Background: an optimization exercise with open tools, aiming at a short achievable clock period and few clock cycles. Do not read the settings as production practice.
At most, simulation tests tie the RTL to the original design; equivalence was not proved.
Not every run is shown, and edits may drop behaviour that the tests do not exercise.
The RTL of runs 2 to 4 was laid out without a check of its function.
The clock port is modelled as an ideal driver; clocking choices that lean on that would not hold on a real chip.
Power figures rest on the tool's default switching activity, not on a simulated workload.

### Wiring by layer, run 1

Only two layers are drawn.
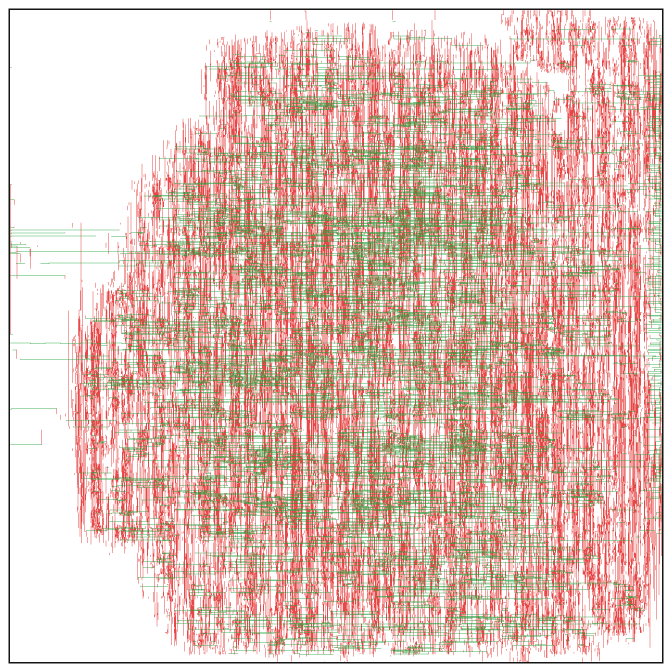
### Congestion heat map, run 1

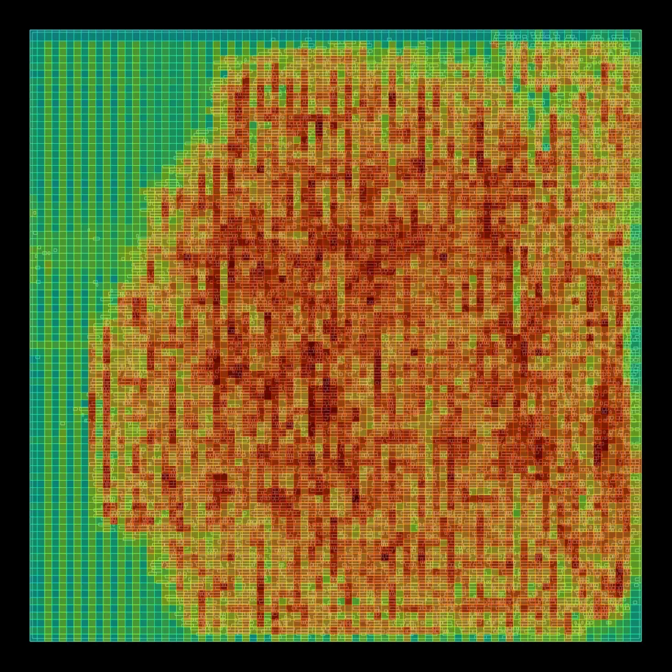
### Top view of the die, run 1

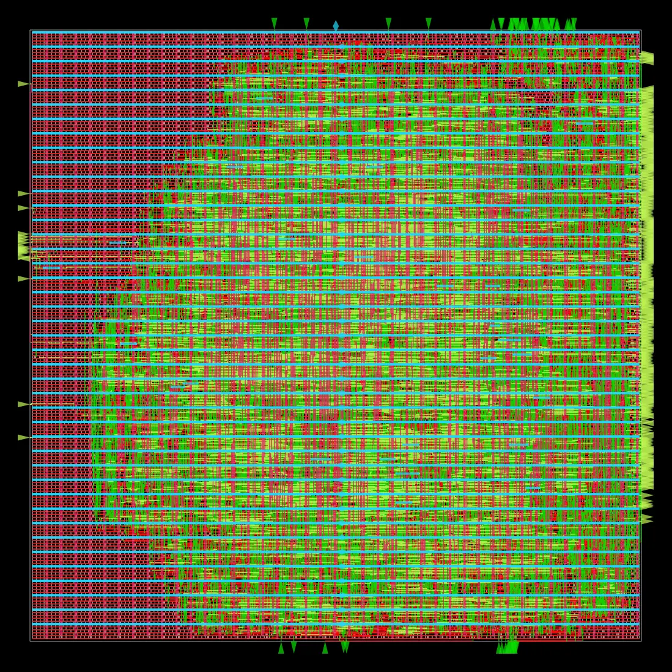
### Signal wires on met3, run 1

Scale bar: 200 um.
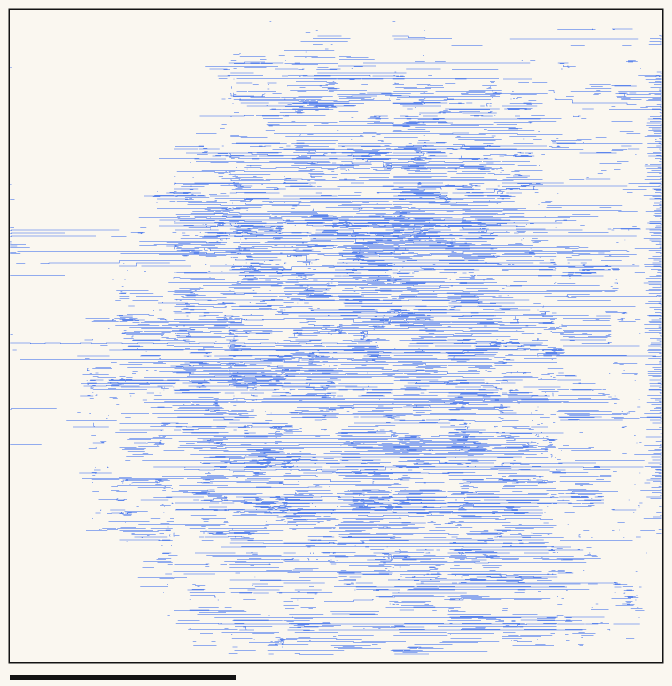
==> design/flow/design.v <==
module SingleCycleControl(Reg2Loc, ALUSrc, MemToReg, RegWrite, MemRead, MemWrite, Branch, Uncondbranch, ALUOp, Opcode);
   input [10:0] Opcode;
   output 	Reg2Loc;
   output 	ALUSrc;
   output 	MemToReg;
   output 	RegWrite;
   output 	MemRead;
   output 	MemWrite;
   output 	Branch;
   output 	Uncondbranch;
   output [1:0] ALUOp;
   reg 		Reg2Loc, ALUSrc, MemToReg, RegWrite, MemRead, MemWrite, Branch, Uncondbranch;
   reg [1:0] 	ALUOp;
   always @ (*) begin
     casez(Opcode)
       11'b11111000010: begin
         Reg2Loc = 1'b0;
         Uncondbranch = 1'b0;
         Branch = 1'b0;
         MemRead = 1'b1;
         MemToReg = 1'b1;
         MemWrite = 1'b0;
         ALUSrc = 1'b1;
         RegWrite = 1'b1;
         ALUOp = 2'b00;
       end
       11'b11111000000: begin
         Reg2Loc = 1'b1;
         Uncondbranch = 1'b0;
         Branch = 1'b0;
         MemRead = 1'b0;
         MemToReg = 1'b0;
         MemWrite = 1'b1;
         ALUSrc = 1'b1;
         RegWrite = 1'b0;
         ALUOp = 2'b00;
       end
       11'b10001011000: begin
         Reg2Loc = 1'b0;
         Uncondbranch = 1'b0;
         Branch = 1'b0;
         MemRead = 1'b0;
         MemToReg = 1'b0;
         MemWrite = 1'b0;
         ALUSrc = 1'b0;
         RegWrite = 1'b1;
         ALUOp = 2'b10;
       end
       11'b11001011000: begin
         Reg2Loc = 1'b0;
         Uncondbranch = 1'b0;
         Branch = 1'b0;
         MemRead = 1'b0;
         MemToReg = 1'b0;
         MemWrite = 1'b0;
         ALUSrc = 1'b0;
         RegWrite = 1'b1;
         ALUOp = 2'b10;
       end
       11'b10001010000: begin
         Reg2Loc = 1'b0;
         Uncondbranch = 1'b0;
         Branch = 1'b0;
         MemRead = 1'b0;
         MemToReg = 1'b0;
         MemWrite = 1'b0;
         ALUSrc = 1'b0;
         RegWrite = 1'b1;
         ALUOp = 2'b10;
       end
       11'b10101010000: begin
         Reg2Loc = 1'b0;
         Uncondbranch = 1'b0;
         Branch = 1'b0;
         MemRead = 1'b0;
         MemToReg = 1'b0;
         MemWrite = 1'b0;
         ALUSrc = 1'b0;
         RegWrite = 1'b1;
         ALUOp = 2'b10;
       end
       11'b10110100???: begin
         Reg2Loc = 1'b1;
         Uncondbranch = 1'b0;
         Branch = 1'b1;
         MemRead = 1'b0;
         MemToReg = 1'b0;
         MemWrite = 1'b0;
         ALUSrc = 1'b0;
         RegWrite = 1'b0;
         ALUOp = 2'b01;
       end
       11'b000101?????: begin
         Reg2Loc = 1'b0;
         Uncondbranch = 1'b1;
         Branch = 1'b0;
         MemRead = 1'b0;
         MemToReg = 1'b0;
         MemWrite = 1'b0;
         ALUSrc = 1'b0;
         RegWrite = 1'b0;
         ALUOp = 2'b01;
       end
        default: begin
           Reg2Loc = 1'b0;
           Uncondbranch = 1'b0;
           ALUSrc = 1'b0;
           MemToReg = 1'b0;
           RegWrite = 1'b0;
           MemRead = 1'b0;
           MemWrite = 1'b0;
           Branch = 1'b0;
           ALUOp = 2'b00;
        end
      endcase
   end
endmodule
`timescale 1ns / 1ps
module ALUControl(ALUCtrl, ALUop, Opcode); 
  input [1:0] ALUop; 
  input [10:0] Opcode; 
  output reg [3:0] ALUCtrl; 
  always @(*) begin  
    ALUCtrl = 4'b0010;
    case(ALUop)
      2'b00: begin  
        ALUCtrl = 4'b0010;
      end
      2'b01: begin  
        ALUCtrl = 4'b0111;
      end
      2'b10: begin  
        if(Opcode == 11'b10001011000)
          ALUCtrl = 4'b0010;
        else if(Opcode == 11'b11001011000)
          ALUCtrl = 4'b0110;
        else if(Opcode == 11'b10001010000)
          ALUCtrl = 4'b0000;
        else if(Opcode == 11'b10101010000)
          ALUCtrl = 4'b0001;
      end
      default: ;
    endcase
  end
endmodule
`timescale 1ns / 1ps
module ALU(BusW, Zero, BusA, BusB, ALUCtrl);
  output  [63:0] BusW;
  input   [63:0] BusA, BusB;
  input   [3:0] ALUCtrl;
  output reg  Zero;
  reg     [63:0] BusW;
  always @(*) begin
    case(ALUCtrl)
      4'b0000: begin
        BusW = (BusA & BusB);
      end
      4'b0001: begin
        BusW = (BusA | BusB);
      end
      4'b0010: begin
        BusW = (BusA + BusB);
      end
      4'b0110: begin
        BusW = (BusA - BusB);
      end
      4'b0111: begin
        BusW = BusB;
      end
      default: begin
        BusW = 64'd0;
      end
    endcase
  end
  always@(*)
    begin
      if(BusW == 0)
        Zero = 1;
      else
        Zero = 0;
    end
endmodule
`timescale 1ns / 1ps
module NextPClogic(NextPC, CurrentPC, SignExtImm64, Branch, ALUZero, UCbranch); 
  input [63:0] CurrentPC, SignExtImm64; 
  input Branch, ALUZero, UCbranch; 
  output reg [63:0] NextPC;
  reg [63:0]SignExtImm64SL;
  always @ (*) begin
    SignExtImm64SL = SignExtImm64 << 2;
  	if(UCbranch)
  		NextPC = CurrentPC + SignExtImm64SL;
    else if(Branch && ALUZero)
    	NextPC = CurrentPC + SignExtImm64SL;
    else 
    	NextPC = CurrentPC + 4;
  end
endmodule
`timescale 1ns / 1ps
module SignExtender(BusImm, Imm32); 
  output reg [63:0] BusImm; 
  input [31:0] Imm32; 
  always @(*) begin
    if (Imm32[31:26] == 6'b000101)
      BusImm = {{38{Imm32[25]}}, Imm32[25:0]};
    else if (Imm32[31:24] == 8'b10110100)
      BusImm = {{45{Imm32[23]}}, Imm32[23:5]};
    else
      BusImm = {{55{Imm32[20]}}, Imm32[20:12]};
  end
endmodule
`timescale 1ns / 1ps
module RegisterFile(BusA, BusB, BusW, RA, RB, RW, RegWr, Clk);
  output [63:0] BusA;
  output [63:0] BusB;
  input [63:0] BusW;
  input [4:0]RW;
  input [4:0]RA;
  input [4:0]RB;
  input RegWr;
  input Clk;
  reg [63:0] registers [30:0];
  assign BusA = (RA == 5'd31) ? 64'd0 : registers[RA];
  assign BusB = (RB == 5'd31) ? 64'd0 : registers[RB];
  always@(posedge Clk) 
    begin
      if(RegWr) 
        if(RW != 5'd31) 
          registers[RW] <= BusW;
    end
endmodule
module SingleCycleProc(CLK, Reset_L, startPC, currentPC, instruction, dMemAddr, dMemWriteData, dMemWrite, dMemOut);
   input CLK;
   input Reset_L;
   input [63:0] startPC;
   output [63:0] currentPC;
   input [31:0] instruction;    
   output [63:0] dMemAddr;      
   output [63:0] dMemWriteData;
   output 	 dMemWrite;
   input [63:0]  dMemOut;       
   wire [63:0] 	 nextPC;
   reg [63:0] 	 currentPC;
   wire [31:0] 	 currentInstruction;
   wire [10:0] 	 opcode;
   wire [4:0] 	 rm,rn,rd;
   wire [5:0] 	 shamt;
   assign currentInstruction = instruction;
   assign {opcode, rm, shamt, rn, rd} = currentInstruction;
   wire [63:0] 	 busA, busB, busW;  
   wire [4:0] 	 rB;  
   wire 	 Reg2Loc, ALUSrc, MemToReg, RegWrite, MemRead, MemWrite, Branch, Uncondbranch;
   wire [1:0] 	 ALUOp;
   wire [3:0] 	 ALUCtrl;
   wire [63:0] 	 signExtImm64;
   wire [63:0] ALUImmRegChoice;
   wire [63:0] 	 ALUResult;
   wire 	 ALUZero;
   NextPClogic next(nextPC, currentPC, signExtImm64, Branch, ALUZero, Uncondbranch);
   always @ (posedge CLK) begin
      if(~Reset_L)
	      currentPC <= startPC;
      else
	      currentPC <= nextPC;
   end
   SingleCycleControl control(Reg2Loc, ALUSrc, MemToReg, RegWrite, MemRead, MemWrite, Branch, Uncondbranch, ALUOp, opcode);
   assign rB = Reg2Loc ? rd : rm;
   RegisterFile registers(busA, busB, busW, rn, rB, rd, RegWrite & Reset_L, CLK);
   SignExtender sgnext(signExtImm64, currentInstruction);
   ALUControl ALUCont(ALUCtrl, ALUOp, opcode);
   assign ALUImmRegChoice = ALUSrc ? signExtImm64 : busB;
   ALU mainALU(ALUResult, ALUZero, busA, ALUImmRegChoice, ALUCtrl);
   assign dMemAddr = ALUResult;
   assign dMemWriteData = busB;
   assign dMemWrite = MemWrite & Reset_L;
   assign busW = MemToReg ? dMemOut : ALUResult;
endmodule
==> design/flow/run.sh <==
#!/bin/bash
# synth_recipe.tcl (not shown) runs the flow's synth.tcl, then flattens the netlist and writes it again
# the make line also repeats each setting of config.mk as NAME=value (left out here)
make -C /OpenROAD-flow-scripts/flow DESIGN_CONFIG=/design/flow/config.mk WORK_HOME=/design/flow/orfs CLKGATE_MAP_FILE= SYNTH_SCRIPT=/design/flow/synth_recipe.tcl finish
==> design/flow/config.mk <==
export PLATFORM = sky130hd
export DESIGN_NAME = SingleCycleProc
export DESIGN_NICKNAME = SingleCycleProc
export VERILOG_FILES = /design/flow/design.v
export SDC_FILE = /design/flow/constraint.sdc
export NUM_CORES = 4
export LEC_CHECK = 0
export CAP_MARGIN = 20
export CORE_MARGIN = 2
export CORE_UTILIZATION = 35
export PLACE_DENSITY = 0.5
export SETUP_SLACK_MARGIN = 1.0
export SLEW_MARGIN = 20
==> design/flow/constraint.sdc <==
create_clock -name core_clock -period 17.0 [get_ports {CLK}]
set_input_delay 3.4000 -clock core_clock [delete_from_list [all_inputs] [get_ports {CLK}]]
set_output_delay 3.4000 -clock core_clock [all_outputs]
set_load 0.01 [all_outputs]
==> impl_metrics.tcl, run 1 <==
set metrics [dict create \
    fmax_ghz 0.0629 \
    place_congestion 0.975 \
    gr-total-overflow 0 \
    first_pass_iters 8 \
    hold_end "currentPC[30]" \
    mostFrequentLayoutCell "edfxtp_1" \
    placementRows 210 \
    grt_pass1_wl_um 792000 \
    layout-drive-gt1-share_pct 20.3 \
    timing.final.crit_share_pct 93.4 \
    syn_nets 9707 \
    synth_async_sr_flop_share_pct 0 \
    syn_inst 9410 \
    synth_cell_types 118 \
    arrival_ps 12490 \
    wl_um 593000 \
    drc 0 \
    synth_area_leaders "edfxtp_1, mux4_2, nand2_1" \
    final_max_slew_viol_count 0 \
    core_sq_mm 0.327 \
    synth_top_area_share_pct 52.1 \
    drt_iter0_drc 17400 \
    fin_crit_ps 15890 \
    finalSetupTns_ps 0 \
    clock_sinks 2048 \
    status "finished clean" \
    vdd_drop_max_uv 92.1 \
    tightest_slew_ps 1350 \
    crit_buf_inv 13 \
    syn_area_sq_mm 0.115 \
    cts_tree "built" \
    dp.cells 14100 \
    grtUsageMet3_pct 12.3 \
    reg2reg_setup_slack_ps 6900 \
    layout_common_cells "edfxtp_1, nand2_1, buf_4" \
    synth_edf_count 1986 \
    cts_hold_buf 0 \
    yosys.area.top_type "edfxtp_1" \
    grt.busiest_layer "met2" \
    io_buffers 354 \
    rsz0062_at_grt "true" \
    skew_ps 127 \
    nNetsFinal 10400 \
    grt_max_degree 114 \
    io_pins 355 \
]
Testbench counts for the RTL of run 1, summed over its fixed seeds: cycles 51,124.
Notes on 'Wiring by layer' above:
legend:
  green:
    layer: M3
    wire_length: 85.1 mm
  red:
    layer: M2
    wire_length: 251 mm

Notes on 'Congestion heat map' above:
Util after Layout: 41.6%
gr usage total: 34.5%
M1 GR Usage: 45.1%
grt met2 use: 50.5%

Notes on 'Top view of the die' above:
fin cells: 14600
die area: 0.332 sq mm
width of the die: 576 um
die height: 576 um
design area: 0.136 sq mm

Notes on 'Signal wires on met3' above:
share of all routed wire: 14%
main direction: horizontal

run 1: cells in the mapped netlist (all sizes together), types with 36 or more instances:
| master | instances |
|---|---|
| o211ai | 61 |
| dfxtp | 62 |
| o31ai | 38 |
| clkbuf | 417 |
| nand3 | 447 |
| a221o | 40 |
| or3 | 36 |
| a211oi | 302 |
| a22oi | 131 |
| and2 | 54 |
| buf | 334 |
| nand2 | 1086 |
| a221oi | 52 |
| mux4 | 598 |
| xor2 | 80 |
| o21a | 46 |
| a31oi | 138 |
| xnor2 | 140 |
| nor2 | 580 |
| and3 | 217 |
| edfxtp | 1986 |
| nor3 | 91 |
| a2111oi | 37 |
| a311oi | 62 |
| a21oi | 411 |
| o21ai | 571 |
| nand4 | 78 |
| nand2b | 82 |
| mux2i | 369 |
| inv | 91 |
| a21o | 81 |
| ha | 133 |
| o22ai | 77 |
| a32oi | 46 |
run 1: report_power, final:
group,switching (mW),internal [mW],total (mW),leakage (nW)
Sequential,0.0298,6.37,6.40,18.4
Combinational,2.89,1.25,4.14,24.8
Clock,2.18,2.95,5.12,3.67
Total,5.10,10.6,15.7,46.9
run 1: sequential cells by signal, summed over array words and instances, names as in the netlist:
signal	flops
currentPC	64
registers.registers	1984
run 1: worst max-delay path by stage:
stage / startpoint / endpoint / depth (start not counted)
2_1_floorplan: instruction[24] / dMemAddr[63] / 42
3_3_place_gp: instruction[22] / dMemAddr[63] / 42
3_5_place_dp: instruction[22] / dMemAddr[63] / 39
4_1_cts: instruction[23] / dMemAddr[63] / 45
5_1_grt: instruction[24] / dMemAddr[58] / 38
6_report: instruction[24] / dMemAddr[58] / 39
run 1: routing by layer:
layer / share of wire, % / wire (um)
met5: 0.062 / 365
met4: 5.9 / 35300
met3: 14 / 85100
met2: 42 / 251000
met1: 37 / 222000
run 1: area by class of cell:
cell class / instances / area, sq um
diodes: 27 / 67.6
clock buffers: 275 / 5890
fillers: 30300 / 191000
flip-flops and latches: 2048 / 60900
well taps: 4346 / 5440
multi-input cells: 6516 / 51200
repair buffers: 1172 / 10500
inverters: 94 / 359
clock inverters: 145 / 1620
run 1: worst reg2reg max path: cells and delay by family, from the launching register on:
kind	cells	cell delay, ps
DFF	1	390
buffers and inverters	9	1720
and+or+nand+nor	16	4250
AOI/OAI and AO/OA	14	3000
xor gates and xnor gates	1	150
adders and majority gates	2	510
run 1: through the flow:
| step | hold slack [ps] | total power [mW] | instance area (sq um) | worst slack, ps |
|---|---|---|---|---|
| finish | 675 | 15.7 | 136000 | 1110 |
| global route | 717 | 16.0 | 136000 | 892 |
| CTS | 675 | 15.5 | 135000 | 728 |
| detailed placement | 662 | 10.5 | 127000 | 44.5 |
| global placement | 651 | 10.4 | 127000 | -244 |
| floorplan | 610 | 8.31 | 115000 | 2390 |
run 1: cells by family (layout without fill, tap and decap cells):
group                    after synthesis  count (layout)  share of synthesized area [%]
AO/OA/AOI/OAI                       2342            2344                           13.7
XOR/XNOR                             220             220                           1.68
adder cells (fa/ha/maj)              142             142                           1.55
buffers and inverters                848            1686                           3.28
flip-flops                          2048            2048                           53.1
multiplexers                         996             996                           15.3
other                                  0              27                              0
AND/OR/NAND/NOR                     2814            2814                           11.3
run 1: repair_timing:
action                                  in CTS  in global routing
resized for setup                           31                108
gates cloned                                 4                  4
pin swaps                                   14                 30
endpoints found under the setup margin      20                 17
buffers inserted                            13                 35
==> run 2: a larger rewrite; changed files in full <==
removed: design/flow/run.sh
==> design/flow/design.v <==
module SingleCycleControl(IsLd, IsSt, IsAdd, IsSub, IsAnd, IsOrr, IsCBZ, IsB, Opcode);
   input [10:0] Opcode;
   output IsLd, IsSt, IsAdd, IsSub, IsAnd, IsOrr, IsCBZ, IsB;
   assign IsLd  = Opcode == 11'b11111000010;
   assign IsSt  = Opcode == 11'b11111000000;
   assign IsAdd = Opcode == 11'b10001011000;
   assign IsSub = Opcode == 11'b11001011000;
   assign IsAnd = Opcode == 11'b10001010000;
   assign IsOrr = Opcode == 11'b10101010000;
   assign IsCBZ = Opcode[10:3] == 8'b10110100;
   assign IsB   = Opcode[10:5] == 6'b000101;
endmodule
`timescale 1ns / 1ps
module ALUControl(ALUCtrl, ALUop, Opcode); 
  input [1:0] ALUop; 
  input [10:0] Opcode; 
  output reg [3:0] ALUCtrl; 
  always @(*) begin  
    ALUCtrl = 4'b0010;
    case(ALUop)
      2'b00: begin  
        ALUCtrl = 4'b0010;
      end
      2'b01: begin  
        ALUCtrl = 4'b0111;
      end
      2'b10: begin  
        if(Opcode == 11'b10001011000)
          ALUCtrl = 4'b0010;
        else if(Opcode == 11'b11001011000)
          ALUCtrl = 4'b0110;
        else if(Opcode == 11'b10001010000)
          ALUCtrl = 4'b0000;
        else if(Opcode == 11'b10101010000)
          ALUCtrl = 4'b0001;
      end
      default: ;
    endcase
  end
endmodule
`timescale 1ns / 1ps
module ALU(BusW, Zero, BusA, BusB, Cin, Logic, OrSel);
  output [63:0] BusW;
  output        Zero;
  input  [63:0] BusA, BusB;
  input         Cin;      
  input         Logic;    
  input         OrSel;    
  wire [63:0] sum  = BusA + BusB + {63'd0, Cin};
  wire [63:0] land = BusA & BusB;
  wire [63:0] lor  = BusA | BusB;
  assign BusW = Logic ? (OrSel ? lor : land) : sum;
  wire [63:0] p = BusA ^ BusB;
  wire [63:0] c = {BusA[62:0] | BusB[62:0], Cin};
  wire sumZero  = ~|(p ^ c);
  assign Zero = Logic ? (OrSel ? ~|lor : ~|land) : sumZero;
endmodule
`timescale 1ns / 1ps
module NextPClogic(BTarget, CTarget, PCPlus4, CurrentPC, Instr);
  output [63:0] BTarget, CTarget, PCPlus4;
  input  [63:0] CurrentPC;
  input  [31:0] Instr;
  assign PCPlus4 = CurrentPC + 64'd4;
  wire [28:0] blo = {1'b0, CurrentPC[27:0]} + {1'b0, Instr[25:0], 2'b00};
  wire [35:0] bhi  = CurrentPC[63:28];
  wire [35:0] bhi1, bhim;
  IncDec #(36) bid(bhi1, bhim, bhi);
  wire bs = Instr[25];
  assign BTarget = {(bs == blo[28]) ? bhi : (blo[28] ? bhi1 : bhim), blo[27:0]};
  wire [21:0] clo = {1'b0, CurrentPC[20:0]} + {1'b0, Instr[23:5], 2'b00};
  wire [42:0] chi  = CurrentPC[63:21];
  wire [42:0] chi1, chim;
  IncDec #(43) cid(chi1, chim, chi);
  wire cs = Instr[23];
  assign CTarget = {(cs == clo[21]) ? chi : (clo[21] ? chi1 : chim), clo[20:0]};
endmodule
module IncDec(Inc, Dec, X);
  parameter W = 8;
  output [W-1:0] Inc, Dec;
  input  [W-1:0] X;
  genvar i;
  generate
    for (i = 0; i < W; i = i + 1) begin : g_bit
      if (i == 0) begin : b0
        assign Inc[0] = ~X[0];
        assign Dec[0] = ~X[0];
      end else begin : bn
        assign Inc[i] = X[i] ^ (&X[i-1:0]);
        assign Dec[i] = X[i] ^ ~(|X[i-1:0]);
      end
    end
  endgenerate
endmodule
`timescale 1ns / 1ps
module SignExtender(BusImm, Imm32); 
  output reg [63:0] BusImm; 
  input [31:0] Imm32; 
  always @(*) begin
    if (Imm32[31:26] == 6'b000101)
      BusImm = {{38{Imm32[25]}}, Imm32[25:0]};
    else if (Imm32[31:24] == 8'b10110100)
      BusImm = {{45{Imm32[23]}}, Imm32[23:5]};
    else
      BusImm = {{55{Imm32[20]}}, Imm32[20:12]};
  end
endmodule
`timescale 1ns / 1ps
module RegisterFile(BusA, BusB, BusC, ZeroC, BusW, ZeroW, RA, RB, RC, RW, RegWr, Clk);
  output [63:0] BusA;
  output [63:0] BusB;
  output [63:0] BusC;
  output        ZeroC;
  input  [63:0] BusW;
  input         ZeroW;
  input  [4:0]  RA;
  input  [4:0]  RB;
  input  [4:0]  RC;
  input  [4:0]  RW;
  input         RegWr;
  input         Clk;
  reg [63:0] registers [30:0];
  reg [30:0] zflags;
  assign BusA  = (RA == 5'd31) ? 64'd0 : registers[RA];
  assign BusB  = (RB == 5'd31) ? 64'd0 : registers[RB];
  assign BusC  = (RC == 5'd31) ? 64'd0 : registers[RC];
  assign ZeroC = (RC == 5'd31) ? 1'b1  : zflags[RC];
  always @(posedge Clk)
    if (RegWr && RW != 5'd31) begin
      registers[RW] <= BusW;
      zflags[RW]    <= ZeroW;
    end
endmodule
module SingleCycleProc(CLK, Reset_L, startPC, currentPC, instruction, dMemAddr, dMemWriteData, dMemWrite, dMemOut);
   input CLK;
   input Reset_L;
   input [63:0] startPC;
   output [63:0] currentPC;
   input [31:0] instruction;    
   output [63:0] dMemAddr;      
   output [63:0] dMemWriteData;
   output 	 dMemWrite;
   input [63:0]  dMemOut;       
   reg [63:0] pcF;
   reg        xValid;           
   reg        xWr;              
   reg        xLd, xSt;
   reg        xCin, xLogic, xOr;
   reg [4:0]  xRd;
   reg [63:0] xA, xB, xSD;      
   reg [8:0]  xImm;             
   reg        btbV;             
   reg [61:0] btbPC, btbTgt;
   reg        cbzV;             
   reg [61:0] cbzPC, cbzPC1;    
   reg [61:0] cbzTgt;
   reg [4:0]  cbzRt;
   assign currentPC = pcF;
   wire [4:0] rm = instruction[20:16];
   wire [4:0] rn = instruction[9:5];
   wire [4:0] rt = instruction[4:0];
   wire isLd, isSt, isAdd, isSub, isAnd, isOrr, isCBZ, isB;
   SingleCycleControl control(isLd, isSt, isAdd, isSub, isAnd, isOrr, isCBZ, isB, instruction[31:21]);
   wire isR = isAdd | isSub | isAnd | isOrr;
   wire [63:0] aluRes;
   wire        aluZero;
   ALU mainALU(aluRes, aluZero, xA, xB, xCin, xLogic, xOr);
   wire [63:0] wData = xLd ? dMemOut : aluRes;
   wire        wZero = xLd ? ~|dMemOut : aluZero;
   wire        wEn   = xValid & xWr & Reset_L;
   wire [9:0]  aLo = {1'b0, xA[8:0]} + {1'b0, xImm};
   wire [54:0] aHi = xA[63:9];
   wire [54:0] aHiInc, aHiDec;
   IncDec #(55) aid(aHiInc, aHiDec, aHi);
   assign dMemAddr      = {(xImm[8] == aLo[9]) ? aHi : (aLo[9] ? aHiInc : aHiDec), aLo[8:0]};
   assign dMemWriteData = xSD;
   assign dMemWrite     = xValid & xSt & Reset_L;
   wire [63:0] rfA, rfB, rfC;
   wire        rfCZero;
   RegisterFile registers(rfA, rfB, rfC, rfCZero, wData, wZero, rn, rm, rt, xRd, wEn, CLK);
   wire fwd  = xValid & xWr;
   wire fwdA = fwd & (xRd == rn);
   wire fwdB = fwd & (xRd == rm);
   wire fwdC = fwd & (xRd == rt);
   wire [63:0] valA = fwdA ? wData : rfA;
   wire [63:0] valB = fwdB ? wData : rfB;
   wire [63:0] valC = fwdC ? wData : rfC;
   wire        zeroC = fwdC ? wZero : rfCZero;
   wire [63:0] bTarget, cTarget, pcPlus4;
   NextPClogic next(bTarget, cTarget, pcPlus4, pcF, instruction);
   wire cbzTaken = isCBZ & zeroC;
   wire btbHit = Reset_L & btbV & (pcPlus4[63:2] == btbPC);
   wire [63:0] fallPC = btbHit ? {btbTgt, 2'b00} : pcPlus4;
   wire cHit = Reset_L & cbzV & (pcPlus4[63:2] == cbzPC) & isR & (rt == cbzRt);
   wire [61:0] cFall = (btbV & (btbPC == cbzPC1)) ? btbTgt : cbzPC1;
   wire [63:0] fzC = {valA[62:0] | valB[62:0], 1'b0};
   wire fZero = isSub ? (valA == valB) :
                isAnd ? ~|(valA & valB) :
                isOrr ? ~|(valA | valB) :
                        ~|(valA ^ valB ^ fzC);
   wire [63:0] cNext = {(fZero ? cbzTgt : cFall), 2'b00};
   wire [63:0] nextPC = isB ? bTarget : (cbzTaken ? cTarget : (cHit ? cNext : fallPC));
   wire capture = (pcF == startPC);
   wire runF    = Reset_L | capture;
   always @(posedge CLK) begin
      pcF    <= runF ? nextPC : startPC;
      xValid <= runF;
      xWr    <= (isR | isLd) & (rt != 5'd31);
      xLd    <= isLd;
      xSt    <= isSt;
      xCin   <= isSub;
      xLogic <= isAnd | isOrr;
      xOr    <= isOrr;
      xRd    <= rt;
      xA     <= valA;
      xB     <= isSub ? ~valB : valB;
      xImm   <= instruction[20:12];
      xSD    <= valC;
      if (!Reset_L)
        cbzV <= 1'b0;
      else if (isCBZ & (rt != 5'd31)) begin
        cbzV   <= 1'b1;
        cbzPC  <= pcF[63:2];
        cbzPC1 <= pcPlus4[63:2];
        cbzTgt <= cTarget[63:2];
        cbzRt  <= rt;
      end
      if (!Reset_L)
        btbV <= 1'b0;
      else if (isB) begin
        btbV   <= 1'b1;
        btbPC  <= pcF[63:2];
        btbTgt <= bTarget[63:2];
      end
   end
endmodule
==> design/flow/flow/run.sh <==
#!/bin/bash
# The standard layout (standard.sh, unchanged synthesis and steps),
# with ORFS's repair_timing asked for a larger setup margin, so that the
# resizer keeps working on paths well inside the design's clock period.
# The clock period and constraints are the design's own (constraint.sdc).
set -euo pipefail
bash standard.sh SETUP_SLACK_MARGIN=10.5 finish > standard_flow.log 2>&1
==> design/flow/standard.sh <==
#!/bin/bash
# synth_recipe.tcl (not shown) runs the flow's synth.tcl, then flattens the netlist and writes it again
# the make line also repeats each setting of config.mk as NAME=value (left out here)
make -C /OpenROAD-flow-scripts/flow DESIGN_CONFIG=/design/flow/config.mk WORK_HOME=/design/flow/orfs CLKGATE_MAP_FILE= SYNTH_SCRIPT=/design/flow/synth_recipe.tcl "${@:-finish}"
==> design/flow/config.mk <==
export PLATFORM = sky130hd
export DESIGN_NAME = SingleCycleProc
export DESIGN_NICKNAME = SingleCycleProc
export VERILOG_FILES = /design/flow/design.v
export SDC_FILE = /design/flow/constraint.sdc
export NUM_CORES = 4
export LEC_CHECK = 0
export ABC_CLOCK_PERIOD_IN_PS = 4000
export CAP_MARGIN = 20
export CORE_MARGIN = 2
export CORE_UTILIZATION = 35
export PLACE_DENSITY = 0.5
export SLEW_MARGIN = 20
### Congestion heat map, run 2

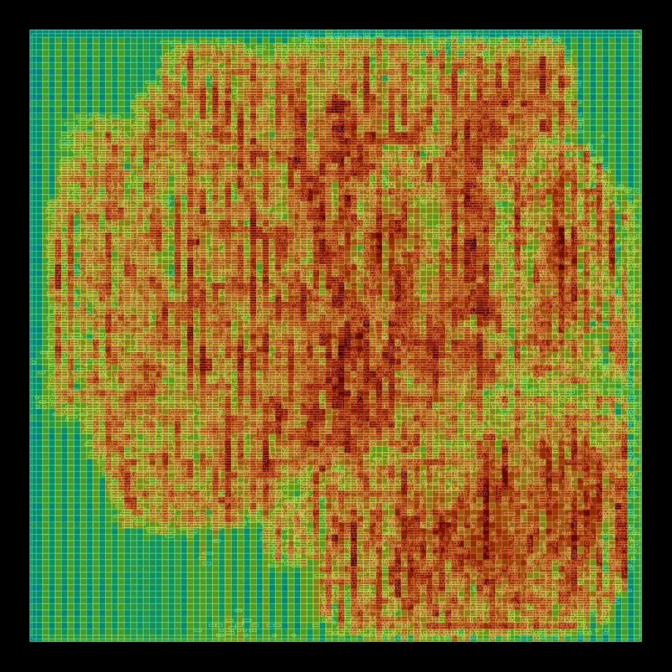
grt met2 use: 49.2%
M3 GR Usage: 9.25%
M1 GR Usage: 43.5%
wire length per cell: 43.0 um
most used routing layer: met2

==> run 2 against run 1 <==
- combinational power up 21%
- synthesized cell count increased by 14%
- clock-buffer cell count is 141 higher
- core utilization up 0.89 points
- largest power group unchanged
- die area up 35%
- maximum frequency rose by 95%
- critical endpoint is now dMemAddr[63]
- register-to-register slack better by 2200 ps
==> impl_metrics.tcl, run 2 <==
set metrics [dict create \
    dp.cells 16600 \
    crit_buf_inv 1 \
    synth_top_area_share_pct 45.0 \
    status "finished clean" \
    grt_pass1_wl_um 1010000 \
    synth_edf_count 2332 \
    wl_um 756000 \
    routed-wl-met2_um 330000 \
    io_pins 355 \
    place_congestion 0.979 \
    syn_area_sq_mm 0.155 \
    registers.top_by_ff_count "registers.registers" \
    gr-total-overflow 0 \
    wl_met3_um 91000 \
    route.layer.met1.wl_um 289000 \
    vdd_drop_max_uv 78.7 \
    fillCellCount 39800 \
    routed.top_layer "met5" \
    dieHeight_um 670 \
    fin_cells 17600 \
    finalSetupTns_ps 0 \
    largest_register_ffs 1984 \
    cts_tree "built" \
    final_max_slew_viol_count 0 \
    die_x_um 670 \
    drt_iter0_drc 18200 \
    core_sq_mm 0.442 \
    synth_async_sr_flop_share_pct 0 \
    skew_ps 94.5 \
    grt_usage_pct 32.7 \
    first_pass_iters 6 \
    grt_max_degree 84 \
    layout-drive-gt1-share_pct 31.9 \
    clock_sinks 2609 \
    fin_crit_ps 8150 \
    io_buffers 354 \
    synth_area_leaders "edfxtp_1, mux4_2, dfxtp_1" \
    yosysMostFrequentCell "edfxtp_1" \
    syn_inst 10800 \
    end_kind "primary output" \
    fmax_ghz 0.123 \
    layout_common_cells "edfxtp_1, mux4_2, nand2_1" \
    timing.final.crit_share_pct 48.0 \
    syn_nets 11200 \
    arrival_ps 4750 \
    synth_cell_types 107 \
    cts-root-buf "clkbuf_16" \
    synthTopCellsByCount "edfxtp_1, mux4_2, nand2_1" \
    mostFrequentLayoutCell "edfxtp_1" \
]
### Signal wires on met3, run 2

Scale bar: 200 um.
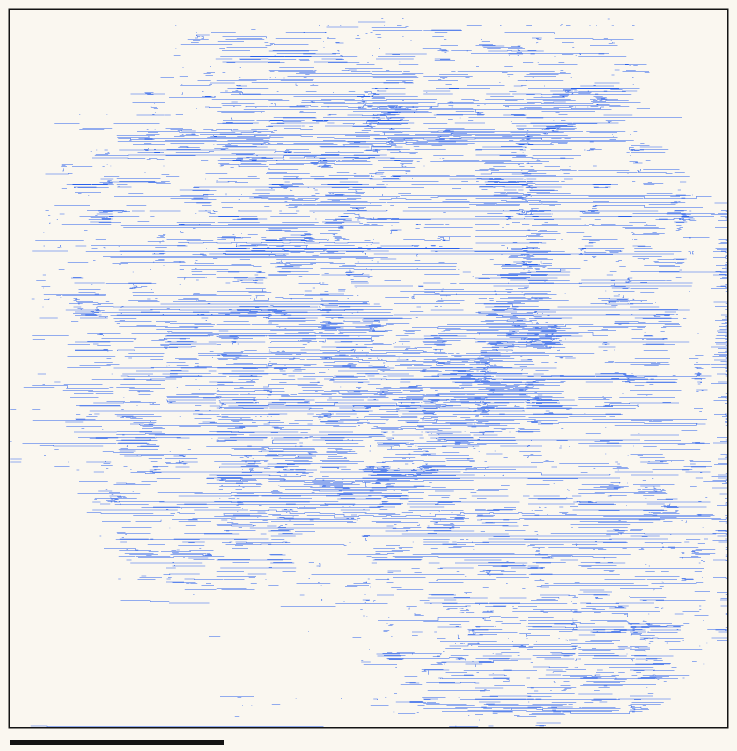
wire length on this layer: 91.0 mm
longest straight run: 281 um

## run 2: changes by cell type after synthesis, sizes merged, moves of 268 or more
cell and delta:
mux4 +1121, nand2 -468, edfxtp +346, inv +341, nand3 -318, a211oi -268
## run 2: final timing paths
kind               start      endpoint  slack (ps)  depth (start not counted)
setup reg to reg  xA[18]       pcF[36]        9090                         29
hold reg to reg     cbzV          cbzV         450                          1
setup / recovery  xA[41]  dMemAddr[63]        8850                         13
hold / removal      cbzV          cbzV         450                          1
## run 2: where the power goes
| part | switching (mW) | internal (mW) | leakage (nW) |
|---|---|---|---|
| sequential | 0.137 | 7.82 | 23.3 |
| combinational | 3.43 | 1.59 | 35.2 |
| clock | 2.96 | 3.99 | 5.04 |
| total | 6.53 | 13.4 | 63.5 |
## run 2: metrics by stage
step / setup WS [ps] / power (mW) / area [sq um] / util (%)
CTS: 8800 / 19.8 / 186000 / 42.2
finish: 8850 / 19.9 / 188000 / 42.5
detailed placement: 5330 / 12.5 / 167000 / 37.8
global placement: 5250 / 12.4 / 167000 / 37.8
global route: 8800 / 20.4 / 188000 / 42.5
floorplan: 9390 / 10.3 / 157000 / -
## run 2: kinds of logic (layout without fill, tap and decap cells)
kind of cell	Yosys count	count (layout)	share of synthesized area, %
adders and majority gates	321	321	2.61
and+or+nand+nor	2018	2022	6.52
DFF	2609	2609	48.6
buffers and inverters	1262	2113	3.11
xor gates and xnor gates	678	678	3.92
other	0	44	0
muxes	2274	2274	28.6
AOI/OAI and AO/OA	1605	1607	6.67
## run 2: area by class of cell
type	count	area, sq um	area share (%)
antenna	44	110	0.0586
clock buffer	416	8620	4.59
clock inverter	159	1720	0.917
inverter	433	1690	0.898
multi-input combinational	6902	79100	42.1
sequential	2609	75600	40.2
tap	5904	7390	3.93
timing repair buffer	1096	13600	7.25
timing repair inverter	9	45.0	0.0240
## run 2: timing repair
action                                  in CTS  in global routing
resized for setup                          975                249
gates cloned                               112                  5
buffers inserted                           229                 51
pin swaps                                  106                 92
endpoints found under the setup margin    1129                297
hold buffers                                 0                  0
## run 2: per-layer routing
metal	global-route usage, %	vias to the layer above
met5	0	-
met4	16.1	30
met3	9.25	1656
met2	49.2	8456
met1	43.5	61700
li1	-	45000
==> run 3: changes to the inputs <==
--- a/design/flow/design.v
+++ b/design/flow/design.v
@@ -79,16 +79,30 @@
   output [W-1:0] Inc, Dec;
   input  [W-1:0] X;
-  genvar i;
+  wire [W-1:0] ones, zeros;
+  PrefixAnd #(W) po(ones, X);
+  PrefixAnd #(W) pz(zeros, ~X);
+  assign Inc = X ^ {ones[W-2:0], 1'b1};
+  assign Dec = X ^ {zeros[W-2:0], 1'b1};
+endmodule
+module PrefixAnd(P, X);
+  parameter W = 8;
+  localparam L = $clog2(W);
+  output [W-1:0] P;
+  input  [W-1:0] X;
+  wire [(L+1)*W-1:0] s;
+  assign s[W-1:0] = X;
+  genvar l, i;
   generate
-    for (i = 0; i < W; i = i + 1) begin : g_bit
-      if (i == 0) begin : b0
-        assign Inc[0] = ~X[0];
-        assign Dec[0] = ~X[0];
-      end else begin : bn
-        assign Inc[i] = X[i] ^ (&X[i-1:0]);
-        assign Dec[i] = X[i] ^ ~(|X[i-1:0]);
+    for (l = 0; l < L; l = l + 1) begin : g_lvl
+      for (i = 0; i < W; i = i + 1) begin : g_bit
+        if (i >= (1 << l)) begin : g_and
+          assign s[(l+1)*W+i] = s[l*W+i] & s[l*W+i-(1<<l)];
+        end else begin : g_pass
+          assign s[(l+1)*W+i] = s[l*W+i];
+        end
       end
     end
   endgenerate
+  assign P = s[(L+1)*W-1:L*W];
 endmodule
 `timescale 1ns / 1ps
==> design/flow/flow/run.sh (replaced) <==
#!/bin/bash
# The standard layout (standard.sh: unchanged synthesis and steps,
# the design's clock period and constraints in constraint.sdc), with two
# repair settings changed:
#  - MATCH_CELL_FOOTPRINT 0: the resizer may swap a cell for one with another
#    footprint (the port buffers ORFS inserts are clkdlybuf4s50_1 cells,
#    which otherwise can only be resized within their own footprint).
set -euo pipefail
bash standard.sh SETUP_SLACK_MARGIN=10.5 MATCH_CELL_FOOTPRINT=0 finish > standard_flow.log 2>&1
### Signal wires on met3, run 3

Scale bar: 200 um.
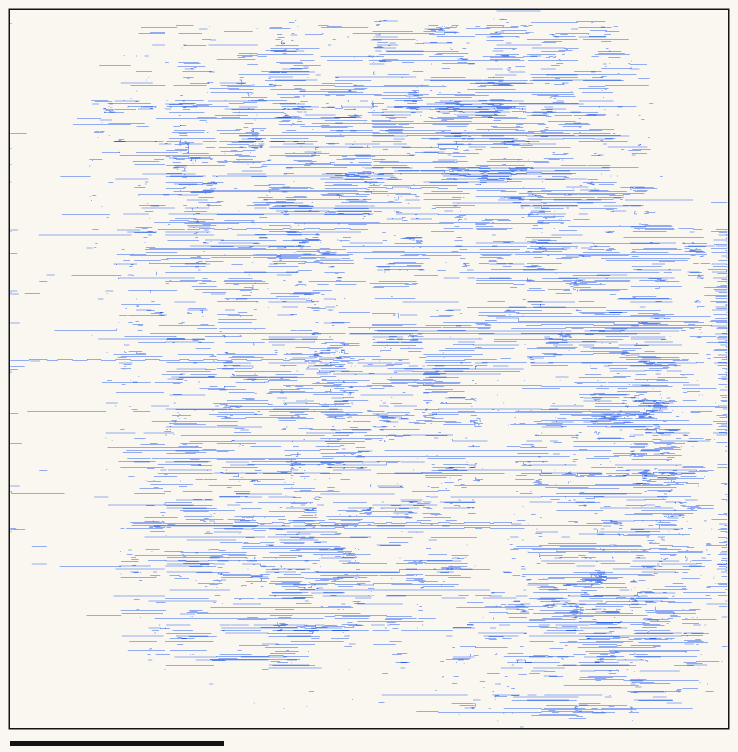
nets with wire on the layer: 2087
longest straight run: 278 um
share of all routed wire: 11%
main direction: horizontal

==> run 3 against run 2 <==
- die area rose by 0.16%
- non-clock buffer count rose by 73
- flip-flop and latch count did not move
- synthesized cell count barely moved
- register-to-register slack got worse by 60 ps
- sequential share of layout area fell by 0.65 points
- critical path depth rose by 2
- cell area rose by 1.7%
- worst hold slack improved by 2.6 ps
- clock power rose by 2%
- power rose by 3.0%
- setup slack got worse by 590 ps
==> impl_metrics.tcl, run 3 <==
set metrics [dict create \
    status "finished clean" \
    synthAdderAreaFrac_pct 2.60 \
    synth_xor_area_share_pct 3.91 \
    gr-total-overflow 0 \
    synth_top_family_by_area "multiplexers" \
    power_frac_seq_pct 39.1 \
    vdd_drop_max_uv 80.4 \
    cts-root-buf "clkbuf_16" \
    timing.final.crit_share_pct 51.4 \
    synth-compound-area-share_pct 6.28 \
    synth_cell_types 107 \
    first_pass_iters 6 \
    core_sq_mm 0.442 \
    grt_pass1_wl_um 1000000 \
    syn_area_sq_mm 0.156 \
    p_sw_share_pct 33.0 \
    layout-drive-gt1-share_pct 34.3 \
    die_x_um 671 \
    io_buffers 354 \
    yosysMostFrequentCell "edfxtp_1" \
    arrival_ps 5340 \
    pwr-share-clk_pct 34.7 \
    largest_register_ffs 1984 \
    muxShareOfSynthArea_pct 28.8 \
    p_int_mw 13.7 \
    synth_edf_count 2332 \
    p_switching_mw 6.78 \
    wl_per_cell_um 42.8 \
    fmax_ghz 0.114 \
    cp-startpoint "xA[22]" \
    finalSetupTns_ps 0 \
    cts_tree "built" \
    rr_worst_depth 35 \
    final_max_slew_viol_count 0 \
    registers.top_by_ff_count "registers.registers" \
    synth_top_area_share_pct 45.0 \
    clock_sinks 2609 \
    skew_ps 86.2 \
    pwr-share-comb_pct 26.2 \
]
### Top view of the die, run 3

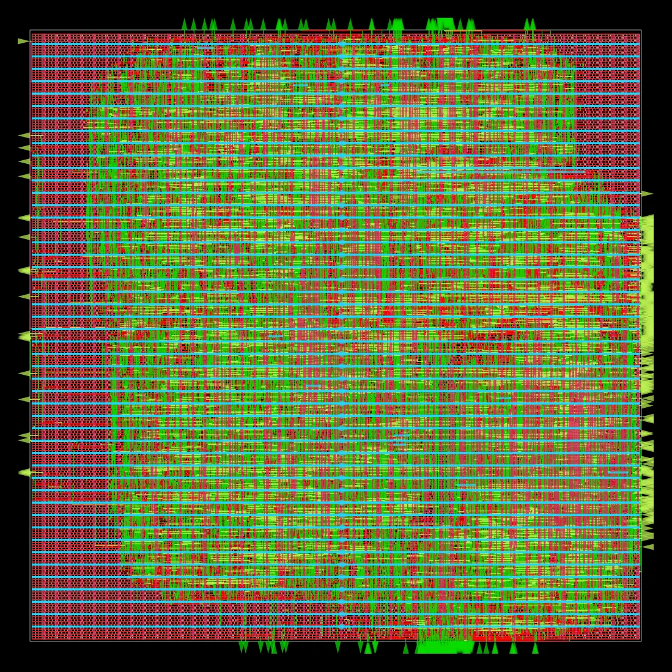
Util after Layout: 43.2%
die area: 0.450 sq mm
die height: 671 um
fin cells: 17600

-- run 3: cell count changes after synthesis, moves of 46 or more --
cell,previous run,this run
a21o_1,111,56
mux2_2,93,39
mux2i_1,461,534
nand2_1,617,566
nor2_1,379,456
o22ai_1,92,162
xnor2_1,403,449
xor2_1,263,192
-- run 3: metrics by stage --
step / power (mW) / instances / setup WS, ps / utilization, % / instance area (sq um)
2_1_floorplan: 10.5 / 10800 / 9400 / - / 158000
3_3_place_gp: 12.6 / 16500 / 5450 / 37.8 / 167000
3_5_place_dp: 12.7 / 16500 / 5420 / 37.9 / 167000
4_1_cts: 20.3 / 17400 / 8270 / 42.3 / 187000
5_1_grt: 21.0 / 17600 / 8200 / 43.2 / 191000
6_report: 20.5 / 17600 / 8260 / 43.2 / 191000
-- run 3: what timing repair did --
item,in CTS,in global routing
cloned,119,34
hold buffers,0,0
setup endpoints to repair,1032,311
buffers inserted,199,131
resized for setup,1139,549
hold endpoints to repair,0,0
pin swaps,120,194
-- run 3: power by group through the flow --
| stage | logic, mW | clock network, mW | registers (mW) |
|---|---|---|---|
| after detailed placement | 4.53 | 0 | 8.15 |
| final | 5.38 | 7.12 | 8.03 |
| after CTS | 5.05 | 7.20 | 8.02 |
| after global routing | 5.55 | 7.44 | 8.03 |
| after floorplan | 2.43 | 0 | 8.07 |
| after global placement | 4.48 | 0 | 8.15 |
-- run 3: worst max-delay path, cell delays in order (launching register included) --
cell and delay, ps:
dfxtp_1 740, nand3_1 260, nor4_4 340, buf_6 180, nand4_1 130, or4_4 630, nor4b_4 300, nand4_1 140
buf_6 160, or4_4 470, buf_6 160, buf_6 110, nor3_4 140, o21ai_4 100, xnor2_4 320, buf_6 160
-- run 3: layout make-up --
type	instances	area (sq um)
fillers	39400	251000
multi-input cells	6899	81000
flip-flops and latches	2609	75600
repair buffers	1169	14500
clock buffers	390	8640
well taps	5904	7390
clock inverters	187	1970
inverters	424	1700
repair inverters	19	95.1
diodes	25	62.6
-- run 3: worst min path at each step --
stage	start	to	slack, ps	depth (start not counted)
floorplan	cbzV	cbzV	430	1
global placement	cbzV	cbzV	440	1
detailed placement	cbzV	cbzV	450	1
CTS	cbzV	cbzV	460	1
global route	cbzV	cbzV	480	1
finish	cbzV	cbzV	460	1
-- run 3: cells by family after synthesis --
| kind of cell | Yosys count |
|---|---|
| flops | 2609 |
| compound gates | 1550 |
| mux | 2309 |
| xor+xnor | 662 |
| buf+inv | 1250 |
| simple gates | 2058 |
| fa+ha+maj | 320 |
-- run 3: layer usage --
layer	vias to the layer above	wire (um)	GRT usage [%]
li1	45200	-	-
met5	-	322	0.287
met4	22	50300	17.8
met3	1678	79400	7.33
met1	61700	290000	42.9
met2	8054	334000	48.8
==> run 4: changes to the inputs <==
--- a/design/flow/design.v
+++ b/design/flow/design.v
@@ -162,5 +162,5 @@
    reg [4:0]  xRd;
    reg [63:0] xA, xB, xSD;      
-   reg [8:0]  xImm;             
+   reg [63:0] xAddr;            
    reg        btbV;             
    reg [61:0] btbPC, btbTgt;
@@ -182,9 +182,5 @@
    wire        wZero = xLd ? ~|dMemOut : aluZero;
    wire        wEn   = xValid & xWr & Reset_L;
-   wire [9:0]  aLo = {1'b0, xA[8:0]} + {1'b0, xImm};
-   wire [54:0] aHi = xA[63:9];
-   wire [54:0] aHiInc, aHiDec;
-   IncDec #(55) aid(aHiInc, aHiDec, aHi);
-   assign dMemAddr      = {(xImm[8] == aLo[9]) ? aHi : (aLo[9] ? aHiInc : aHiDec), aLo[8:0]};
+   assign dMemAddr      = xAddr;
    assign dMemWriteData = xSD;
    assign dMemWrite     = xValid & xSt & Reset_L;
@@ -200,4 +196,10 @@
    wire [63:0] valC = fwdC ? wData : rfC;
    wire        zeroC = fwdC ? wZero : rfCZero;
+   wire [8:0]  imm9 = instruction[20:12];
+   wire [9:0]  aLo  = {1'b0, valA[8:0]} + {1'b0, imm9};
+   wire [54:0] aHi  = valA[63:9];
+   wire [54:0] aHiInc, aHiDec;
+   IncDec #(55) aid(aHiInc, aHiDec, aHi);
+   wire [63:0] addrF = {(imm9[8] == aLo[9]) ? aHi : (aLo[9] ? aHiInc : aHiDec), aLo[8:0]};
    wire [63:0] bTarget, cTarget, pcPlus4;
    NextPClogic next(bTarget, cTarget, pcPlus4, pcF, instruction);
@@ -207,15 +209,17 @@
    wire cHit = Reset_L & cbzV & (pcPlus4[63:2] == cbzPC) & isR & (rt == cbzRt);
    wire [61:0] cFall = (btbV & (btbPC == cbzPC1)) ? btbTgt : cbzPC1;
-   wire [63:0] fzC = {valA[62:0] | valB[62:0], 1'b0};
-   wire fZero = isSub ? (valA == valB) :
-                isAnd ? ~|(valA & valB) :
-                isOrr ? ~|(valA | valB) :
-                        ~|(valA ^ valB ^ fzC);
-   wire [63:0] cNext = {(fZero ? cbzTgt : cFall), 2'b00};
-   wire [63:0] nextPC = isB ? bTarget : (cbzTaken ? cTarget : (cHit ? cNext : fallPC));
+   wire [63:0] fzX = valA ^ valB;
+   wire [63:0] fzC = {valA[62:0] | valB[62:0], 1'b0} & {64{isAdd}};
+   wire [63:0] fzT = (isAdd | isSub) ? (fzX ^ fzC) :
+                     isAnd ? (valA & valB) : (valA | valB);
+   wire fZero = ~|fzT;
+   wire foldTaken = cHit & fZero;
    wire capture = (pcF == startPC);
    wire runF    = Reset_L | capture;
+   wire [63:0] seqPC  = cHit ? {cFall, 2'b00} : fallPC;
+   wire [63:0] nextPC = isB ? bTarget : (cbzTaken ? cTarget : seqPC);
+   wire [63:0] pcD    = foldTaken ? {cbzTgt, 2'b00} : (runF ? nextPC : startPC);
    always @(posedge CLK) begin
-      pcF    <= runF ? nextPC : startPC;
+      pcF    <= pcD;
       xValid <= runF;
       xWr    <= (isR | isLd) & (rt != 5'd31);
@@ -228,5 +232,5 @@
       xA     <= valA;
       xB     <= isSub ? ~valB : valB;
-      xImm   <= instruction[20:12];
+      xAddr  <= addrF;
       xSD    <= valC;
       if (!Reset_L)
### Wiring by layer, run 4

Only two layers are drawn.
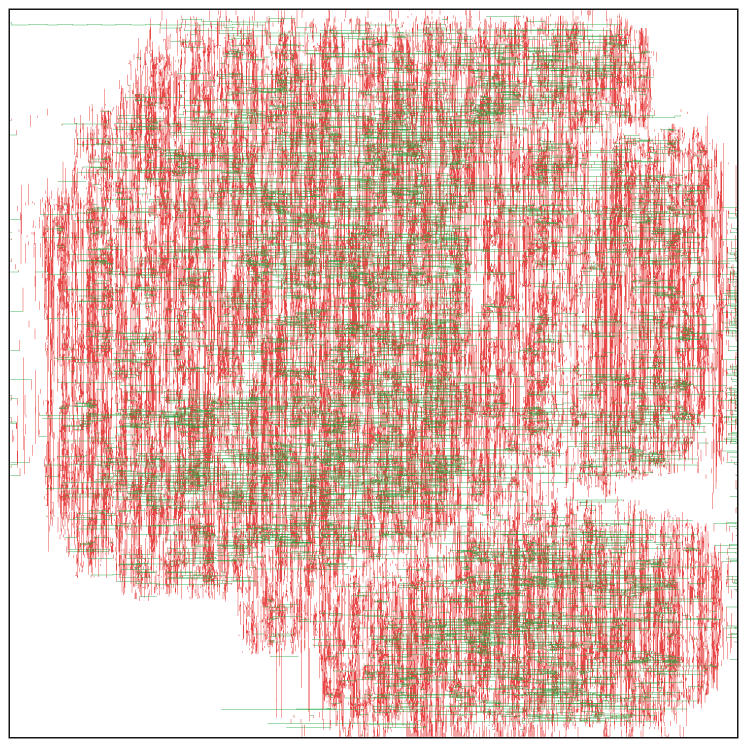
legend:
  green:
    layer: M3
    wire_length: 104 mm
  red:
    layer: M2
    wire_length: 350 mm

==> run 4 against run 3 <==
- via count up 7.5%
- largest cell class unchanged
- die area up 2.3%
- flip-flop and latch count up 55
- first-iteration DRC count up 24%
- wire length up 7.8%
- non-clock buffer count down 22
- clock-buffer cell count up 24
- cell count up 5.3%
==> impl_metrics.tcl, run 4 <==
set metrics [dict create \
    status "finished clean" \
    synth_top_family_by_area "multiplexers" \
    cts_tree "built" \
    gr-usage-met2_pct 50.1 \
    registers.top_by_ff_count "registers.registers" \
    synth_xor_area_share_pct 3.53 \
    gr-total-overflow 0 \
    dieArea_sq_mm 0.461 \
    synthAdderAreaFrac_pct 2.54 \
    die_x_um 679 \
    first_pass_iters 8 \
    fmax_ghz 0.120 \
    skew_ps 105 \
    syn_area_sq_mm 0.159 \
    pwr-share-comb_pct 24.9 \
    synth-compound-area-share_pct 8.65 \
    hold_end "pcF[31]" \
    grt.busiest_layer "met2" \
    largest_register_ffs 1984 \
    yosysMostFrequentCell "edfxtp_1" \
    p_sw_share_pct 32.8 \
    clock_sinks 2664 \
    p_switching_mw 6.69 \
    core_sq_mm 0.453 \
    fin_total_pwr_mw 20.4 \
    muxShareOfSynthArea_pct 26.0 \
    finalSetupTns_ps 0 \
    fillCellCount 40900 \
    min_path_cells 2 \
    p_int_mw 13.7 \
    power_frac_seq_pct 39.4 \
    synth_top_area_share_pct 43.9 \
    cts-root-buf "clkbuf_16" \
    vdd_drop_max_uv 95.4 \
    finalInstanceArea_sq_mm 0.191 \
    io_buffers 354 \
    synth_edf_count 2330 \
]
### Signal wires on met3, run 4

Scale bar: 200 um.
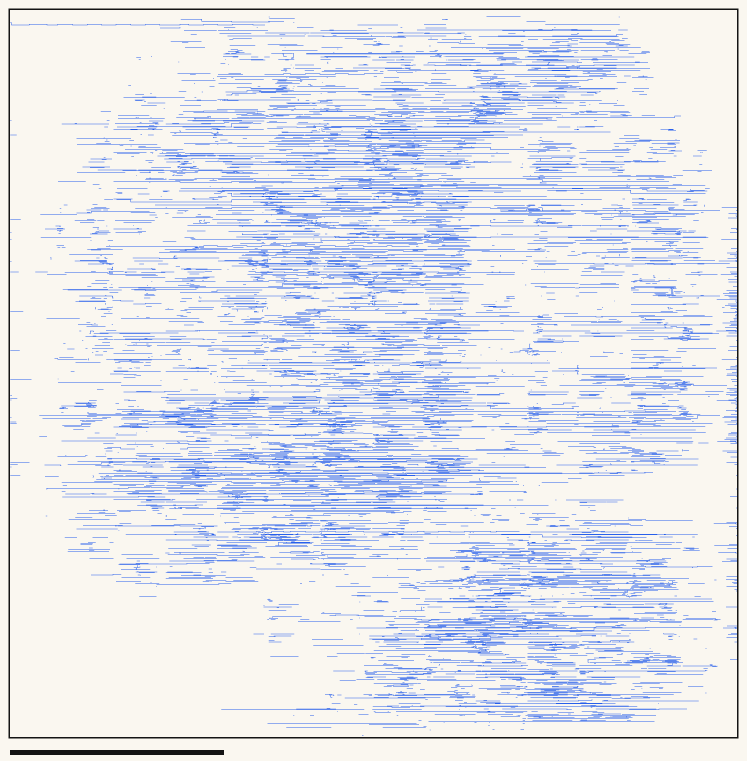
longest straight run: 438 um
wire length on this layer: 104 mm
share of all routed wire: 13%
main direction: horizontal
nets with wire on the layer: 2345

run 4: how the worst max path moves through the flow:
| stage | cells past startpoint | startpoint | slack [ps] | to |
|---|---|---|---|---|
| after floorplan | 30 | instruction[5] | 7960 | pcF[14] |
| after global placement | 20 | instruction[16] | 4770 | pcF[38] |
| after detailed placement | 20 | instruction[16] | 4810 | pcF[29] |
| after CTS | 23 | instruction[6] | 8800 | pcF[15] |
| after global routing | 24 | instruction[5] | 8810 | pcF[38] |
| final | 20 | instruction[7] | 8700 | pcF[15] |
run 4: worst max-delay path, stage by stage:
cell and delay (ps):
buf_16 150, inv_6 540, buf_4 510, mux2i_1 260
o21ai_0 170, a221oi_4 550, nor2_1 240, nor2_1 400
inv_1 230, ha_1 260, nor4_1 230, nand2_1 140
o21a_1 190, nor2_1 230, o21ai_1 170, a211oi_4 270
clkbuf_16 250, buf_12 160, inv_16 50, mux2_4 280
run 4: final cells by class:
class	count	area, sq um	share of cell area [%]
diodes	42	105	0.0549
clock buffers	414	8850	4.63
clock inverters	176	2080	1.09
inverters	441	1770	0.924
multi-input cells	7687	80700	42.2
flip-flops and latches	2664	76700	40.1
well taps	5976	7480	3.91
repair buffers	1147	13500	7.05
repair inverters	14	113	0.0589
run 4: power by group through the flow:
stage	registers, mW	logic (mW)	clock network, mW
4_1_cts	8.02	4.74	7.34
6_report	8.03	5.09	7.28
5_1_grt	8.03	5.23	7.59
3_5_place_dp	8.16	4.49	0
3_3_place_gp	8.16	4.45	0
2_1_floorplan	8.12	2.33	0
run 4: cell families after synthesis:
kind of cell | after synthesis
buffers and inverters | 1307
AO/OA/AOI/OAI | 2098
flip-flops | 2664
multiplexers | 2181
XOR/XNOR | 627
AND/OR/NAND/NOR | 2458
adder cells (fa/ha/maj) | 321
run 4: per-stage QoR:
| step | setup WS (ps) | util (%) | hold WS, ps | std cells |
|---|---|---|---|---|
| 2_1_floorplan | 7960 | - | 418 | 11700 |
| 3_3_place_gp | 4770 | 37.7 | 427 | 17500 |
| 3_5_place_dp | 4810 | 37.8 | 436 | 17500 |
| 4_1_cts | 8800 | 41.4 | 431 | 18300 |
| 5_1_grt | 8810 | 42.2 | 461 | 18500 |
| 6_report | 8700 | 42.2 | 451 | 18600 |
run 4: what timing repair did:
action / 4_1_cts / 5_1_grt
endpoints found under the setup margin: 981 / 243
setup buffers: 132 / 156
gates resized for setup: 631 / 407
cloned: 80 / 17
pin swaps: 62 / 129
run 4: layer usage:
| layer | wire length [um] | up-vias |
|---|---|---|
| met2 | 350000 | 9675 |
| met5 | 189 | - |
| met3 | 104000 | 1766 |
| met1 | 310000 | 65600 |
| li1 | - | 48300 |
| met4 | 47900 | 28 |
### Top view of the die, run 4

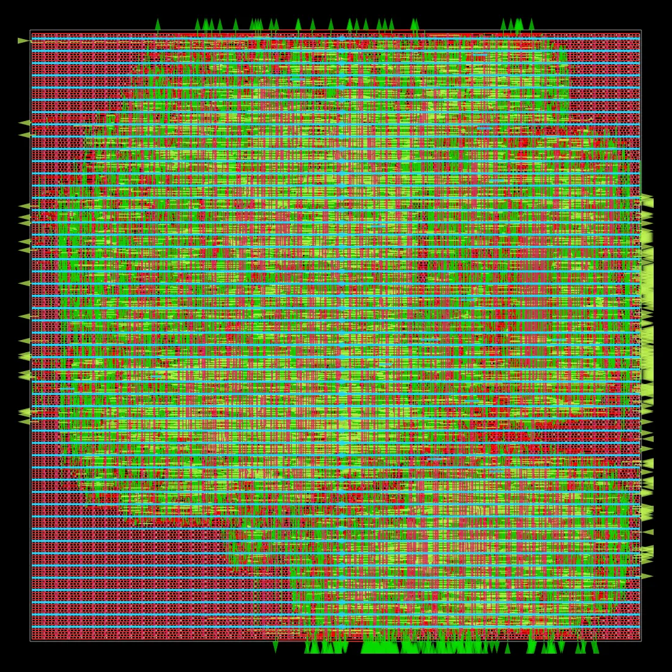

==> run 5: changes to the inputs <==
--- a/design/flow/design.v
+++ b/design/flow/design.v
@@ -87,5 +87,5 @@
 module PrefixAnd(P, X);
   parameter W = 8;
-  localparam L = $clog2(W);
+  localparam L = (W > 64) ? 7 : (W > 32) ? 6 : (W > 16) ? 5 : (W > 8) ? 4 : (W > 4) ? 3 : (W > 2) ? 2 : 1;
   output [W-1:0] P;
   input  [W-1:0] X;
@@ -157,10 +157,15 @@
    reg [63:0] pcF;
    reg        xValid;           
+   reg        xFold;            
    reg        xWr;              
-   reg        xLd, xSt;
+   reg        xLd;
+   reg        xStore;           
    reg        xCin, xLogic, xOr;
    reg [4:0]  xRd;
    reg [63:0] xA, xB, xSD;      
-   reg [63:0] xAddr;            
+   reg [8:0]  xALo;             
+   reg [54:0] xAHi;             
+   reg [54:0] xAOnes, xAZeros;
+   reg        xAInc, xADec;     
    reg        btbV;             
    reg [61:0] btbPC, btbTgt;
@@ -182,7 +187,8 @@
    wire        wZero = xLd ? ~|dMemOut : aluZero;
    wire        wEn   = xValid & xWr & Reset_L;
-   assign dMemAddr      = xAddr;
+   assign dMemAddr = {xAHi ^ (({xAOnes[53:0], 1'b1} & {55{xAInc}}) |
+                              ({xAZeros[53:0], 1'b1} & {55{xADec}})), xALo};
    assign dMemWriteData = xSD;
-   assign dMemWrite     = xValid & xSt & Reset_L;
+   assign dMemWrite     = xStore & Reset_L;
    wire [63:0] rfA, rfB, rfC;
    wire        rfCZero;
@@ -199,7 +205,9 @@
    wire [9:0]  aLo  = {1'b0, valA[8:0]} + {1'b0, imm9};
    wire [54:0] aHi  = valA[63:9];
-   wire [54:0] aHiInc, aHiDec;
-   IncDec #(55) aid(aHiInc, aHiDec, aHi);
-   wire [63:0] addrF = {(imm9[8] == aLo[9]) ? aHi : (aLo[9] ? aHiInc : aHiDec), aLo[8:0]};
+   wire [54:0] aOnes, aZeros;
+   PrefixAnd #(55) apo(aOnes, aHi);
+   PrefixAnd #(55) apz(aZeros, ~aHi);
+   wire aInc = aLo[9] & ~imm9[8];    
+   wire aDec = ~aLo[9] & imm9[8];    
    wire [63:0] bTarget, cTarget, pcPlus4;
    NextPClogic next(bTarget, cTarget, pcPlus4, pcF, instruction);
@@ -209,21 +217,17 @@
    wire cHit = Reset_L & cbzV & (pcPlus4[63:2] == cbzPC) & isR & (rt == cbzRt);
    wire [61:0] cFall = (btbV & (btbPC == cbzPC1)) ? btbTgt : cbzPC1;
-   wire [63:0] fzX = valA ^ valB;
-   wire [63:0] fzC = {valA[62:0] | valB[62:0], 1'b0} & {64{isAdd}};
-   wire [63:0] fzT = (isAdd | isSub) ? (fzX ^ fzC) :
-                     isAnd ? (valA & valB) : (valA | valB);
-   wire fZero = ~|fzT;
-   wire foldTaken = cHit & fZero;
+   wire foldMiss = Reset_L & xValid & xFold & aluZero;
    wire capture = (pcF == startPC);
    wire runF    = Reset_L | capture;
    wire [63:0] seqPC  = cHit ? {cFall, 2'b00} : fallPC;
    wire [63:0] nextPC = isB ? bTarget : (cbzTaken ? cTarget : seqPC);
-   wire [63:0] pcD    = foldTaken ? {cbzTgt, 2'b00} : (runF ? nextPC : startPC);
+   wire [63:0] pcD    = foldMiss ? {cbzTgt, 2'b00} : (runF ? nextPC : startPC);
    always @(posedge CLK) begin
       pcF    <= pcD;
-      xValid <= runF;
+      xValid <= runF & ~foldMiss;
+      xFold  <= cHit;
       xWr    <= (isR | isLd) & (rt != 5'd31);
       xLd    <= isLd;
-      xSt    <= isSt;
+      xStore <= runF & ~foldMiss & isSt;
       xCin   <= isSub;
       xLogic <= isAnd | isOrr;
@@ -232,5 +236,10 @@
       xA     <= valA;
       xB     <= isSub ? ~valB : valB;
-      xAddr  <= addrF;
+      xALo    <= aLo[8:0];
+      xAHi    <= aHi;
+      xAOnes  <= aOnes;
+      xAZeros <= aZeros;
+      xAInc   <= aInc;
+      xADec   <= aDec;
       xSD    <= valC;
       if (!Reset_L)
==> design/flow/flow/run.sh (replaced) <==
#!/bin/bash
# The standard layout (standard.sh: unchanged synthesis and steps,
# the design's clock period and constraints in constraint.sdc), with these
# changes to how the layout is optimised:
#  - MATCH_CELL_FOOTPRINT 0: the resizer may swap a cell for one with another
#    footprint (the port buffers ORFS inserts are clkdlybuf4s50_1 cells,
#    which otherwise can only be resized within their own footprint);
#  - POST_CTS_TCL flow/eco.tcl: after CTS, the AND gate that drives
#    dMemWrite's output buffer takes Reset_L straight from its input buffer
#    (see eco.tcl).
# Each tool's full output is in the ORFS logs under orfs/logs; make's own
# output goes to standard_flow.log.
set -euo pipefail
bash standard.sh SETUP_SLACK_MARGIN=10.5 MATCH_CELL_FOOTPRINT=0 POST_CTS_TCL="$PWD/flow/eco.tcl" finish > standard_flow.log 2>&1
==> design/flow/flow/eco.tcl (new file) <==
# Run by ORFS at the end of CTS (POST_CTS_TCL). The Reset_L -> dMemWrite
# path (input buffer, the AND gate that blocks stores during reset, output
# buffer) is the design's critical path; ORFS's buffer tree for Reset_L's
# fanout puts extra buffers in it. This connects the AND gate's Reset_L
# input straight to Reset_L's input buffer. The logic is unchanged: only
# buffers are bypassed.
proc eco_reset_path {} {
  set block [ord::get_db_block]
  set rnet [$block findNet Reset_L]
  if {$rnet eq "NULL"} { puts "ECO: no Reset_L net"; return }
  set inbuf ""
  foreach it [$rnet getITerms] { if {[$it isInputSignal]} { set inbuf [$it getInst] } }
  if {$inbuf eq ""} { puts "ECO: no Reset_L input buffer"; return }
  set rbuf_net ""
  foreach it [$inbuf getITerms] { if {[$it isOutputSignal]} { set rbuf_net [$it getNet] } }
  if {$rbuf_net eq "" || $rbuf_net eq "NULL"} { puts "ECO: input buffer has no output net"; return }
  set onet [$block findNet dMemWrite]
  if {$onet eq "NULL"} { puts "ECO: no dMemWrite net"; return }
  set obuf ""
  foreach it [$onet getITerms] { if {[$it isOutputSignal]} { set obuf [$it getInst] } }
  if {$obuf eq ""} { puts "ECO: no dMemWrite output buffer"; return }
  set gnet ""
  foreach it [$obuf getITerms] { if {[$it isInputSignal]} { set gnet [$it getNet] } }
  if {$gnet eq "" || $gnet eq "NULL"} { puts "ECO: output buffer has no input net"; return }
  set gate ""
  foreach it [$gnet getITerms] { if {[$it isOutputSignal]} { set gate [$it getInst] } }
  if {$gate eq ""} { puts "ECO: no gate before the output buffer"; return }
  puts "ECO: inbuf [$inbuf getName] ([[$inbuf getMaster] getName]); gate [$gate getName] ([[$gate getMaster] getName]); obuf [$obuf getName]"
  foreach it [$gate getITerms] {
    if {![$it isInputSignal]} continue
    set n [$it getNet]
    set hops 0
    while {$n ne "" && $n ne "NULL" && [$n getName] ne [$rbuf_net getName] && $hops < 6} {
      set drv ""
      foreach d [$n getITerms] { if {[$d isOutputSignal]} { set drv [$d getInst] } }
      if {$drv eq ""} break
      set m [[$drv getMaster] getName]
      if {![regexp {__(buf|clkbuf)_[0-9]+$} $m]} break
      set nn ""
      foreach d [$drv getITerms] { if {[$d isInputSignal]} { set nn [$d getNet] } }
      set n $nn
      incr hops
    }
    if {$n ne "" && $n ne "NULL" && [$n getName] eq [$rbuf_net getName] && $hops > 0} {
      puts "ECO: reconnect [$gate getName]/[[$it getMTerm] getName] from [[$it getNet] getName] to [$rbuf_net getName] ($hops buffers skipped)"
      $it disconnect
      $it connect $rbuf_net
    }
  }
}
eco_reset_path
### Top view of the die, run 5

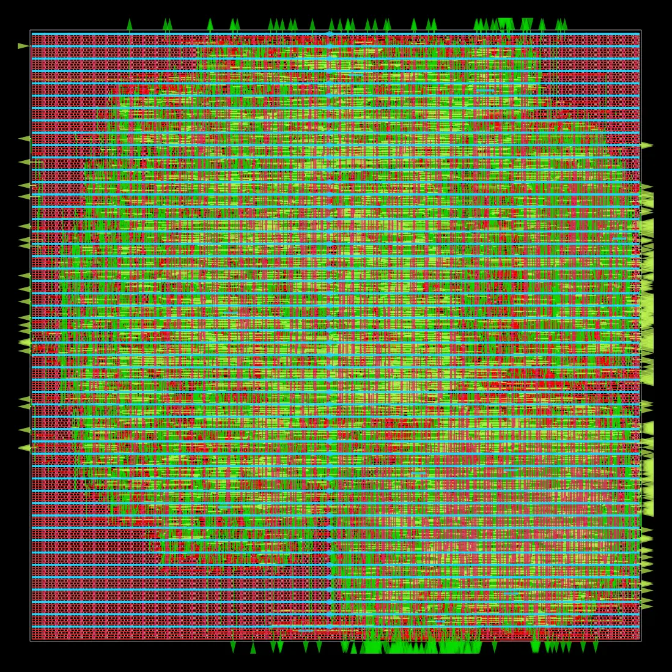
Util after Layout: 41.6%
die height: 673 um
I/O pin count: 355
width of the die: 673 um
Routed Wire Length: 789000 um

### Wiring by layer, run 5

Only two layers are drawn.
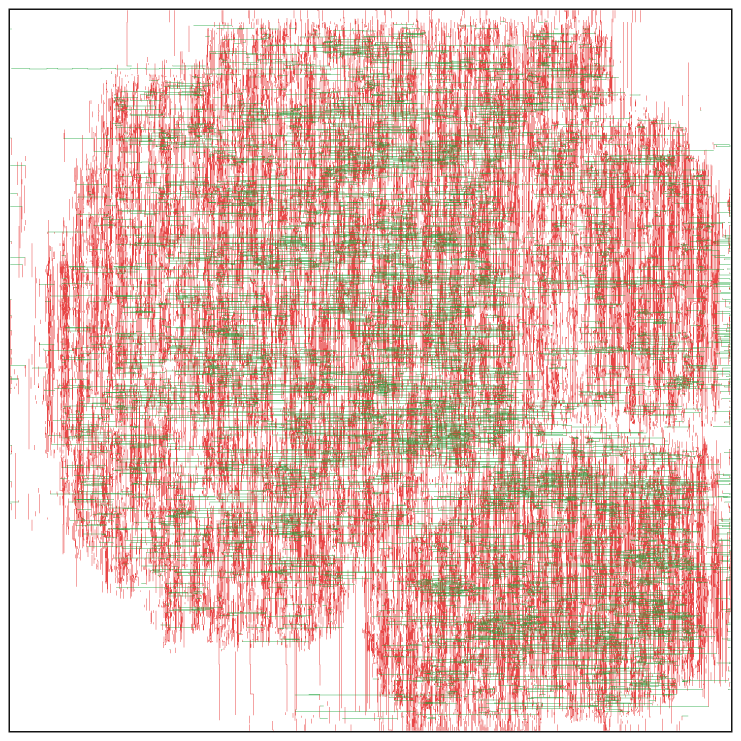
legend:
  red:
    layer: M2
    wire_length: 338 mm
  green:
    layer: M3
    wire_length: 99.9 mm

==> run 5 against run 4 <==
- synthesized cell count shrank 3.0%
- core utilization decreased by 0.60 points
- clock-buffer cell count increased by 2
- first-iteration DRC count down 3.1%
- global-route usage shrank 0.39 points
- clock skew rose by 20 ps
- non-clock buffer count shrank 135
- clock power hardly changed
- combinational power is 13% lower
- flip-flop and latch count grew 55
- register-to-register slack gained 1500 ps
- synthesized area is 1.5% lower
==> impl_metrics.tcl, run 5 <==
set metrics [dict create \
    cp_top_family "buffers and inverters" \
    syn_area_sq_mm 0.157 \
    status "finished clean" \
    pwr-share-comb_pct 22.4 \
    io_buffers 354 \
    finalSetupTns_ps 0 \
    drv_cap 0 \
    fillCellCount 40600 \
    fmax_ghz 0.140 \
    first_pass_iters 7 \
    vdd_drop_max_uv 77.7 \
    core_sq_mm 0.446 \
    skew_ps 125 \
    path_cells "buf_8 -> and2_4 -> buf_6" \
    yosysMostFrequentCell "edfxtp_1" \
    fin_cells 18000 \
    registers.top_by_ff_count "registers.registers" \
    crit_buf_inv 2 \
    dp.cells 17100 \
    crit_path_max_incr_delay_ps 130 \
    power_density_mw_per_mm2 107 \
    dieArea_sq_mm 0.454 \
    largest_register_ffs 1984 \
    power_frac_seq_pct 40.9 \
    gr-total-overflow 0 \
    p_int_mw 13.5 \
    cts_tree "built" \
    synth_edf_count 2330 \
    synth_top_area_share_pct 44.6 \
    p_sw_share_pct 31.9 \
]
Testbench counts for the RTL of run 5, summed over its fixed seeds: cycles 47,632.
run 5: worst paths after layout:
| kind | from | end | slack, ps | cells after the start |
|---|---|---|---|---|
| setup / recovery | Reset_L | dMemWrite | 9840 | 3 |
| setup reg to reg | pcF[25] | pcF[56] | 10380 | 16 |
| hold reg to reg | cbzTgt[1] | pcF[3] | 470 | 1 |
| hold / removal | cbzTgt[1] | pcF[3] | 470 | 1 |
run 5: cell type report:
type                       count  area, sq um  area share, %
clock inverter               182         1930           1.04
antenna                       43          108         0.0580
timing repair buffer        1012        10800           5.84
timing repair inverter         1         5.00        0.00270
inverter                     358         1400          0.755
clock buffer                 416         8960           4.83
sequential                  2719        77800           41.9
tap                         5928         7420           4.00
multi-input combinational   7341        77100           41.6
run 5: logic make-up after synthesis:
family | after synthesis | share of synthesized area (%)
flip-flops | 2719 | 49.6
AND/OR/NAND/NOR | 2312 | 7.48
AO/OA/AOI/OAI | 2143 | 9.17
multiplexers | 2121 | 25.6
buffers and inverters | 1248 | 3.24
XOR/XNOR | 569 | 3.43
adder cells (fa/ha/maj) | 192 | 1.56
run 5: through the flow:
| step | utilization, % | cell area, sq um | setup slack (ps) | total power, mW | hold slack [ps] |
|---|---|---|---|---|---|
| floorplan | - | 158000 | 9210 | 10.3 | 426 |
| global placement | 37.8 | 169000 | 7150 | 12.3 | 438 |
| detailed placement | 37.9 | 169000 | 7060 | 12.3 | 455 |
| global route | 41.6 | 185000 | 9840 | 20.3 | 486 |
| finish | 41.6 | 185000 | 9840 | 19.8 | 469 |
run 5: power by group through the flow:
stage / Clock, mW / Combinational, mW / Sequential (mW)
5_1_grt: 7.60 / 4.54 / 8.11
6_report: 7.28 / 4.44 / 8.11
3_5_place_dp: 0 / 4.09 / 8.24
2_1_floorplan: 0 / 2.11 / 8.19
3_3_place_gp: 0 / 4.04 / 8.24
run 5: metal layers:
| layer | vias to the layer above | track usage [%] | part of all wire, % |
|---|---|---|---|
| li1 | 47000 | - | - |
| met1 | 64000 | 44.8 | 38 |
| met2 | 9378 | 49.2 | 43 |
| met3 | 1886 | 10.3 | 13 |
| met4 | 20 | 17.0 | 6.1 |
| met5 | - | 0 | 0.017 |
==> run 6: changes to the inputs <==
--- a/design/flow/design.v
+++ b/design/flow/design.v
@@ -120,11 +120,13 @@
 endmodule
 `timescale 1ns / 1ps
-module RegisterFile(BusA, BusB, BusC, ZeroC, BusW, ZeroW, RA, RB, RC, RW, RegWr, Clk);
+module RegisterFile(BusA, BusB, BusC, ZeroC, OneA, OneB, BusW, ZeroW, OneW, RA, RB, RC, RW, RegWr, Clk);
   output [63:0] BusA;
   output [63:0] BusB;
   output [63:0] BusC;
   output        ZeroC;
+  output        OneA, OneB;
   input  [63:0] BusW;
   input         ZeroW;
+  input         OneW;
   input  [4:0]  RA;
   input  [4:0]  RB;
@@ -135,12 +137,16 @@
   reg [63:0] registers [30:0];
   reg [30:0] zflags;
+  reg [30:0] oflags;
   assign BusA  = (RA == 5'd31) ? 64'd0 : registers[RA];
   assign BusB  = (RB == 5'd31) ? 64'd0 : registers[RB];
   assign BusC  = (RC == 5'd31) ? 64'd0 : registers[RC];
   assign ZeroC = (RC == 5'd31) ? 1'b1  : zflags[RC];
+  assign OneA  = (RA == 5'd31) ? 1'b0  : oflags[RA];
+  assign OneB  = (RB == 5'd31) ? 1'b0  : oflags[RB];
   always @(posedge Clk)
     if (RegWr && RW != 5'd31) begin
       registers[RW] <= BusW;
       zflags[RW]    <= ZeroW;
+      oflags[RW]    <= OneW;
     end
 endmodule
@@ -186,4 +192,5 @@
    wire [63:0] wData = xLd ? dMemOut : aluRes;
    wire        wZero = xLd ? ~|dMemOut : aluZero;
+   wire        wOne  = xLd ? (dMemOut == 64'd1) : (aluRes == 64'd1);
    wire        wEn   = xValid & xWr & Reset_L;
    assign dMemAddr = {xAHi ^ (({xAOnes[53:0], 1'b1} & {55{xAInc}}) |
@@ -193,5 +200,6 @@
    wire [63:0] rfA, rfB, rfC;
    wire        rfCZero;
-   RegisterFile registers(rfA, rfB, rfC, rfCZero, wData, wZero, rn, rm, rt, xRd, wEn, CLK);
+   wire        rfOneA, rfOneB;
+   RegisterFile registers(rfA, rfB, rfC, rfCZero, rfOneA, rfOneB, wData, wZero, wOne, rn, rm, rt, xRd, wEn, CLK);
    wire fwd  = xValid & xWr;
    wire fwdA = fwd & (xRd == rn);
@@ -202,4 +210,6 @@
    wire [63:0] valC = fwdC ? wData : rfC;
    wire        zeroC = fwdC ? wZero : rfCZero;
+   wire        oneA  = fwdA ? wOne : rfOneA;
+   wire        oneB  = fwdB ? wOne : rfOneB;
    wire [8:0]  imm9 = instruction[20:12];
    wire [9:0]  aLo  = {1'b0, valA[8:0]} + {1'b0, imm9};
@@ -217,14 +227,16 @@
    wire cHit = Reset_L & cbzV & (pcPlus4[63:2] == cbzPC) & isR & (rt == cbzRt);
    wire [61:0] cFall = (btbV & (btbPC == cbzPC1)) ? btbTgt : cbzPC1;
-   wire foldMiss = Reset_L & xValid & xFold & aluZero;
+   wire subKnown  = isSub & (oneA | oneB);
+   wire foldTaken = cHit & isSub & oneA & oneB;
+   wire foldMiss  = Reset_L & xValid & xFold & aluZero;
    wire capture = (pcF == startPC);
    wire runF    = Reset_L | capture;
    wire [63:0] seqPC  = cHit ? {cFall, 2'b00} : fallPC;
    wire [63:0] nextPC = isB ? bTarget : (cbzTaken ? cTarget : seqPC);
-   wire [63:0] pcD    = foldMiss ? {cbzTgt, 2'b00} : (runF ? nextPC : startPC);
+   wire [63:0] pcD    = (foldMiss | foldTaken) ? {cbzTgt, 2'b00} : (runF ? nextPC : startPC);
    always @(posedge CLK) begin
       pcF    <= pcD;
       xValid <= runF & ~foldMiss;
-      xFold  <= cHit;
+      xFold  <= cHit & ~subKnown;
       xWr    <= (isR | isLd) & (rt != 5'd31);
       xLd    <= isLd;
### Congestion heat map, run 6

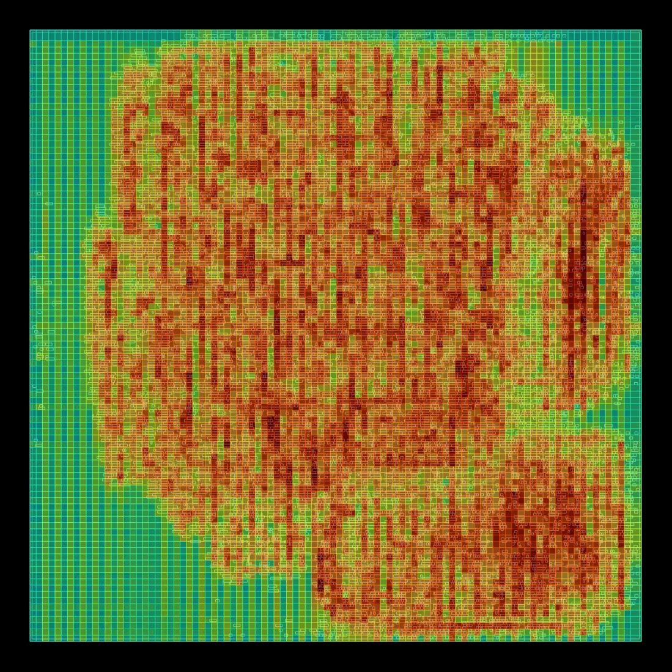
wire length per cell: 42.3 um
M3 GR Usage: 9.48%
M1 GR Usage: 42.8%
gr usage total: 32.5%

==> run 6 against run 5 <==
- largest power group unchanged
- power grew 3.1%
- still clean
- sequential share of layout area grew 0.21 points
- die area grew 0.24%
- clock power grew 1%
==> impl_metrics.tcl, run 6 <==
set metrics [dict create \
    placed_area_sq_mm 0.169 \
    fmax_ghz 0.139 \
    r2r-start "pcF[25]" \
    core_sq_mm 0.448 \
    multi_input_area_sq_mm 0.0761 \
    fin_total_pwr_mw 20.5 \
    gr-total-overflow 0 \
    cpMaxStageDelayCell "and2_4" \
    syn_area_sq_mm 0.157 \
    r2r-end "pcF[13]" \
    vdd_drop_max_uv 75.2 \
    dp.cells 17200 \
    die_x_um 674 \
    min_path_cells 1 \
    io_pins 355 \
    status "finished clean" \
    registers.top_by_ff_count "registers.registers" \
    hold_class "reg2reg" \
    fin_cells 18100 \
    synth_cell_types 110 \
    power_density_mw_per_mm2 110 \
    skew_ps 104 \
    dieArea_sq_mm 0.455 \
    dieHeight_um 674 \
    yosysMostFrequentCell "edfxtp_1" \
    hold_end "cbzV" \
    leakage_nw 62.6 \
    initial_core_util_pct 35.1 \
    clk_pin_slew_ps 60 \
    place_congestion 0.974 \
    final_antenna_net_count 0 \
    cts_tree "built" \
    first_pass_iters 6 \
    final.setup.worst_slack_ps 9830 \
    synth-main-ff-cell "edfxtp_1" \
    drv_cap 0 \
    synth_top_area_share_pct 45.1 \
    regArea_sq_mm 0.0787 \
    layout_common_cells "edfxtp_1, mux4_2, mux2i_1" \
    fillCellCount 40800 \
    reg2reg_setup_slack_ps 10450 \
    io_buffers 354 \
    rr_worst_depth 17 \
    path_cells "buf_16 -> and2_4 -> buf_6" \
    wl_um 767000 \
    cp-startpoint "Reset_L" \
    crit_path_max_incr_delay_ps 150 \
    hold_viol 0 \
    path_max_fanout 3 \
    largest_register_ffs 1984 \
    finalInstanceArea_sq_mm 0.187 \
    yosys_warnings 2 \
    hp-start "cbzV" \
    grt_pass1_vias 117000 \
    antenna_found_initial 65 \
    drt_iter0_drc 19500 \
    synth_edf_count 2361 \
    setup_viol 0 \
    place_ws_ps 6440 \
    finalSetupTns_ps 0 \
]
Testbench counts for the RTL of run 6, summed over its fixed seeds: cycles 46,746.
### Wiring by layer, run 6

Only two layers are drawn.
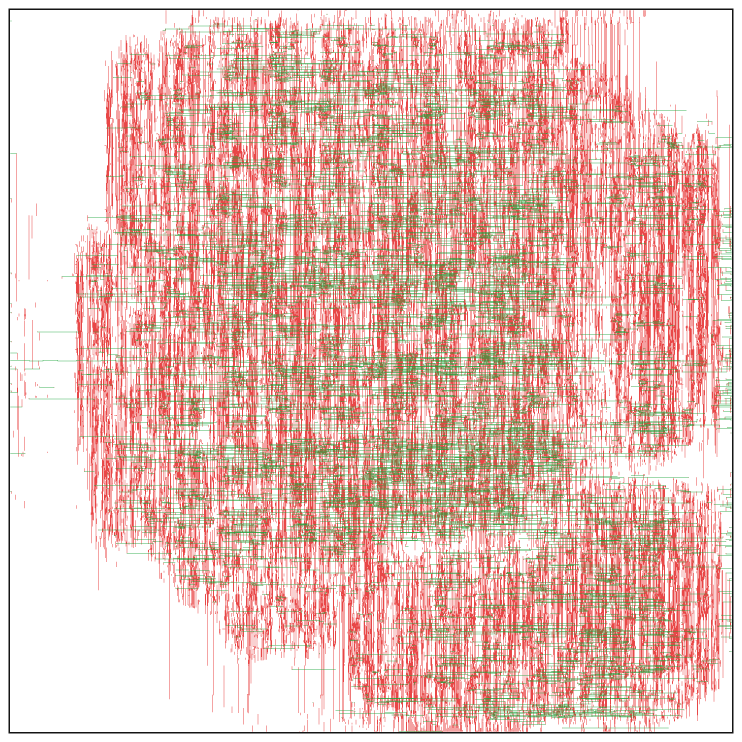
legend:
  green:
    layer: M3
    wire_length: 95.8 mm
  red:
    layer: M2
    wire_length: 335 mm

[run 6: report_power, final]
group / total, mW / internal, mW / leakage, nW / switching, mW
clock: 7.36 / 4.25 / 5.38 / 3.11
sequential: 8.23 / 8.12 / 24.4 / 0.102
combinational: 4.87 / 1.43 / 32.8 / 3.44
total: 20.5 / 13.8 / 62.6 / 6.65
[run 6: per-layer routing]
layer | up-vias | GRT usage [%] | wire length (um)
met5 | - | 0 | 342
met3 | 1815 | 9.48 | 95800
met1 | 63500 | 42.8 | 288000
met4 | 28 | 16.6 | 47300
li1 | 46900 | - | -
met2 | 9481 | 48.7 | 335000
[run 6: cells by family (layout without fill, tap and decap cells)]
| logic type | after synthesis | after routing | share of synthesized area, % |
|---|---|---|---|
| xor gates and xnor gates | 605 | 605 | 3.40 |
| muxes | 2298 | 2298 | 26.1 |
| DFF | 2750 | 2750 | 50.0 |
| buffers and inverters | 1279 | 2047 | 3.44 |
| and+or+nand+nor | 2138 | 2142 | 6.64 |
| other | 0 | 41 | 0 |
| AOI/OAI and AO/OA | 2100 | 2103 | 8.83 |
| adders and majority gates | 193 | 193 | 1.56 |
[run 6: critical path, delay by kind of cell]
| family | cells | cell delay [ps] |
|---|---|---|
| buffers and inverters | 2 | 220 |
| AND/OR/NAND/NOR | 1 | 150 |
[run 6: stage by stage]
stage	hold WS, ps	util [%]
after floorplan	426	-
after global placement	444	37.6
after detailed placement	452	37.7
after global routing	479	41.7
final	459	41.7
[run 6: final cells by class]
| type | instances | share of cell area [%] |
|---|---|---|
| repair buffers | 1042 | 6.29 |
| flip-flops and latches | 2750 | 42.1 |
| repair inverters | 17 | 0.0522 |
| multi-input cells | 7341 | 40.7 |
| well taps | 5952 | 3.99 |
| diodes | 41 | 0.0549 |
| clock inverters | 191 | 1.05 |
| inverters | 388 | 0.861 |
| clock buffers | 409 | 4.82 |
[run 6: worst max-delay path by stage]
| stage | end | slack, ps | depth (start not counted) |
|---|---|---|---|
| floorplan | xADec | 8720 | 31 |
| global placement | xAZeros[53] | 6510 | 15 |
| detailed placement | xAZeros[53] | 6440 | 15 |
| global route | dMemWrite | 9830 | 3 |
| finish | dMemWrite | 9830 | 3 |
==> run 7: changes to the inputs <==
--- a/design/flow/design.v
+++ b/design/flow/design.v
@@ -120,13 +120,11 @@
 endmodule
 `timescale 1ns / 1ps
-module RegisterFile(BusA, BusB, BusC, ZeroC, OneA, OneB, BusW, ZeroW, OneW, RA, RB, RC, RW, RegWr, Clk);
+module RegisterFile(BusA, BusB, BusC, ZeroC, BusW, ZeroW, RA, RB, RC, RW, RegWr, Clk);
   output [63:0] BusA;
   output [63:0] BusB;
   output [63:0] BusC;
   output        ZeroC;
-  output        OneA, OneB;
   input  [63:0] BusW;
   input         ZeroW;
-  input         OneW;
   input  [4:0]  RA;
   input  [4:0]  RB;
@@ -137,16 +135,12 @@
   reg [63:0] registers [30:0];
   reg [30:0] zflags;
-  reg [30:0] oflags;
   assign BusA  = (RA == 5'd31) ? 64'd0 : registers[RA];
   assign BusB  = (RB == 5'd31) ? 64'd0 : registers[RB];
   assign BusC  = (RC == 5'd31) ? 64'd0 : registers[RC];
   assign ZeroC = (RC == 5'd31) ? 1'b1  : zflags[RC];
-  assign OneA  = (RA == 5'd31) ? 1'b0  : oflags[RA];
-  assign OneB  = (RB == 5'd31) ? 1'b0  : oflags[RB];
   always @(posedge Clk)
     if (RegWr && RW != 5'd31) begin
       registers[RW] <= BusW;
       zflags[RW]    <= ZeroW;
-      oflags[RW]    <= OneW;
     end
 endmodule
@@ -163,5 +157,4 @@
    reg [63:0] pcF;
    reg        xValid;           
-   reg        xFold;            
    reg        xWr;              
    reg        xLd;
@@ -174,10 +167,4 @@
    reg [54:0] xAOnes, xAZeros;
    reg        xAInc, xADec;     
-   reg        btbV;             
-   reg [61:0] btbPC, btbTgt;
-   reg        cbzV;             
-   reg [61:0] cbzPC, cbzPC1;    
-   reg [61:0] cbzTgt;
-   reg [4:0]  cbzRt;
    assign currentPC = pcF;
    wire [4:0] rm = instruction[20:16];
@@ -192,5 +179,4 @@
    wire [63:0] wData = xLd ? dMemOut : aluRes;
    wire        wZero = xLd ? ~|dMemOut : aluZero;
-   wire        wOne  = xLd ? (dMemOut == 64'd1) : (aluRes == 64'd1);
    wire        wEn   = xValid & xWr & Reset_L;
    assign dMemAddr = {xAHi ^ (({xAOnes[53:0], 1'b1} & {55{xAInc}}) |
@@ -200,6 +186,5 @@
    wire [63:0] rfA, rfB, rfC;
    wire        rfCZero;
-   wire        rfOneA, rfOneB;
-   RegisterFile registers(rfA, rfB, rfC, rfCZero, rfOneA, rfOneB, wData, wZero, wOne, rn, rm, rt, xRd, wEn, CLK);
+   RegisterFile registers(rfA, rfB, rfC, rfCZero, wData, wZero, rn, rm, rt, xRd, wEn, CLK);
    wire fwd  = xValid & xWr;
    wire fwdA = fwd & (xRd == rn);
@@ -210,6 +195,4 @@
    wire [63:0] valC = fwdC ? wData : rfC;
    wire        zeroC = fwdC ? wZero : rfCZero;
-   wire        oneA  = fwdA ? wOne : rfOneA;
-   wire        oneB  = fwdB ? wOne : rfOneB;
    wire [8:0]  imm9 = instruction[20:12];
    wire [9:0]  aLo  = {1'b0, valA[8:0]} + {1'b0, imm9};
@@ -223,23 +206,14 @@
    NextPClogic next(bTarget, cTarget, pcPlus4, pcF, instruction);
    wire cbzTaken = isCBZ & zeroC;
-   wire btbHit = Reset_L & btbV & (pcPlus4[63:2] == btbPC);
-   wire [63:0] fallPC = btbHit ? {btbTgt, 2'b00} : pcPlus4;
-   wire cHit = Reset_L & cbzV & (pcPlus4[63:2] == cbzPC) & isR & (rt == cbzRt);
-   wire [61:0] cFall = (btbV & (btbPC == cbzPC1)) ? btbTgt : cbzPC1;
-   wire subKnown  = isSub & (oneA | oneB);
-   wire foldTaken = cHit & isSub & oneA & oneB;
-   wire foldMiss  = Reset_L & xValid & xFold & aluZero;
    wire capture = (pcF == startPC);
    wire runF    = Reset_L | capture;
-   wire [63:0] seqPC  = cHit ? {cFall, 2'b00} : fallPC;
-   wire [63:0] nextPC = isB ? bTarget : (cbzTaken ? cTarget : seqPC);
-   wire [63:0] pcD    = (foldMiss | foldTaken) ? {cbzTgt, 2'b00} : (runF ? nextPC : startPC);
+   wire [63:0] nextPC = isB ? bTarget : (cbzTaken ? cTarget : pcPlus4);
+   wire [63:0] pcD    = runF ? nextPC : startPC;
    always @(posedge CLK) begin
       pcF    <= pcD;
-      xValid <= runF & ~foldMiss;
-      xFold  <= cHit & ~subKnown;
+      xValid <= runF;
       xWr    <= (isR | isLd) & (rt != 5'd31);
       xLd    <= isLd;
-      xStore <= runF & ~foldMiss & isSt;
+      xStore <= runF & isSt;
       xCin   <= isSub;
       xLogic <= isAnd | isOrr;
@@ -255,20 +229,4 @@
       xADec   <= aDec;
       xSD    <= valC;
-      if (!Reset_L)
-        cbzV <= 1'b0;
-      else if (isCBZ & (rt != 5'd31)) begin
-        cbzV   <= 1'b1;
-        cbzPC  <= pcF[63:2];
-        cbzPC1 <= pcPlus4[63:2];
-        cbzTgt <= cTarget[63:2];
-        cbzRt  <= rt;
-      end
-      if (!Reset_L)
-        btbV <= 1'b0;
-      else if (isB) begin
-        btbV   <= 1'b1;
-        btbPC  <= pcF[63:2];
-        btbTgt <= bTarget[63:2];
-      end
    end
 endmodule
### Congestion heat map, run 7

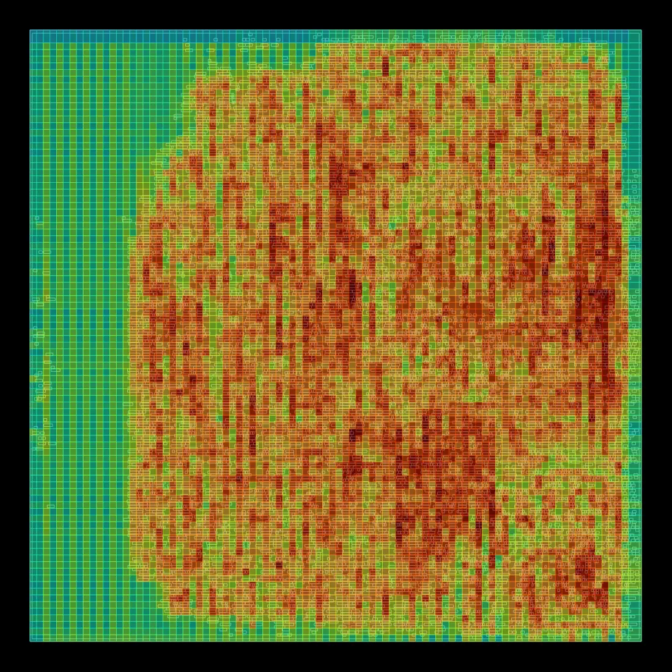
wire length per cell: 40.6 um
Util after Layout: 41.2%

### Wiring by layer, run 7

Only two layers are drawn.
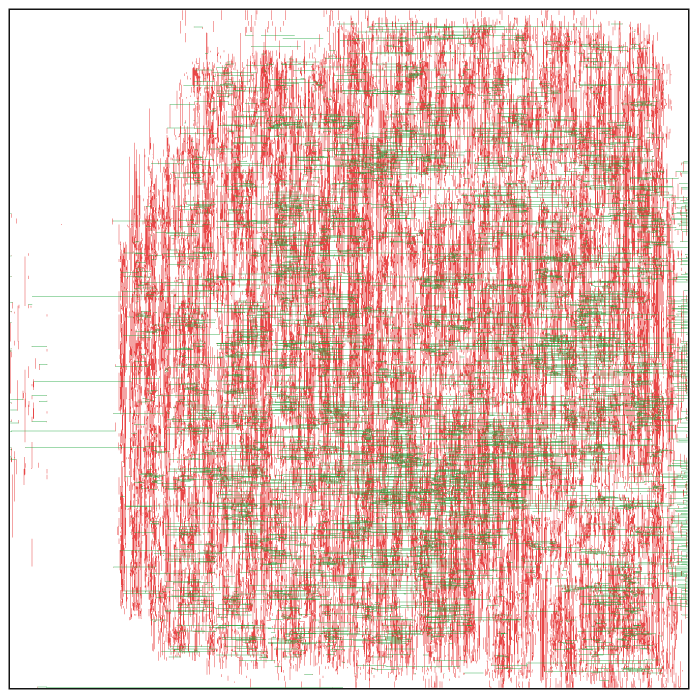
legend:
  green:
    layer: M3
    wire_length: 71.4 mm
  red:
    layer: M2
    wire_length: 277 mm

==> run 7 against run 6 <==
- first-iteration DRC count decreased by 20%
- cell area shrank 13%
- core utilization is 0.52 points lower
- via count is 15% lower
- sequential power shrank 11%
- clock power decreased by 15%
- register-to-register slack lost 60 ps
- clock skew fell by 25 ps
- maximum frequency about the same
- critical endpoint unchanged
==> impl_metrics.tcl, run 7 <==
set metrics [dict create \
    hold_viol 0 \
    wl_um 630000 \
    synth_top_area_share_pct 44.5 \
    hold_class "reg2reg" \
    place_congestion 1.00 \
    gr-total-overflow 0 \
    dieArea_sq_mm 0.402 \
    r2r-end "xAZeros[45]" \
    cts_tree "built" \
    final_antenna_net_count 0 \
    crit_buf_inv 2 \
    whs_ps 550 \
    dieHeight_um 634 \
    status "finished clean" \
    fmax_ghz 0.140 \
    core_sq_mm 0.396 \
    first_pass_iters 7 \
    drt_iter0_drc 15700 \
    cpMaxStageDelayCell "and2_4" \
    leakage_nw 54.7 \
    drv_cap 0 \
    io_buffers 354 \
    largest_register_ffs 1984 \
    layout_common_cells "edfxtp_1, mux4_2, nand2_1" \
    path_max_fanout 3 \
    crit_path_max_incr_delay_ps 150 \
    synth_cell_types 106 \
    power_density_mw_per_mm2 107 \
    io_pins 355 \
    cp-startpoint "Reset_L" \
    grt_usage_pct 30.5 \
    yosysMostFrequentCell "edfxtp_1" \
    yosys_warnings 2 \
    antenna_found_initial 54 \
    crit_cells 3 \
    endpoint "dMemWrite" \
    cp_top_family "buffers and inverters" \
    synth_edf_count 2060 \
]
Testbench counts for the RTL of run 7, summed over its fixed seeds: cycles 51,124.
==> run 7: changes by cell type after synthesis, moves of 98 or more <==
cell,change
xnor2_1,-167
edfxtp_1,-301
mux2i_1,-191
o211ai_1,-107
nand2_1,-98
o21ai_0,-103
a22oi_1,-141
==> run 7: per-layer routing <==
layer  wire (um)  global-route usage [%]
met5         341                       0
met1      246000                    41.3
met4       34900                    14.3
met3       71400                    7.29
met2      277000                    46.1
==> run 7: tightest hold or removal path: stages (launching register included) <==
cell,delay [ps]
edfxtp_1,340
nand2_1,50
o21ai_0,50
==> run 7: how the worst min path moves through the flow <==
stage / slack [ps] / depth (start not counted) / to
2_1_floorplan: 510 / 2 / registers.zflags[27]
3_5_place_dp: 540 / 2 / registers.zflags[19]
6_report: 550 / 2 / registers.zflags[19]
5_1_grt: 600 / 1 / registers.zflags[10]
3_3_place_gp: 540 / 2 / registers.zflags[27]
==> run 7: per-stage QoR <==
step	std cells	worst slack, ps	total power [mW]	instance area (sq um)	util [%]
after global placement	14800	7030	10.9	149000	37.7
after global routing	15500	9820	17.9	163000	41.2
after detailed placement	14800	6980	11.0	149000	37.7
final	15500	9830	17.4	163000	41.2
after floorplan	9710	9460	9.34	140000	-
==> run 7: final cells by class <==
cell class / instances / area (sq um) / area share [%]
clock buffer: 375 / 7840 / 4.82
clock inverter: 153 / 1530 / 0.941
multi-input combinational: 6228 / 67700 / 41.6
antenna: 21 / 52.6 / 0.0323
inverter: 305 / 1210 / 0.744
sequential: 2401 / 68700 / 42.2
timing repair inverter: 4 / 26.3 / 0.0161
timing repair buffer: 797 / 9260 / 5.68
tap: 5242 / 6560 / 4.03
==> run 7: cells by family (layout without fill, tap and decap cells) <==
| kind of cell | after synthesis | in the layout | synth area share, % |
|---|---|---|---|
| xor gates and xnor gates | 371 | 371 | 2.34 |
| adders and majority gates | 192 | 192 | 1.75 |
| muxes | 2144 | 2144 | 29.1 |
| DFF | 2401 | 2401 | 49.4 |
| buffers and inverters | 1084 | 1634 | 3.21 |
| other | 0 | 21 | 0 |
| and+or+nand+nor | 1793 | 1796 | 6.20 |
| AOI/OAI and AO/OA | 1725 | 1725 | 8.00 |
==> run 7: where the power goes <==
group | switching (mW) | total (mW) | leakage (nW) | internal, mW
clock | 2.68 | 6.28 | 4.56 | 3.60
sequential | 0.149 | 7.30 | 21.4 | 7.15
combinational | 2.63 | 3.84 | 28.8 | 1.20
## Run 8: files that changed since run 7, shown whole
removed: design/flow/flow/run.sh
removed: design/flow/flow/eco.tcl
removed: design/flow/standard.sh
==> design/flow/design.v <==
module SingleCycleControl(IsLd, IsSt, IsAdd, IsSub, IsAnd, IsOrr, IsCBZ, IsB, Opcode);
   input [10:0] Opcode;
   output IsLd, IsSt, IsAdd, IsSub, IsAnd, IsOrr, IsCBZ, IsB;
   assign IsLd  = Opcode == 11'b11111000010;
   assign IsSt  = Opcode == 11'b11111000000;
   assign IsAdd = Opcode == 11'b10001011000;
   assign IsSub = Opcode == 11'b11001011000;
   assign IsAnd = Opcode == 11'b10001010000;
   assign IsOrr = Opcode == 11'b10101010000;
   assign IsCBZ = Opcode[10:3] == 8'b10110100;
   assign IsB   = Opcode[10:5] == 6'b000101;
endmodule
`timescale 1ns / 1ps
module ALUControl(ALUCtrl, ALUop, Opcode); 
  input [1:0] ALUop; 
  input [10:0] Opcode; 
  output reg [3:0] ALUCtrl; 
  always @(*) begin  
    ALUCtrl = 4'b0010;
    case(ALUop)
      2'b00: begin  
        ALUCtrl = 4'b0010;
      end
      2'b01: begin  
        ALUCtrl = 4'b0111;
      end
      2'b10: begin  
        if(Opcode == 11'b10001011000)
          ALUCtrl = 4'b0010;
        else if(Opcode == 11'b11001011000)
          ALUCtrl = 4'b0110;
        else if(Opcode == 11'b10001010000)
          ALUCtrl = 4'b0000;
        else if(Opcode == 11'b10101010000)
          ALUCtrl = 4'b0001;
      end
      default: ;
    endcase
  end
endmodule
`timescale 1ns / 1ps
module ALU(BusW, Zero, BusA, BusB, Cin, Logic, OrSel);
  output [63:0] BusW;
  output        Zero;
  input  [63:0] BusA, BusB;
  input         Cin;      
  input         Logic;    
  input         OrSel;    
  wire [63:0] sum  = BusA + BusB + {63'd0, Cin};
  wire [63:0] land = BusA & BusB;
  wire [63:0] lor  = BusA | BusB;
  assign BusW = Logic ? (OrSel ? lor : land) : sum;
  wire [63:0] p = BusA ^ BusB;
  wire [63:0] c = {BusA[62:0] | BusB[62:0], Cin};
  wire sumZero  = ~|(p ^ c);
  assign Zero = Logic ? (OrSel ? ~|lor : ~|land) : sumZero;
endmodule
`timescale 1ns / 1ps
module NextPClogic(BTarget, CTarget, PCPlus4, CurrentPC, Instr);
  output [63:0] BTarget, CTarget, PCPlus4;
  input  [63:0] CurrentPC;
  input  [31:0] Instr;
  assign PCPlus4 = CurrentPC + 64'd4;
  wire [28:0] blo = {1'b0, CurrentPC[27:0]} + {1'b0, Instr[25:0], 2'b00};
  wire [35:0] bhi  = CurrentPC[63:28];
  wire [35:0] bhi1 = bhi + 36'd1;
  wire [35:0] bhim = bhi - 36'd1;
  wire bs = Instr[25];
  assign BTarget = {(bs == blo[28]) ? bhi : (blo[28] ? bhi1 : bhim), blo[27:0]};
  wire [21:0] clo = {1'b0, CurrentPC[20:0]} + {1'b0, Instr[23:5], 2'b00};
  wire [42:0] chi  = CurrentPC[63:21];
  wire [42:0] chi1 = chi + 43'd1;
  wire [42:0] chim = chi - 43'd1;
  wire cs = Instr[23];
  assign CTarget = {(cs == clo[21]) ? chi : (clo[21] ? chi1 : chim), clo[20:0]};
endmodule
`timescale 1ns / 1ps
module SignExtender(BusImm, Imm32); 
  output reg [63:0] BusImm; 
  input [31:0] Imm32; 
  always @(*) begin
    if (Imm32[31:26] == 6'b000101)
      BusImm = {{38{Imm32[25]}}, Imm32[25:0]};
    else if (Imm32[31:24] == 8'b10110100)
      BusImm = {{45{Imm32[23]}}, Imm32[23:5]};
    else
      BusImm = {{55{Imm32[20]}}, Imm32[20:12]};
  end
endmodule
`timescale 1ns / 1ps
module RegisterFile(BusA, BusB, BusC, ZeroC, BusW, ZeroW, RA, RB, RC, RW, RegWr, Clk);
  output [63:0] BusA;
  output [63:0] BusB;
  output [63:0] BusC;
  output        ZeroC;
  input  [63:0] BusW;
  input         ZeroW;
  input  [4:0]  RA;
  input  [4:0]  RB;
  input  [4:0]  RC;
  input  [4:0]  RW;
  input         RegWr;
  input         Clk;
  reg [63:0] registers [30:0];
  reg [30:0] zflags;
  assign BusA  = (RA == 5'd31) ? 64'd0 : registers[RA];
  assign BusB  = (RB == 5'd31) ? 64'd0 : registers[RB];
  assign BusC  = (RC == 5'd31) ? 64'd0 : registers[RC];
  assign ZeroC = (RC == 5'd31) ? 1'b1  : zflags[RC];
  always @(posedge Clk)
    if (RegWr && RW != 5'd31) begin
      registers[RW] <= BusW;
      zflags[RW]    <= ZeroW;
    end
endmodule
module SingleCycleProc(CLK, Reset_L, startPC, currentPC, instruction, dMemAddr, dMemWriteData, dMemWrite, dMemOut);
   input CLK;
   input Reset_L;
   input [63:0] startPC;
   output [63:0] currentPC;
   input [31:0] instruction;    
   output [63:0] dMemAddr;      
   output [63:0] dMemWriteData;
   output 	 dMemWrite;
   input [63:0]  dMemOut;       
   reg [63:0] pcF;
   reg        xValid;           
   reg        xWr;              
   reg        xLd, xSt;
   reg        xCin, xLogic, xOr;
   reg [4:0]  xRd;
   reg [63:0] xA, xB, xSD;      
   assign currentPC = pcF;
   wire [4:0] rm = instruction[20:16];
   wire [4:0] rn = instruction[9:5];
   wire [4:0] rt = instruction[4:0];
   wire isLd, isSt, isAdd, isSub, isAnd, isOrr, isCBZ, isB;
   SingleCycleControl control(isLd, isSt, isAdd, isSub, isAnd, isOrr, isCBZ, isB, instruction[31:21]);
   wire isR = isAdd | isSub | isAnd | isOrr;
   wire [63:0] aluRes;
   wire        aluZero;
   ALU mainALU(aluRes, aluZero, xA, xB, xCin, xLogic, xOr);
   wire [63:0] wData = xLd ? dMemOut : aluRes;
   wire        wZero = xLd ? ~|dMemOut : aluZero;
   wire        wEn   = xValid & xWr & Reset_L;
   assign dMemAddr      = aluRes;
   assign dMemWriteData = xSD;
   assign dMemWrite     = xValid & xSt & Reset_L;
   wire [63:0] rfA, rfB, rfC;
   wire        rfCZero;
   RegisterFile registers(rfA, rfB, rfC, rfCZero, wData, wZero, rn, rm, rt, xRd, wEn, CLK);
   wire fwd  = xValid & xWr;
   wire fwdA = fwd & (xRd == rn);
   wire fwdB = fwd & (xRd == rm);
   wire fwdC = fwd & (xRd == rt);
   wire [63:0] valA = fwdA ? wData : rfA;
   wire [63:0] valB = fwdB ? wData : rfB;
   wire [63:0] valC = fwdC ? wData : rfC;
   wire        zeroC = fwdC ? wZero : rfCZero;
   wire [63:0] bTarget, cTarget, pcPlus4;
   NextPClogic next(bTarget, cTarget, pcPlus4, pcF, instruction);
   wire cbzTaken = isCBZ & zeroC;
   wire [63:0] nextPC = isB ? bTarget : (cbzTaken ? cTarget : pcPlus4);
   wire capture = (pcF == startPC);
   wire runF    = Reset_L | capture;
   wire [63:0] dImm = {{55{instruction[20]}}, instruction[20:12]};
   always @(posedge CLK) begin
      pcF    <= runF ? nextPC : startPC;
      xValid <= runF;
      xWr    <= (isR | isLd) & (rt != 5'd31);
      xLd    <= isLd;
      xSt    <= isSt;
      xCin   <= isSub;
      xLogic <= isAnd | isOrr;
      xOr    <= isOrr;
      xRd    <= rt;
      xA     <= valA;
      xB     <= (isLd | isSt) ? dImm : (isSub ? ~valB : valB);
      xSD    <= valC;
   end
endmodule
==> design/flow/run.sh <==
#!/bin/bash
# synth_recipe.tcl (not shown) runs the flow's synth.tcl, then flattens the netlist and writes it again
# the make line also repeats each setting of config.mk as NAME=value (left out here)
make -C /OpenROAD-flow-scripts/flow DESIGN_CONFIG=/design/flow/config.mk WORK_HOME=/design/flow/orfs CLKGATE_MAP_FILE= SYNTH_SCRIPT=/design/flow/synth_recipe.tcl finish
==> design/flow/config.mk <==
export PLATFORM = sky130hd
export DESIGN_NAME = SingleCycleProc
export DESIGN_NICKNAME = SingleCycleProc
export VERILOG_FILES = /design/flow/design.v
export SDC_FILE = /design/flow/constraint.sdc
export NUM_CORES = 4
export LEC_CHECK = 0
export ABC_CLOCK_PERIOD_IN_PS = 4000
export CAP_MARGIN = 20
export CORE_MARGIN = 2
export CORE_UTILIZATION = 35
export PLACE_DENSITY = 0.5
export SETUP_SLACK_MARGIN = 1.0
export SLEW_MARGIN = 20
### Congestion heat map, run 8

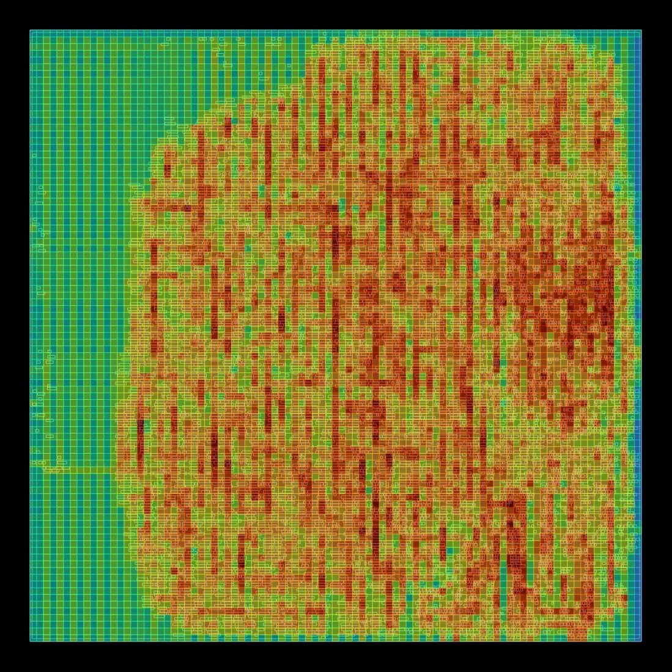
gr usage total: 27.5%
M1 GR Usage: 38.0%
wire length per cell: 37.4 um
Util after Layout: 40.1%

### Signal wires on met3, run 8

Scale bar: 200 um.
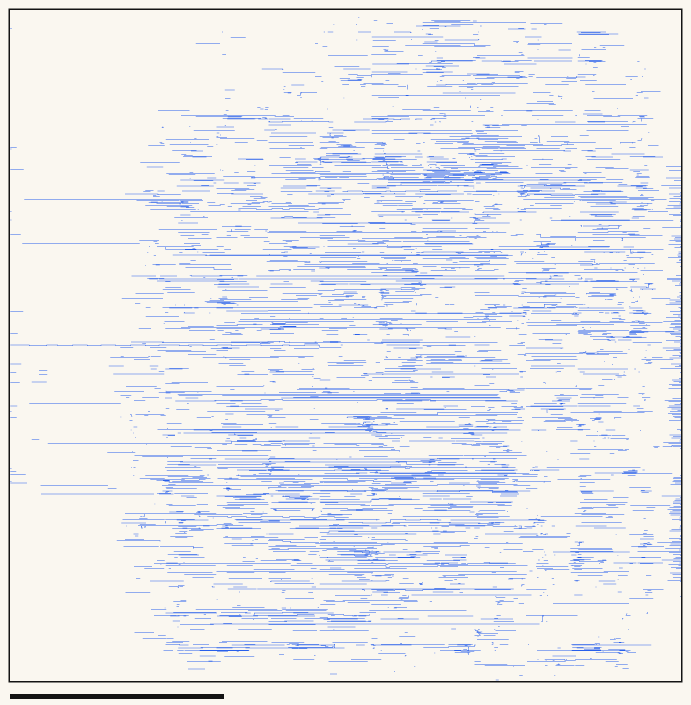
share of all routed wire: 10%
main direction: horizontal

==> run 8 against run 7 <==
- maximum frequency decreased by 28%
- register-to-register slack got worse by 1100 ps
- largest power group unchanged
- non-clock buffer count shrank 162
- via count is 7.0% lower
- cell count is 3.7% lower
- sequential power decreased by 3.4%
- power rose by 1.0%
- core utilization down 1.1 points
- highest routed layer unchanged
==> impl_metrics.tcl, run 8 <==
set metrics [dict create \
    leakage_nw 51.7 \
    io_pins 355 \
    yosys_warnings 2 \
    fmax_ghz 0.101 \
    final_antenna_net_count 0 \
    crit_path_max_incr_delay_ps 760 \
    hold_class "reg2reg" \
    status "finished clean" \
    dieHeight_um 628 \
    antenna_found_initial 31 \
    synth_top_area_share_pct 45.4 \
    synth_cell_types 95 \
    core_sq_mm 0.389 \
    drt_iter0_drc 14000 \
    cts_tree "built" \
    yosysMostFrequentCell "edfxtp_1" \
    placed_area_sq_mm 0.146 \
    syn_nets 9744 \
    io_buffers 354 \
    hold_viol 0 \
    layout_common_cells "edfxtp_1, mux4_2, nand2_1" \
    path_max_fanout 37 \
    drv_cap 0 \
    power_density_mw_per_mm2 113 \
    dieArea_sq_mm 0.395 \
    finalInstanceArea_sq_mm 0.156 \
    place_congestion 0.952 \
]
Testbench counts for the RTL of run 8, summed over its fixed seeds: cycles 51,124.
-- run 8: area by class of cell --
type | count | area (sq um)
clock buffers | 354 | 7680
clock inverters | 146 | 1610
well taps | 5197 | 6500
flip-flops and latches | 2283 | 66300
repair buffers | 635 | 5910
multi-input cells | 5981 | 66300
diodes | 19 | 47.5
fillers | 35600 | 233000
inverters | 330 | 1250
-- run 8: power breakdown --
part / total, mW / switching (mW) / internal [mW]
combinational: 4.36 / 2.96 / 1.39
clock: 6.20 / 2.55 / 3.65
sequential: 7.05 / 0.110 / 6.94
-- run 8: cell families (layout without fill, tap and decap cells) --
family	after synthesis	in the layout	synth area share, %
flops	2283	2283	48.6
mux	2229	2229	30.9
compound gates	1729	1729	7.99
simple gates	1411	1411	4.74
buf+inv	1059	1465	3.03
xor+xnor	353	353	2.28
fa+ha+maj	259	259	2.41
other cells	0	19	0
-- run 8: worst max-delay path, delay by kind of cell --
kind / cells / cell delay (ps)
compound gates: 16 / 4850
fa+ha+maj: 3 / 1090
buf+inv: 2 / 620
simple gates: 2 / 320
xor+xnor: 1 / 170
-- run 8: routing by layer --
metal | share of wire [%] | GRT usage [%] | routed length (um) | vias up
li1 | - | - | - | 38700
met1 | 41 | 38.0 | 227000 | 51100
met2 | 45 | 42.2 | 251000 | 5776
met3 | 10 | 6.68 | 58500 | 1008
met4 | 4.0 | 9.69 | 22400 | 6
met5 | 0.0063 | 0 | 35 | -
-- run 8: through the flow --
stage	power, mW	worst slack, ps	util, %	instances	hold slack [ps]
CTS	17.6	7160	40.0	14900	583
global route	18.1	6710	40.1	14900	596
global placement	11.4	6070	37.6	14400	557
finish	17.6	7090	40.1	14900	579
floorplan	9.42	7220	-	9323	537
detailed placement	11.4	6200	37.6	14400	569
-- run 8: path summary, 6_finish.rpt --
path,startpoint,cells after the start,slack [ps],end
worst max register to register,pcF[2],23,9330,pcF[62]
worst max-delay path,instruction[0],24,7090,pcF[62]
worst min register to register,registers.zflags[29],2,580,registers.zflags[29]
worst min-delay path,registers.zflags[29],2,580,registers.zflags[29]

==> notes/layouts.md <==
Pictures saved along the way, in no particular order.

Signal wires on met3.
Scale bar: 200 um.
panel A
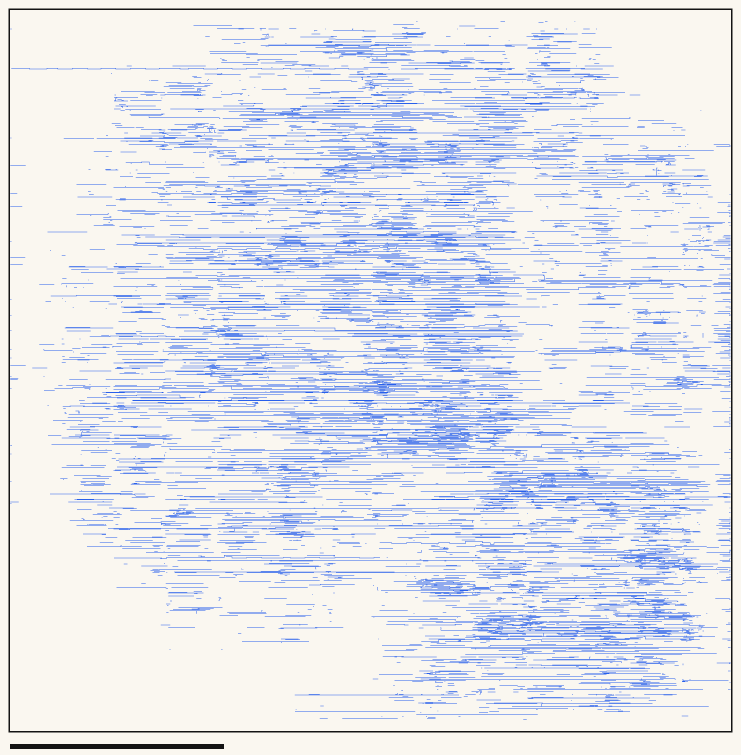
panel B
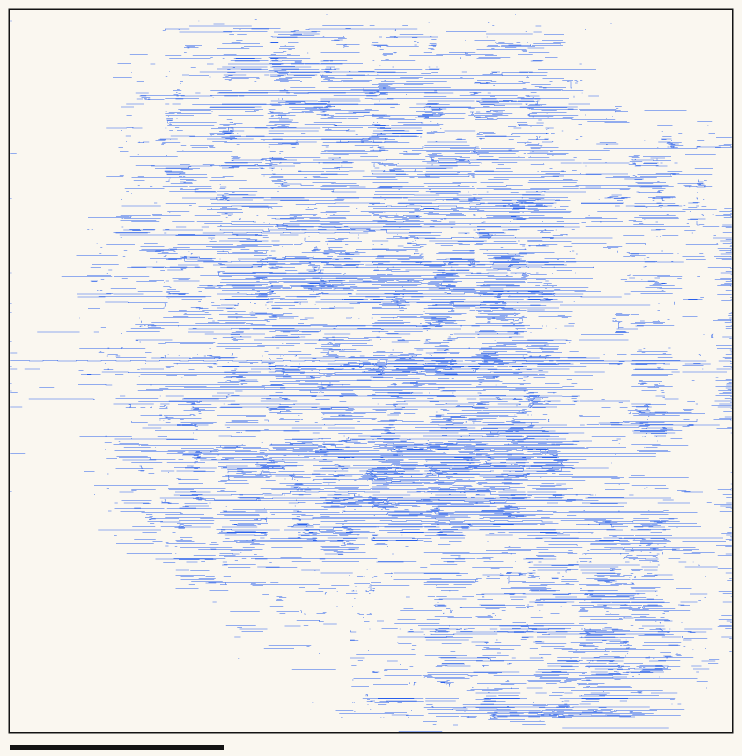
panel C
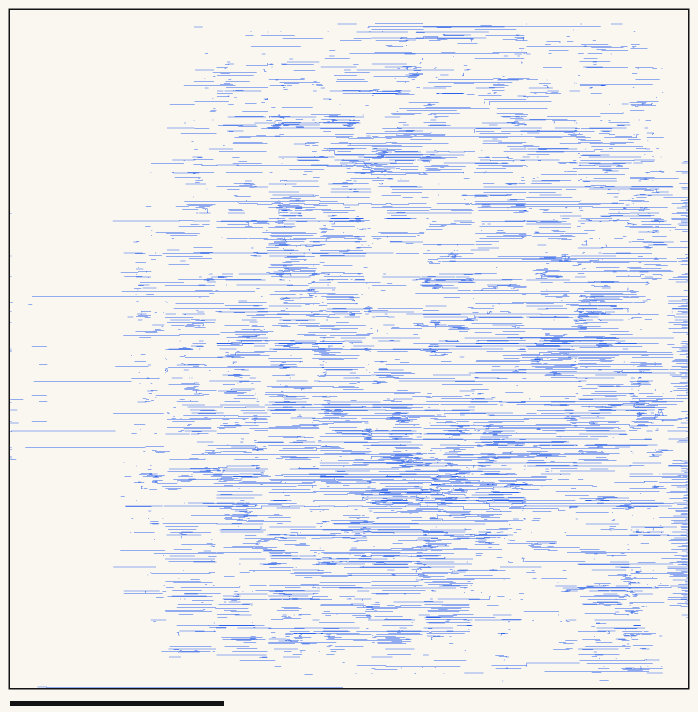
| from | picture |
|---|---|
| run 5 | panel A |
| run 7 | panel C |
| run 6 | panel B |

Key to panel C:
share of all routed wire: 11%
nets with wire on the layer: 1830
wire length on this layer: 71.4 mm


## Gallery

Cell density map.
shot_01.png
Scale bar: 200 um. 34 x 34 tiles, from dark blue (low) to red (high), 0 to 100% covered.
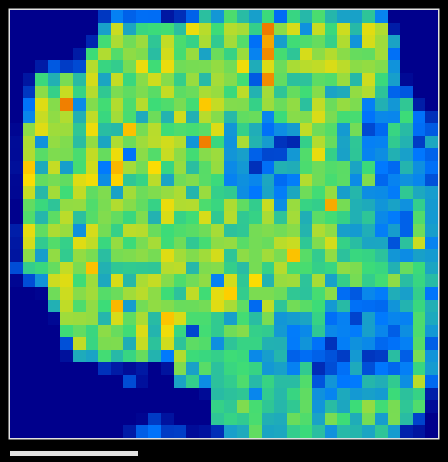
shot_02.png
Scale bar: 200 um. 29 x 29 tiles, from dark blue (low) to red (high), 0 to 100% covered.
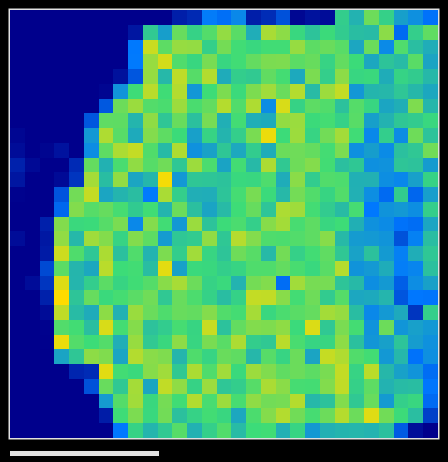
shot_03.png
Scale bar: 200 um. 32 x 32 tiles, from dark blue (low) to red (high), 0 to 100% covered.
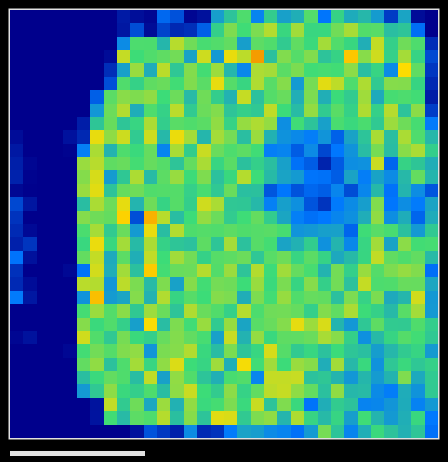
The one with the smallest die is shot_02.png.
| picture | from |
|---|---|
| shot_01.png | run 2 |
| shot_02.png | run 1 |
| shot_03.png | run 7 |

[port drivers added, routing unchanged]
The flow's constraints put no driver on any port. The routed layouts listed below were extracted and timed again, unchanged, in two steps. Step 1 sets driving cells, clkbuf_16 on the clock port and buf_2 on the other inputs (assumed; they add their load-dependent delay and slew). Step 2, shift: input delay + t, output delay - t, t = (earliest + latest rising clock arrival at the registers) / 2. This alone moves slack from input paths to output paths. Three values: no drivers, after step 1, after step 2; two values: the first two.
run | shift t [ns] | slack for setup (ns) | pins driven straight from the clock port
run 1 | 1.017 | 1.114 / 1.092 / 1.092 | 1
run 2 | 1.087 | 8.848 / 8.436 / 7.348 | 1
run 3 | 1.079 | 8.260 / 8.147 / 7.536 | 1
run 4 | 1.093 | 8.700 / 8.426 / 7.333 | 1
run 5 | 1.093 | 9.844 / 9.805 / 8.971 | 1
run 6 | 1.073 | 9.829 / 9.768 / 8.830 | 1
run 7 | 1.046 | 9.833 / 9.780 / 8.830 | 1
run 8 | 1.028 | 7.089 / 7.152 / 6.123 | 1
After both steps every run listed still meets setup and hold. For run 2, which loses most, drivers alone change the setup slack by -0.412 ns; drivers and shift together by -1.500 ns.
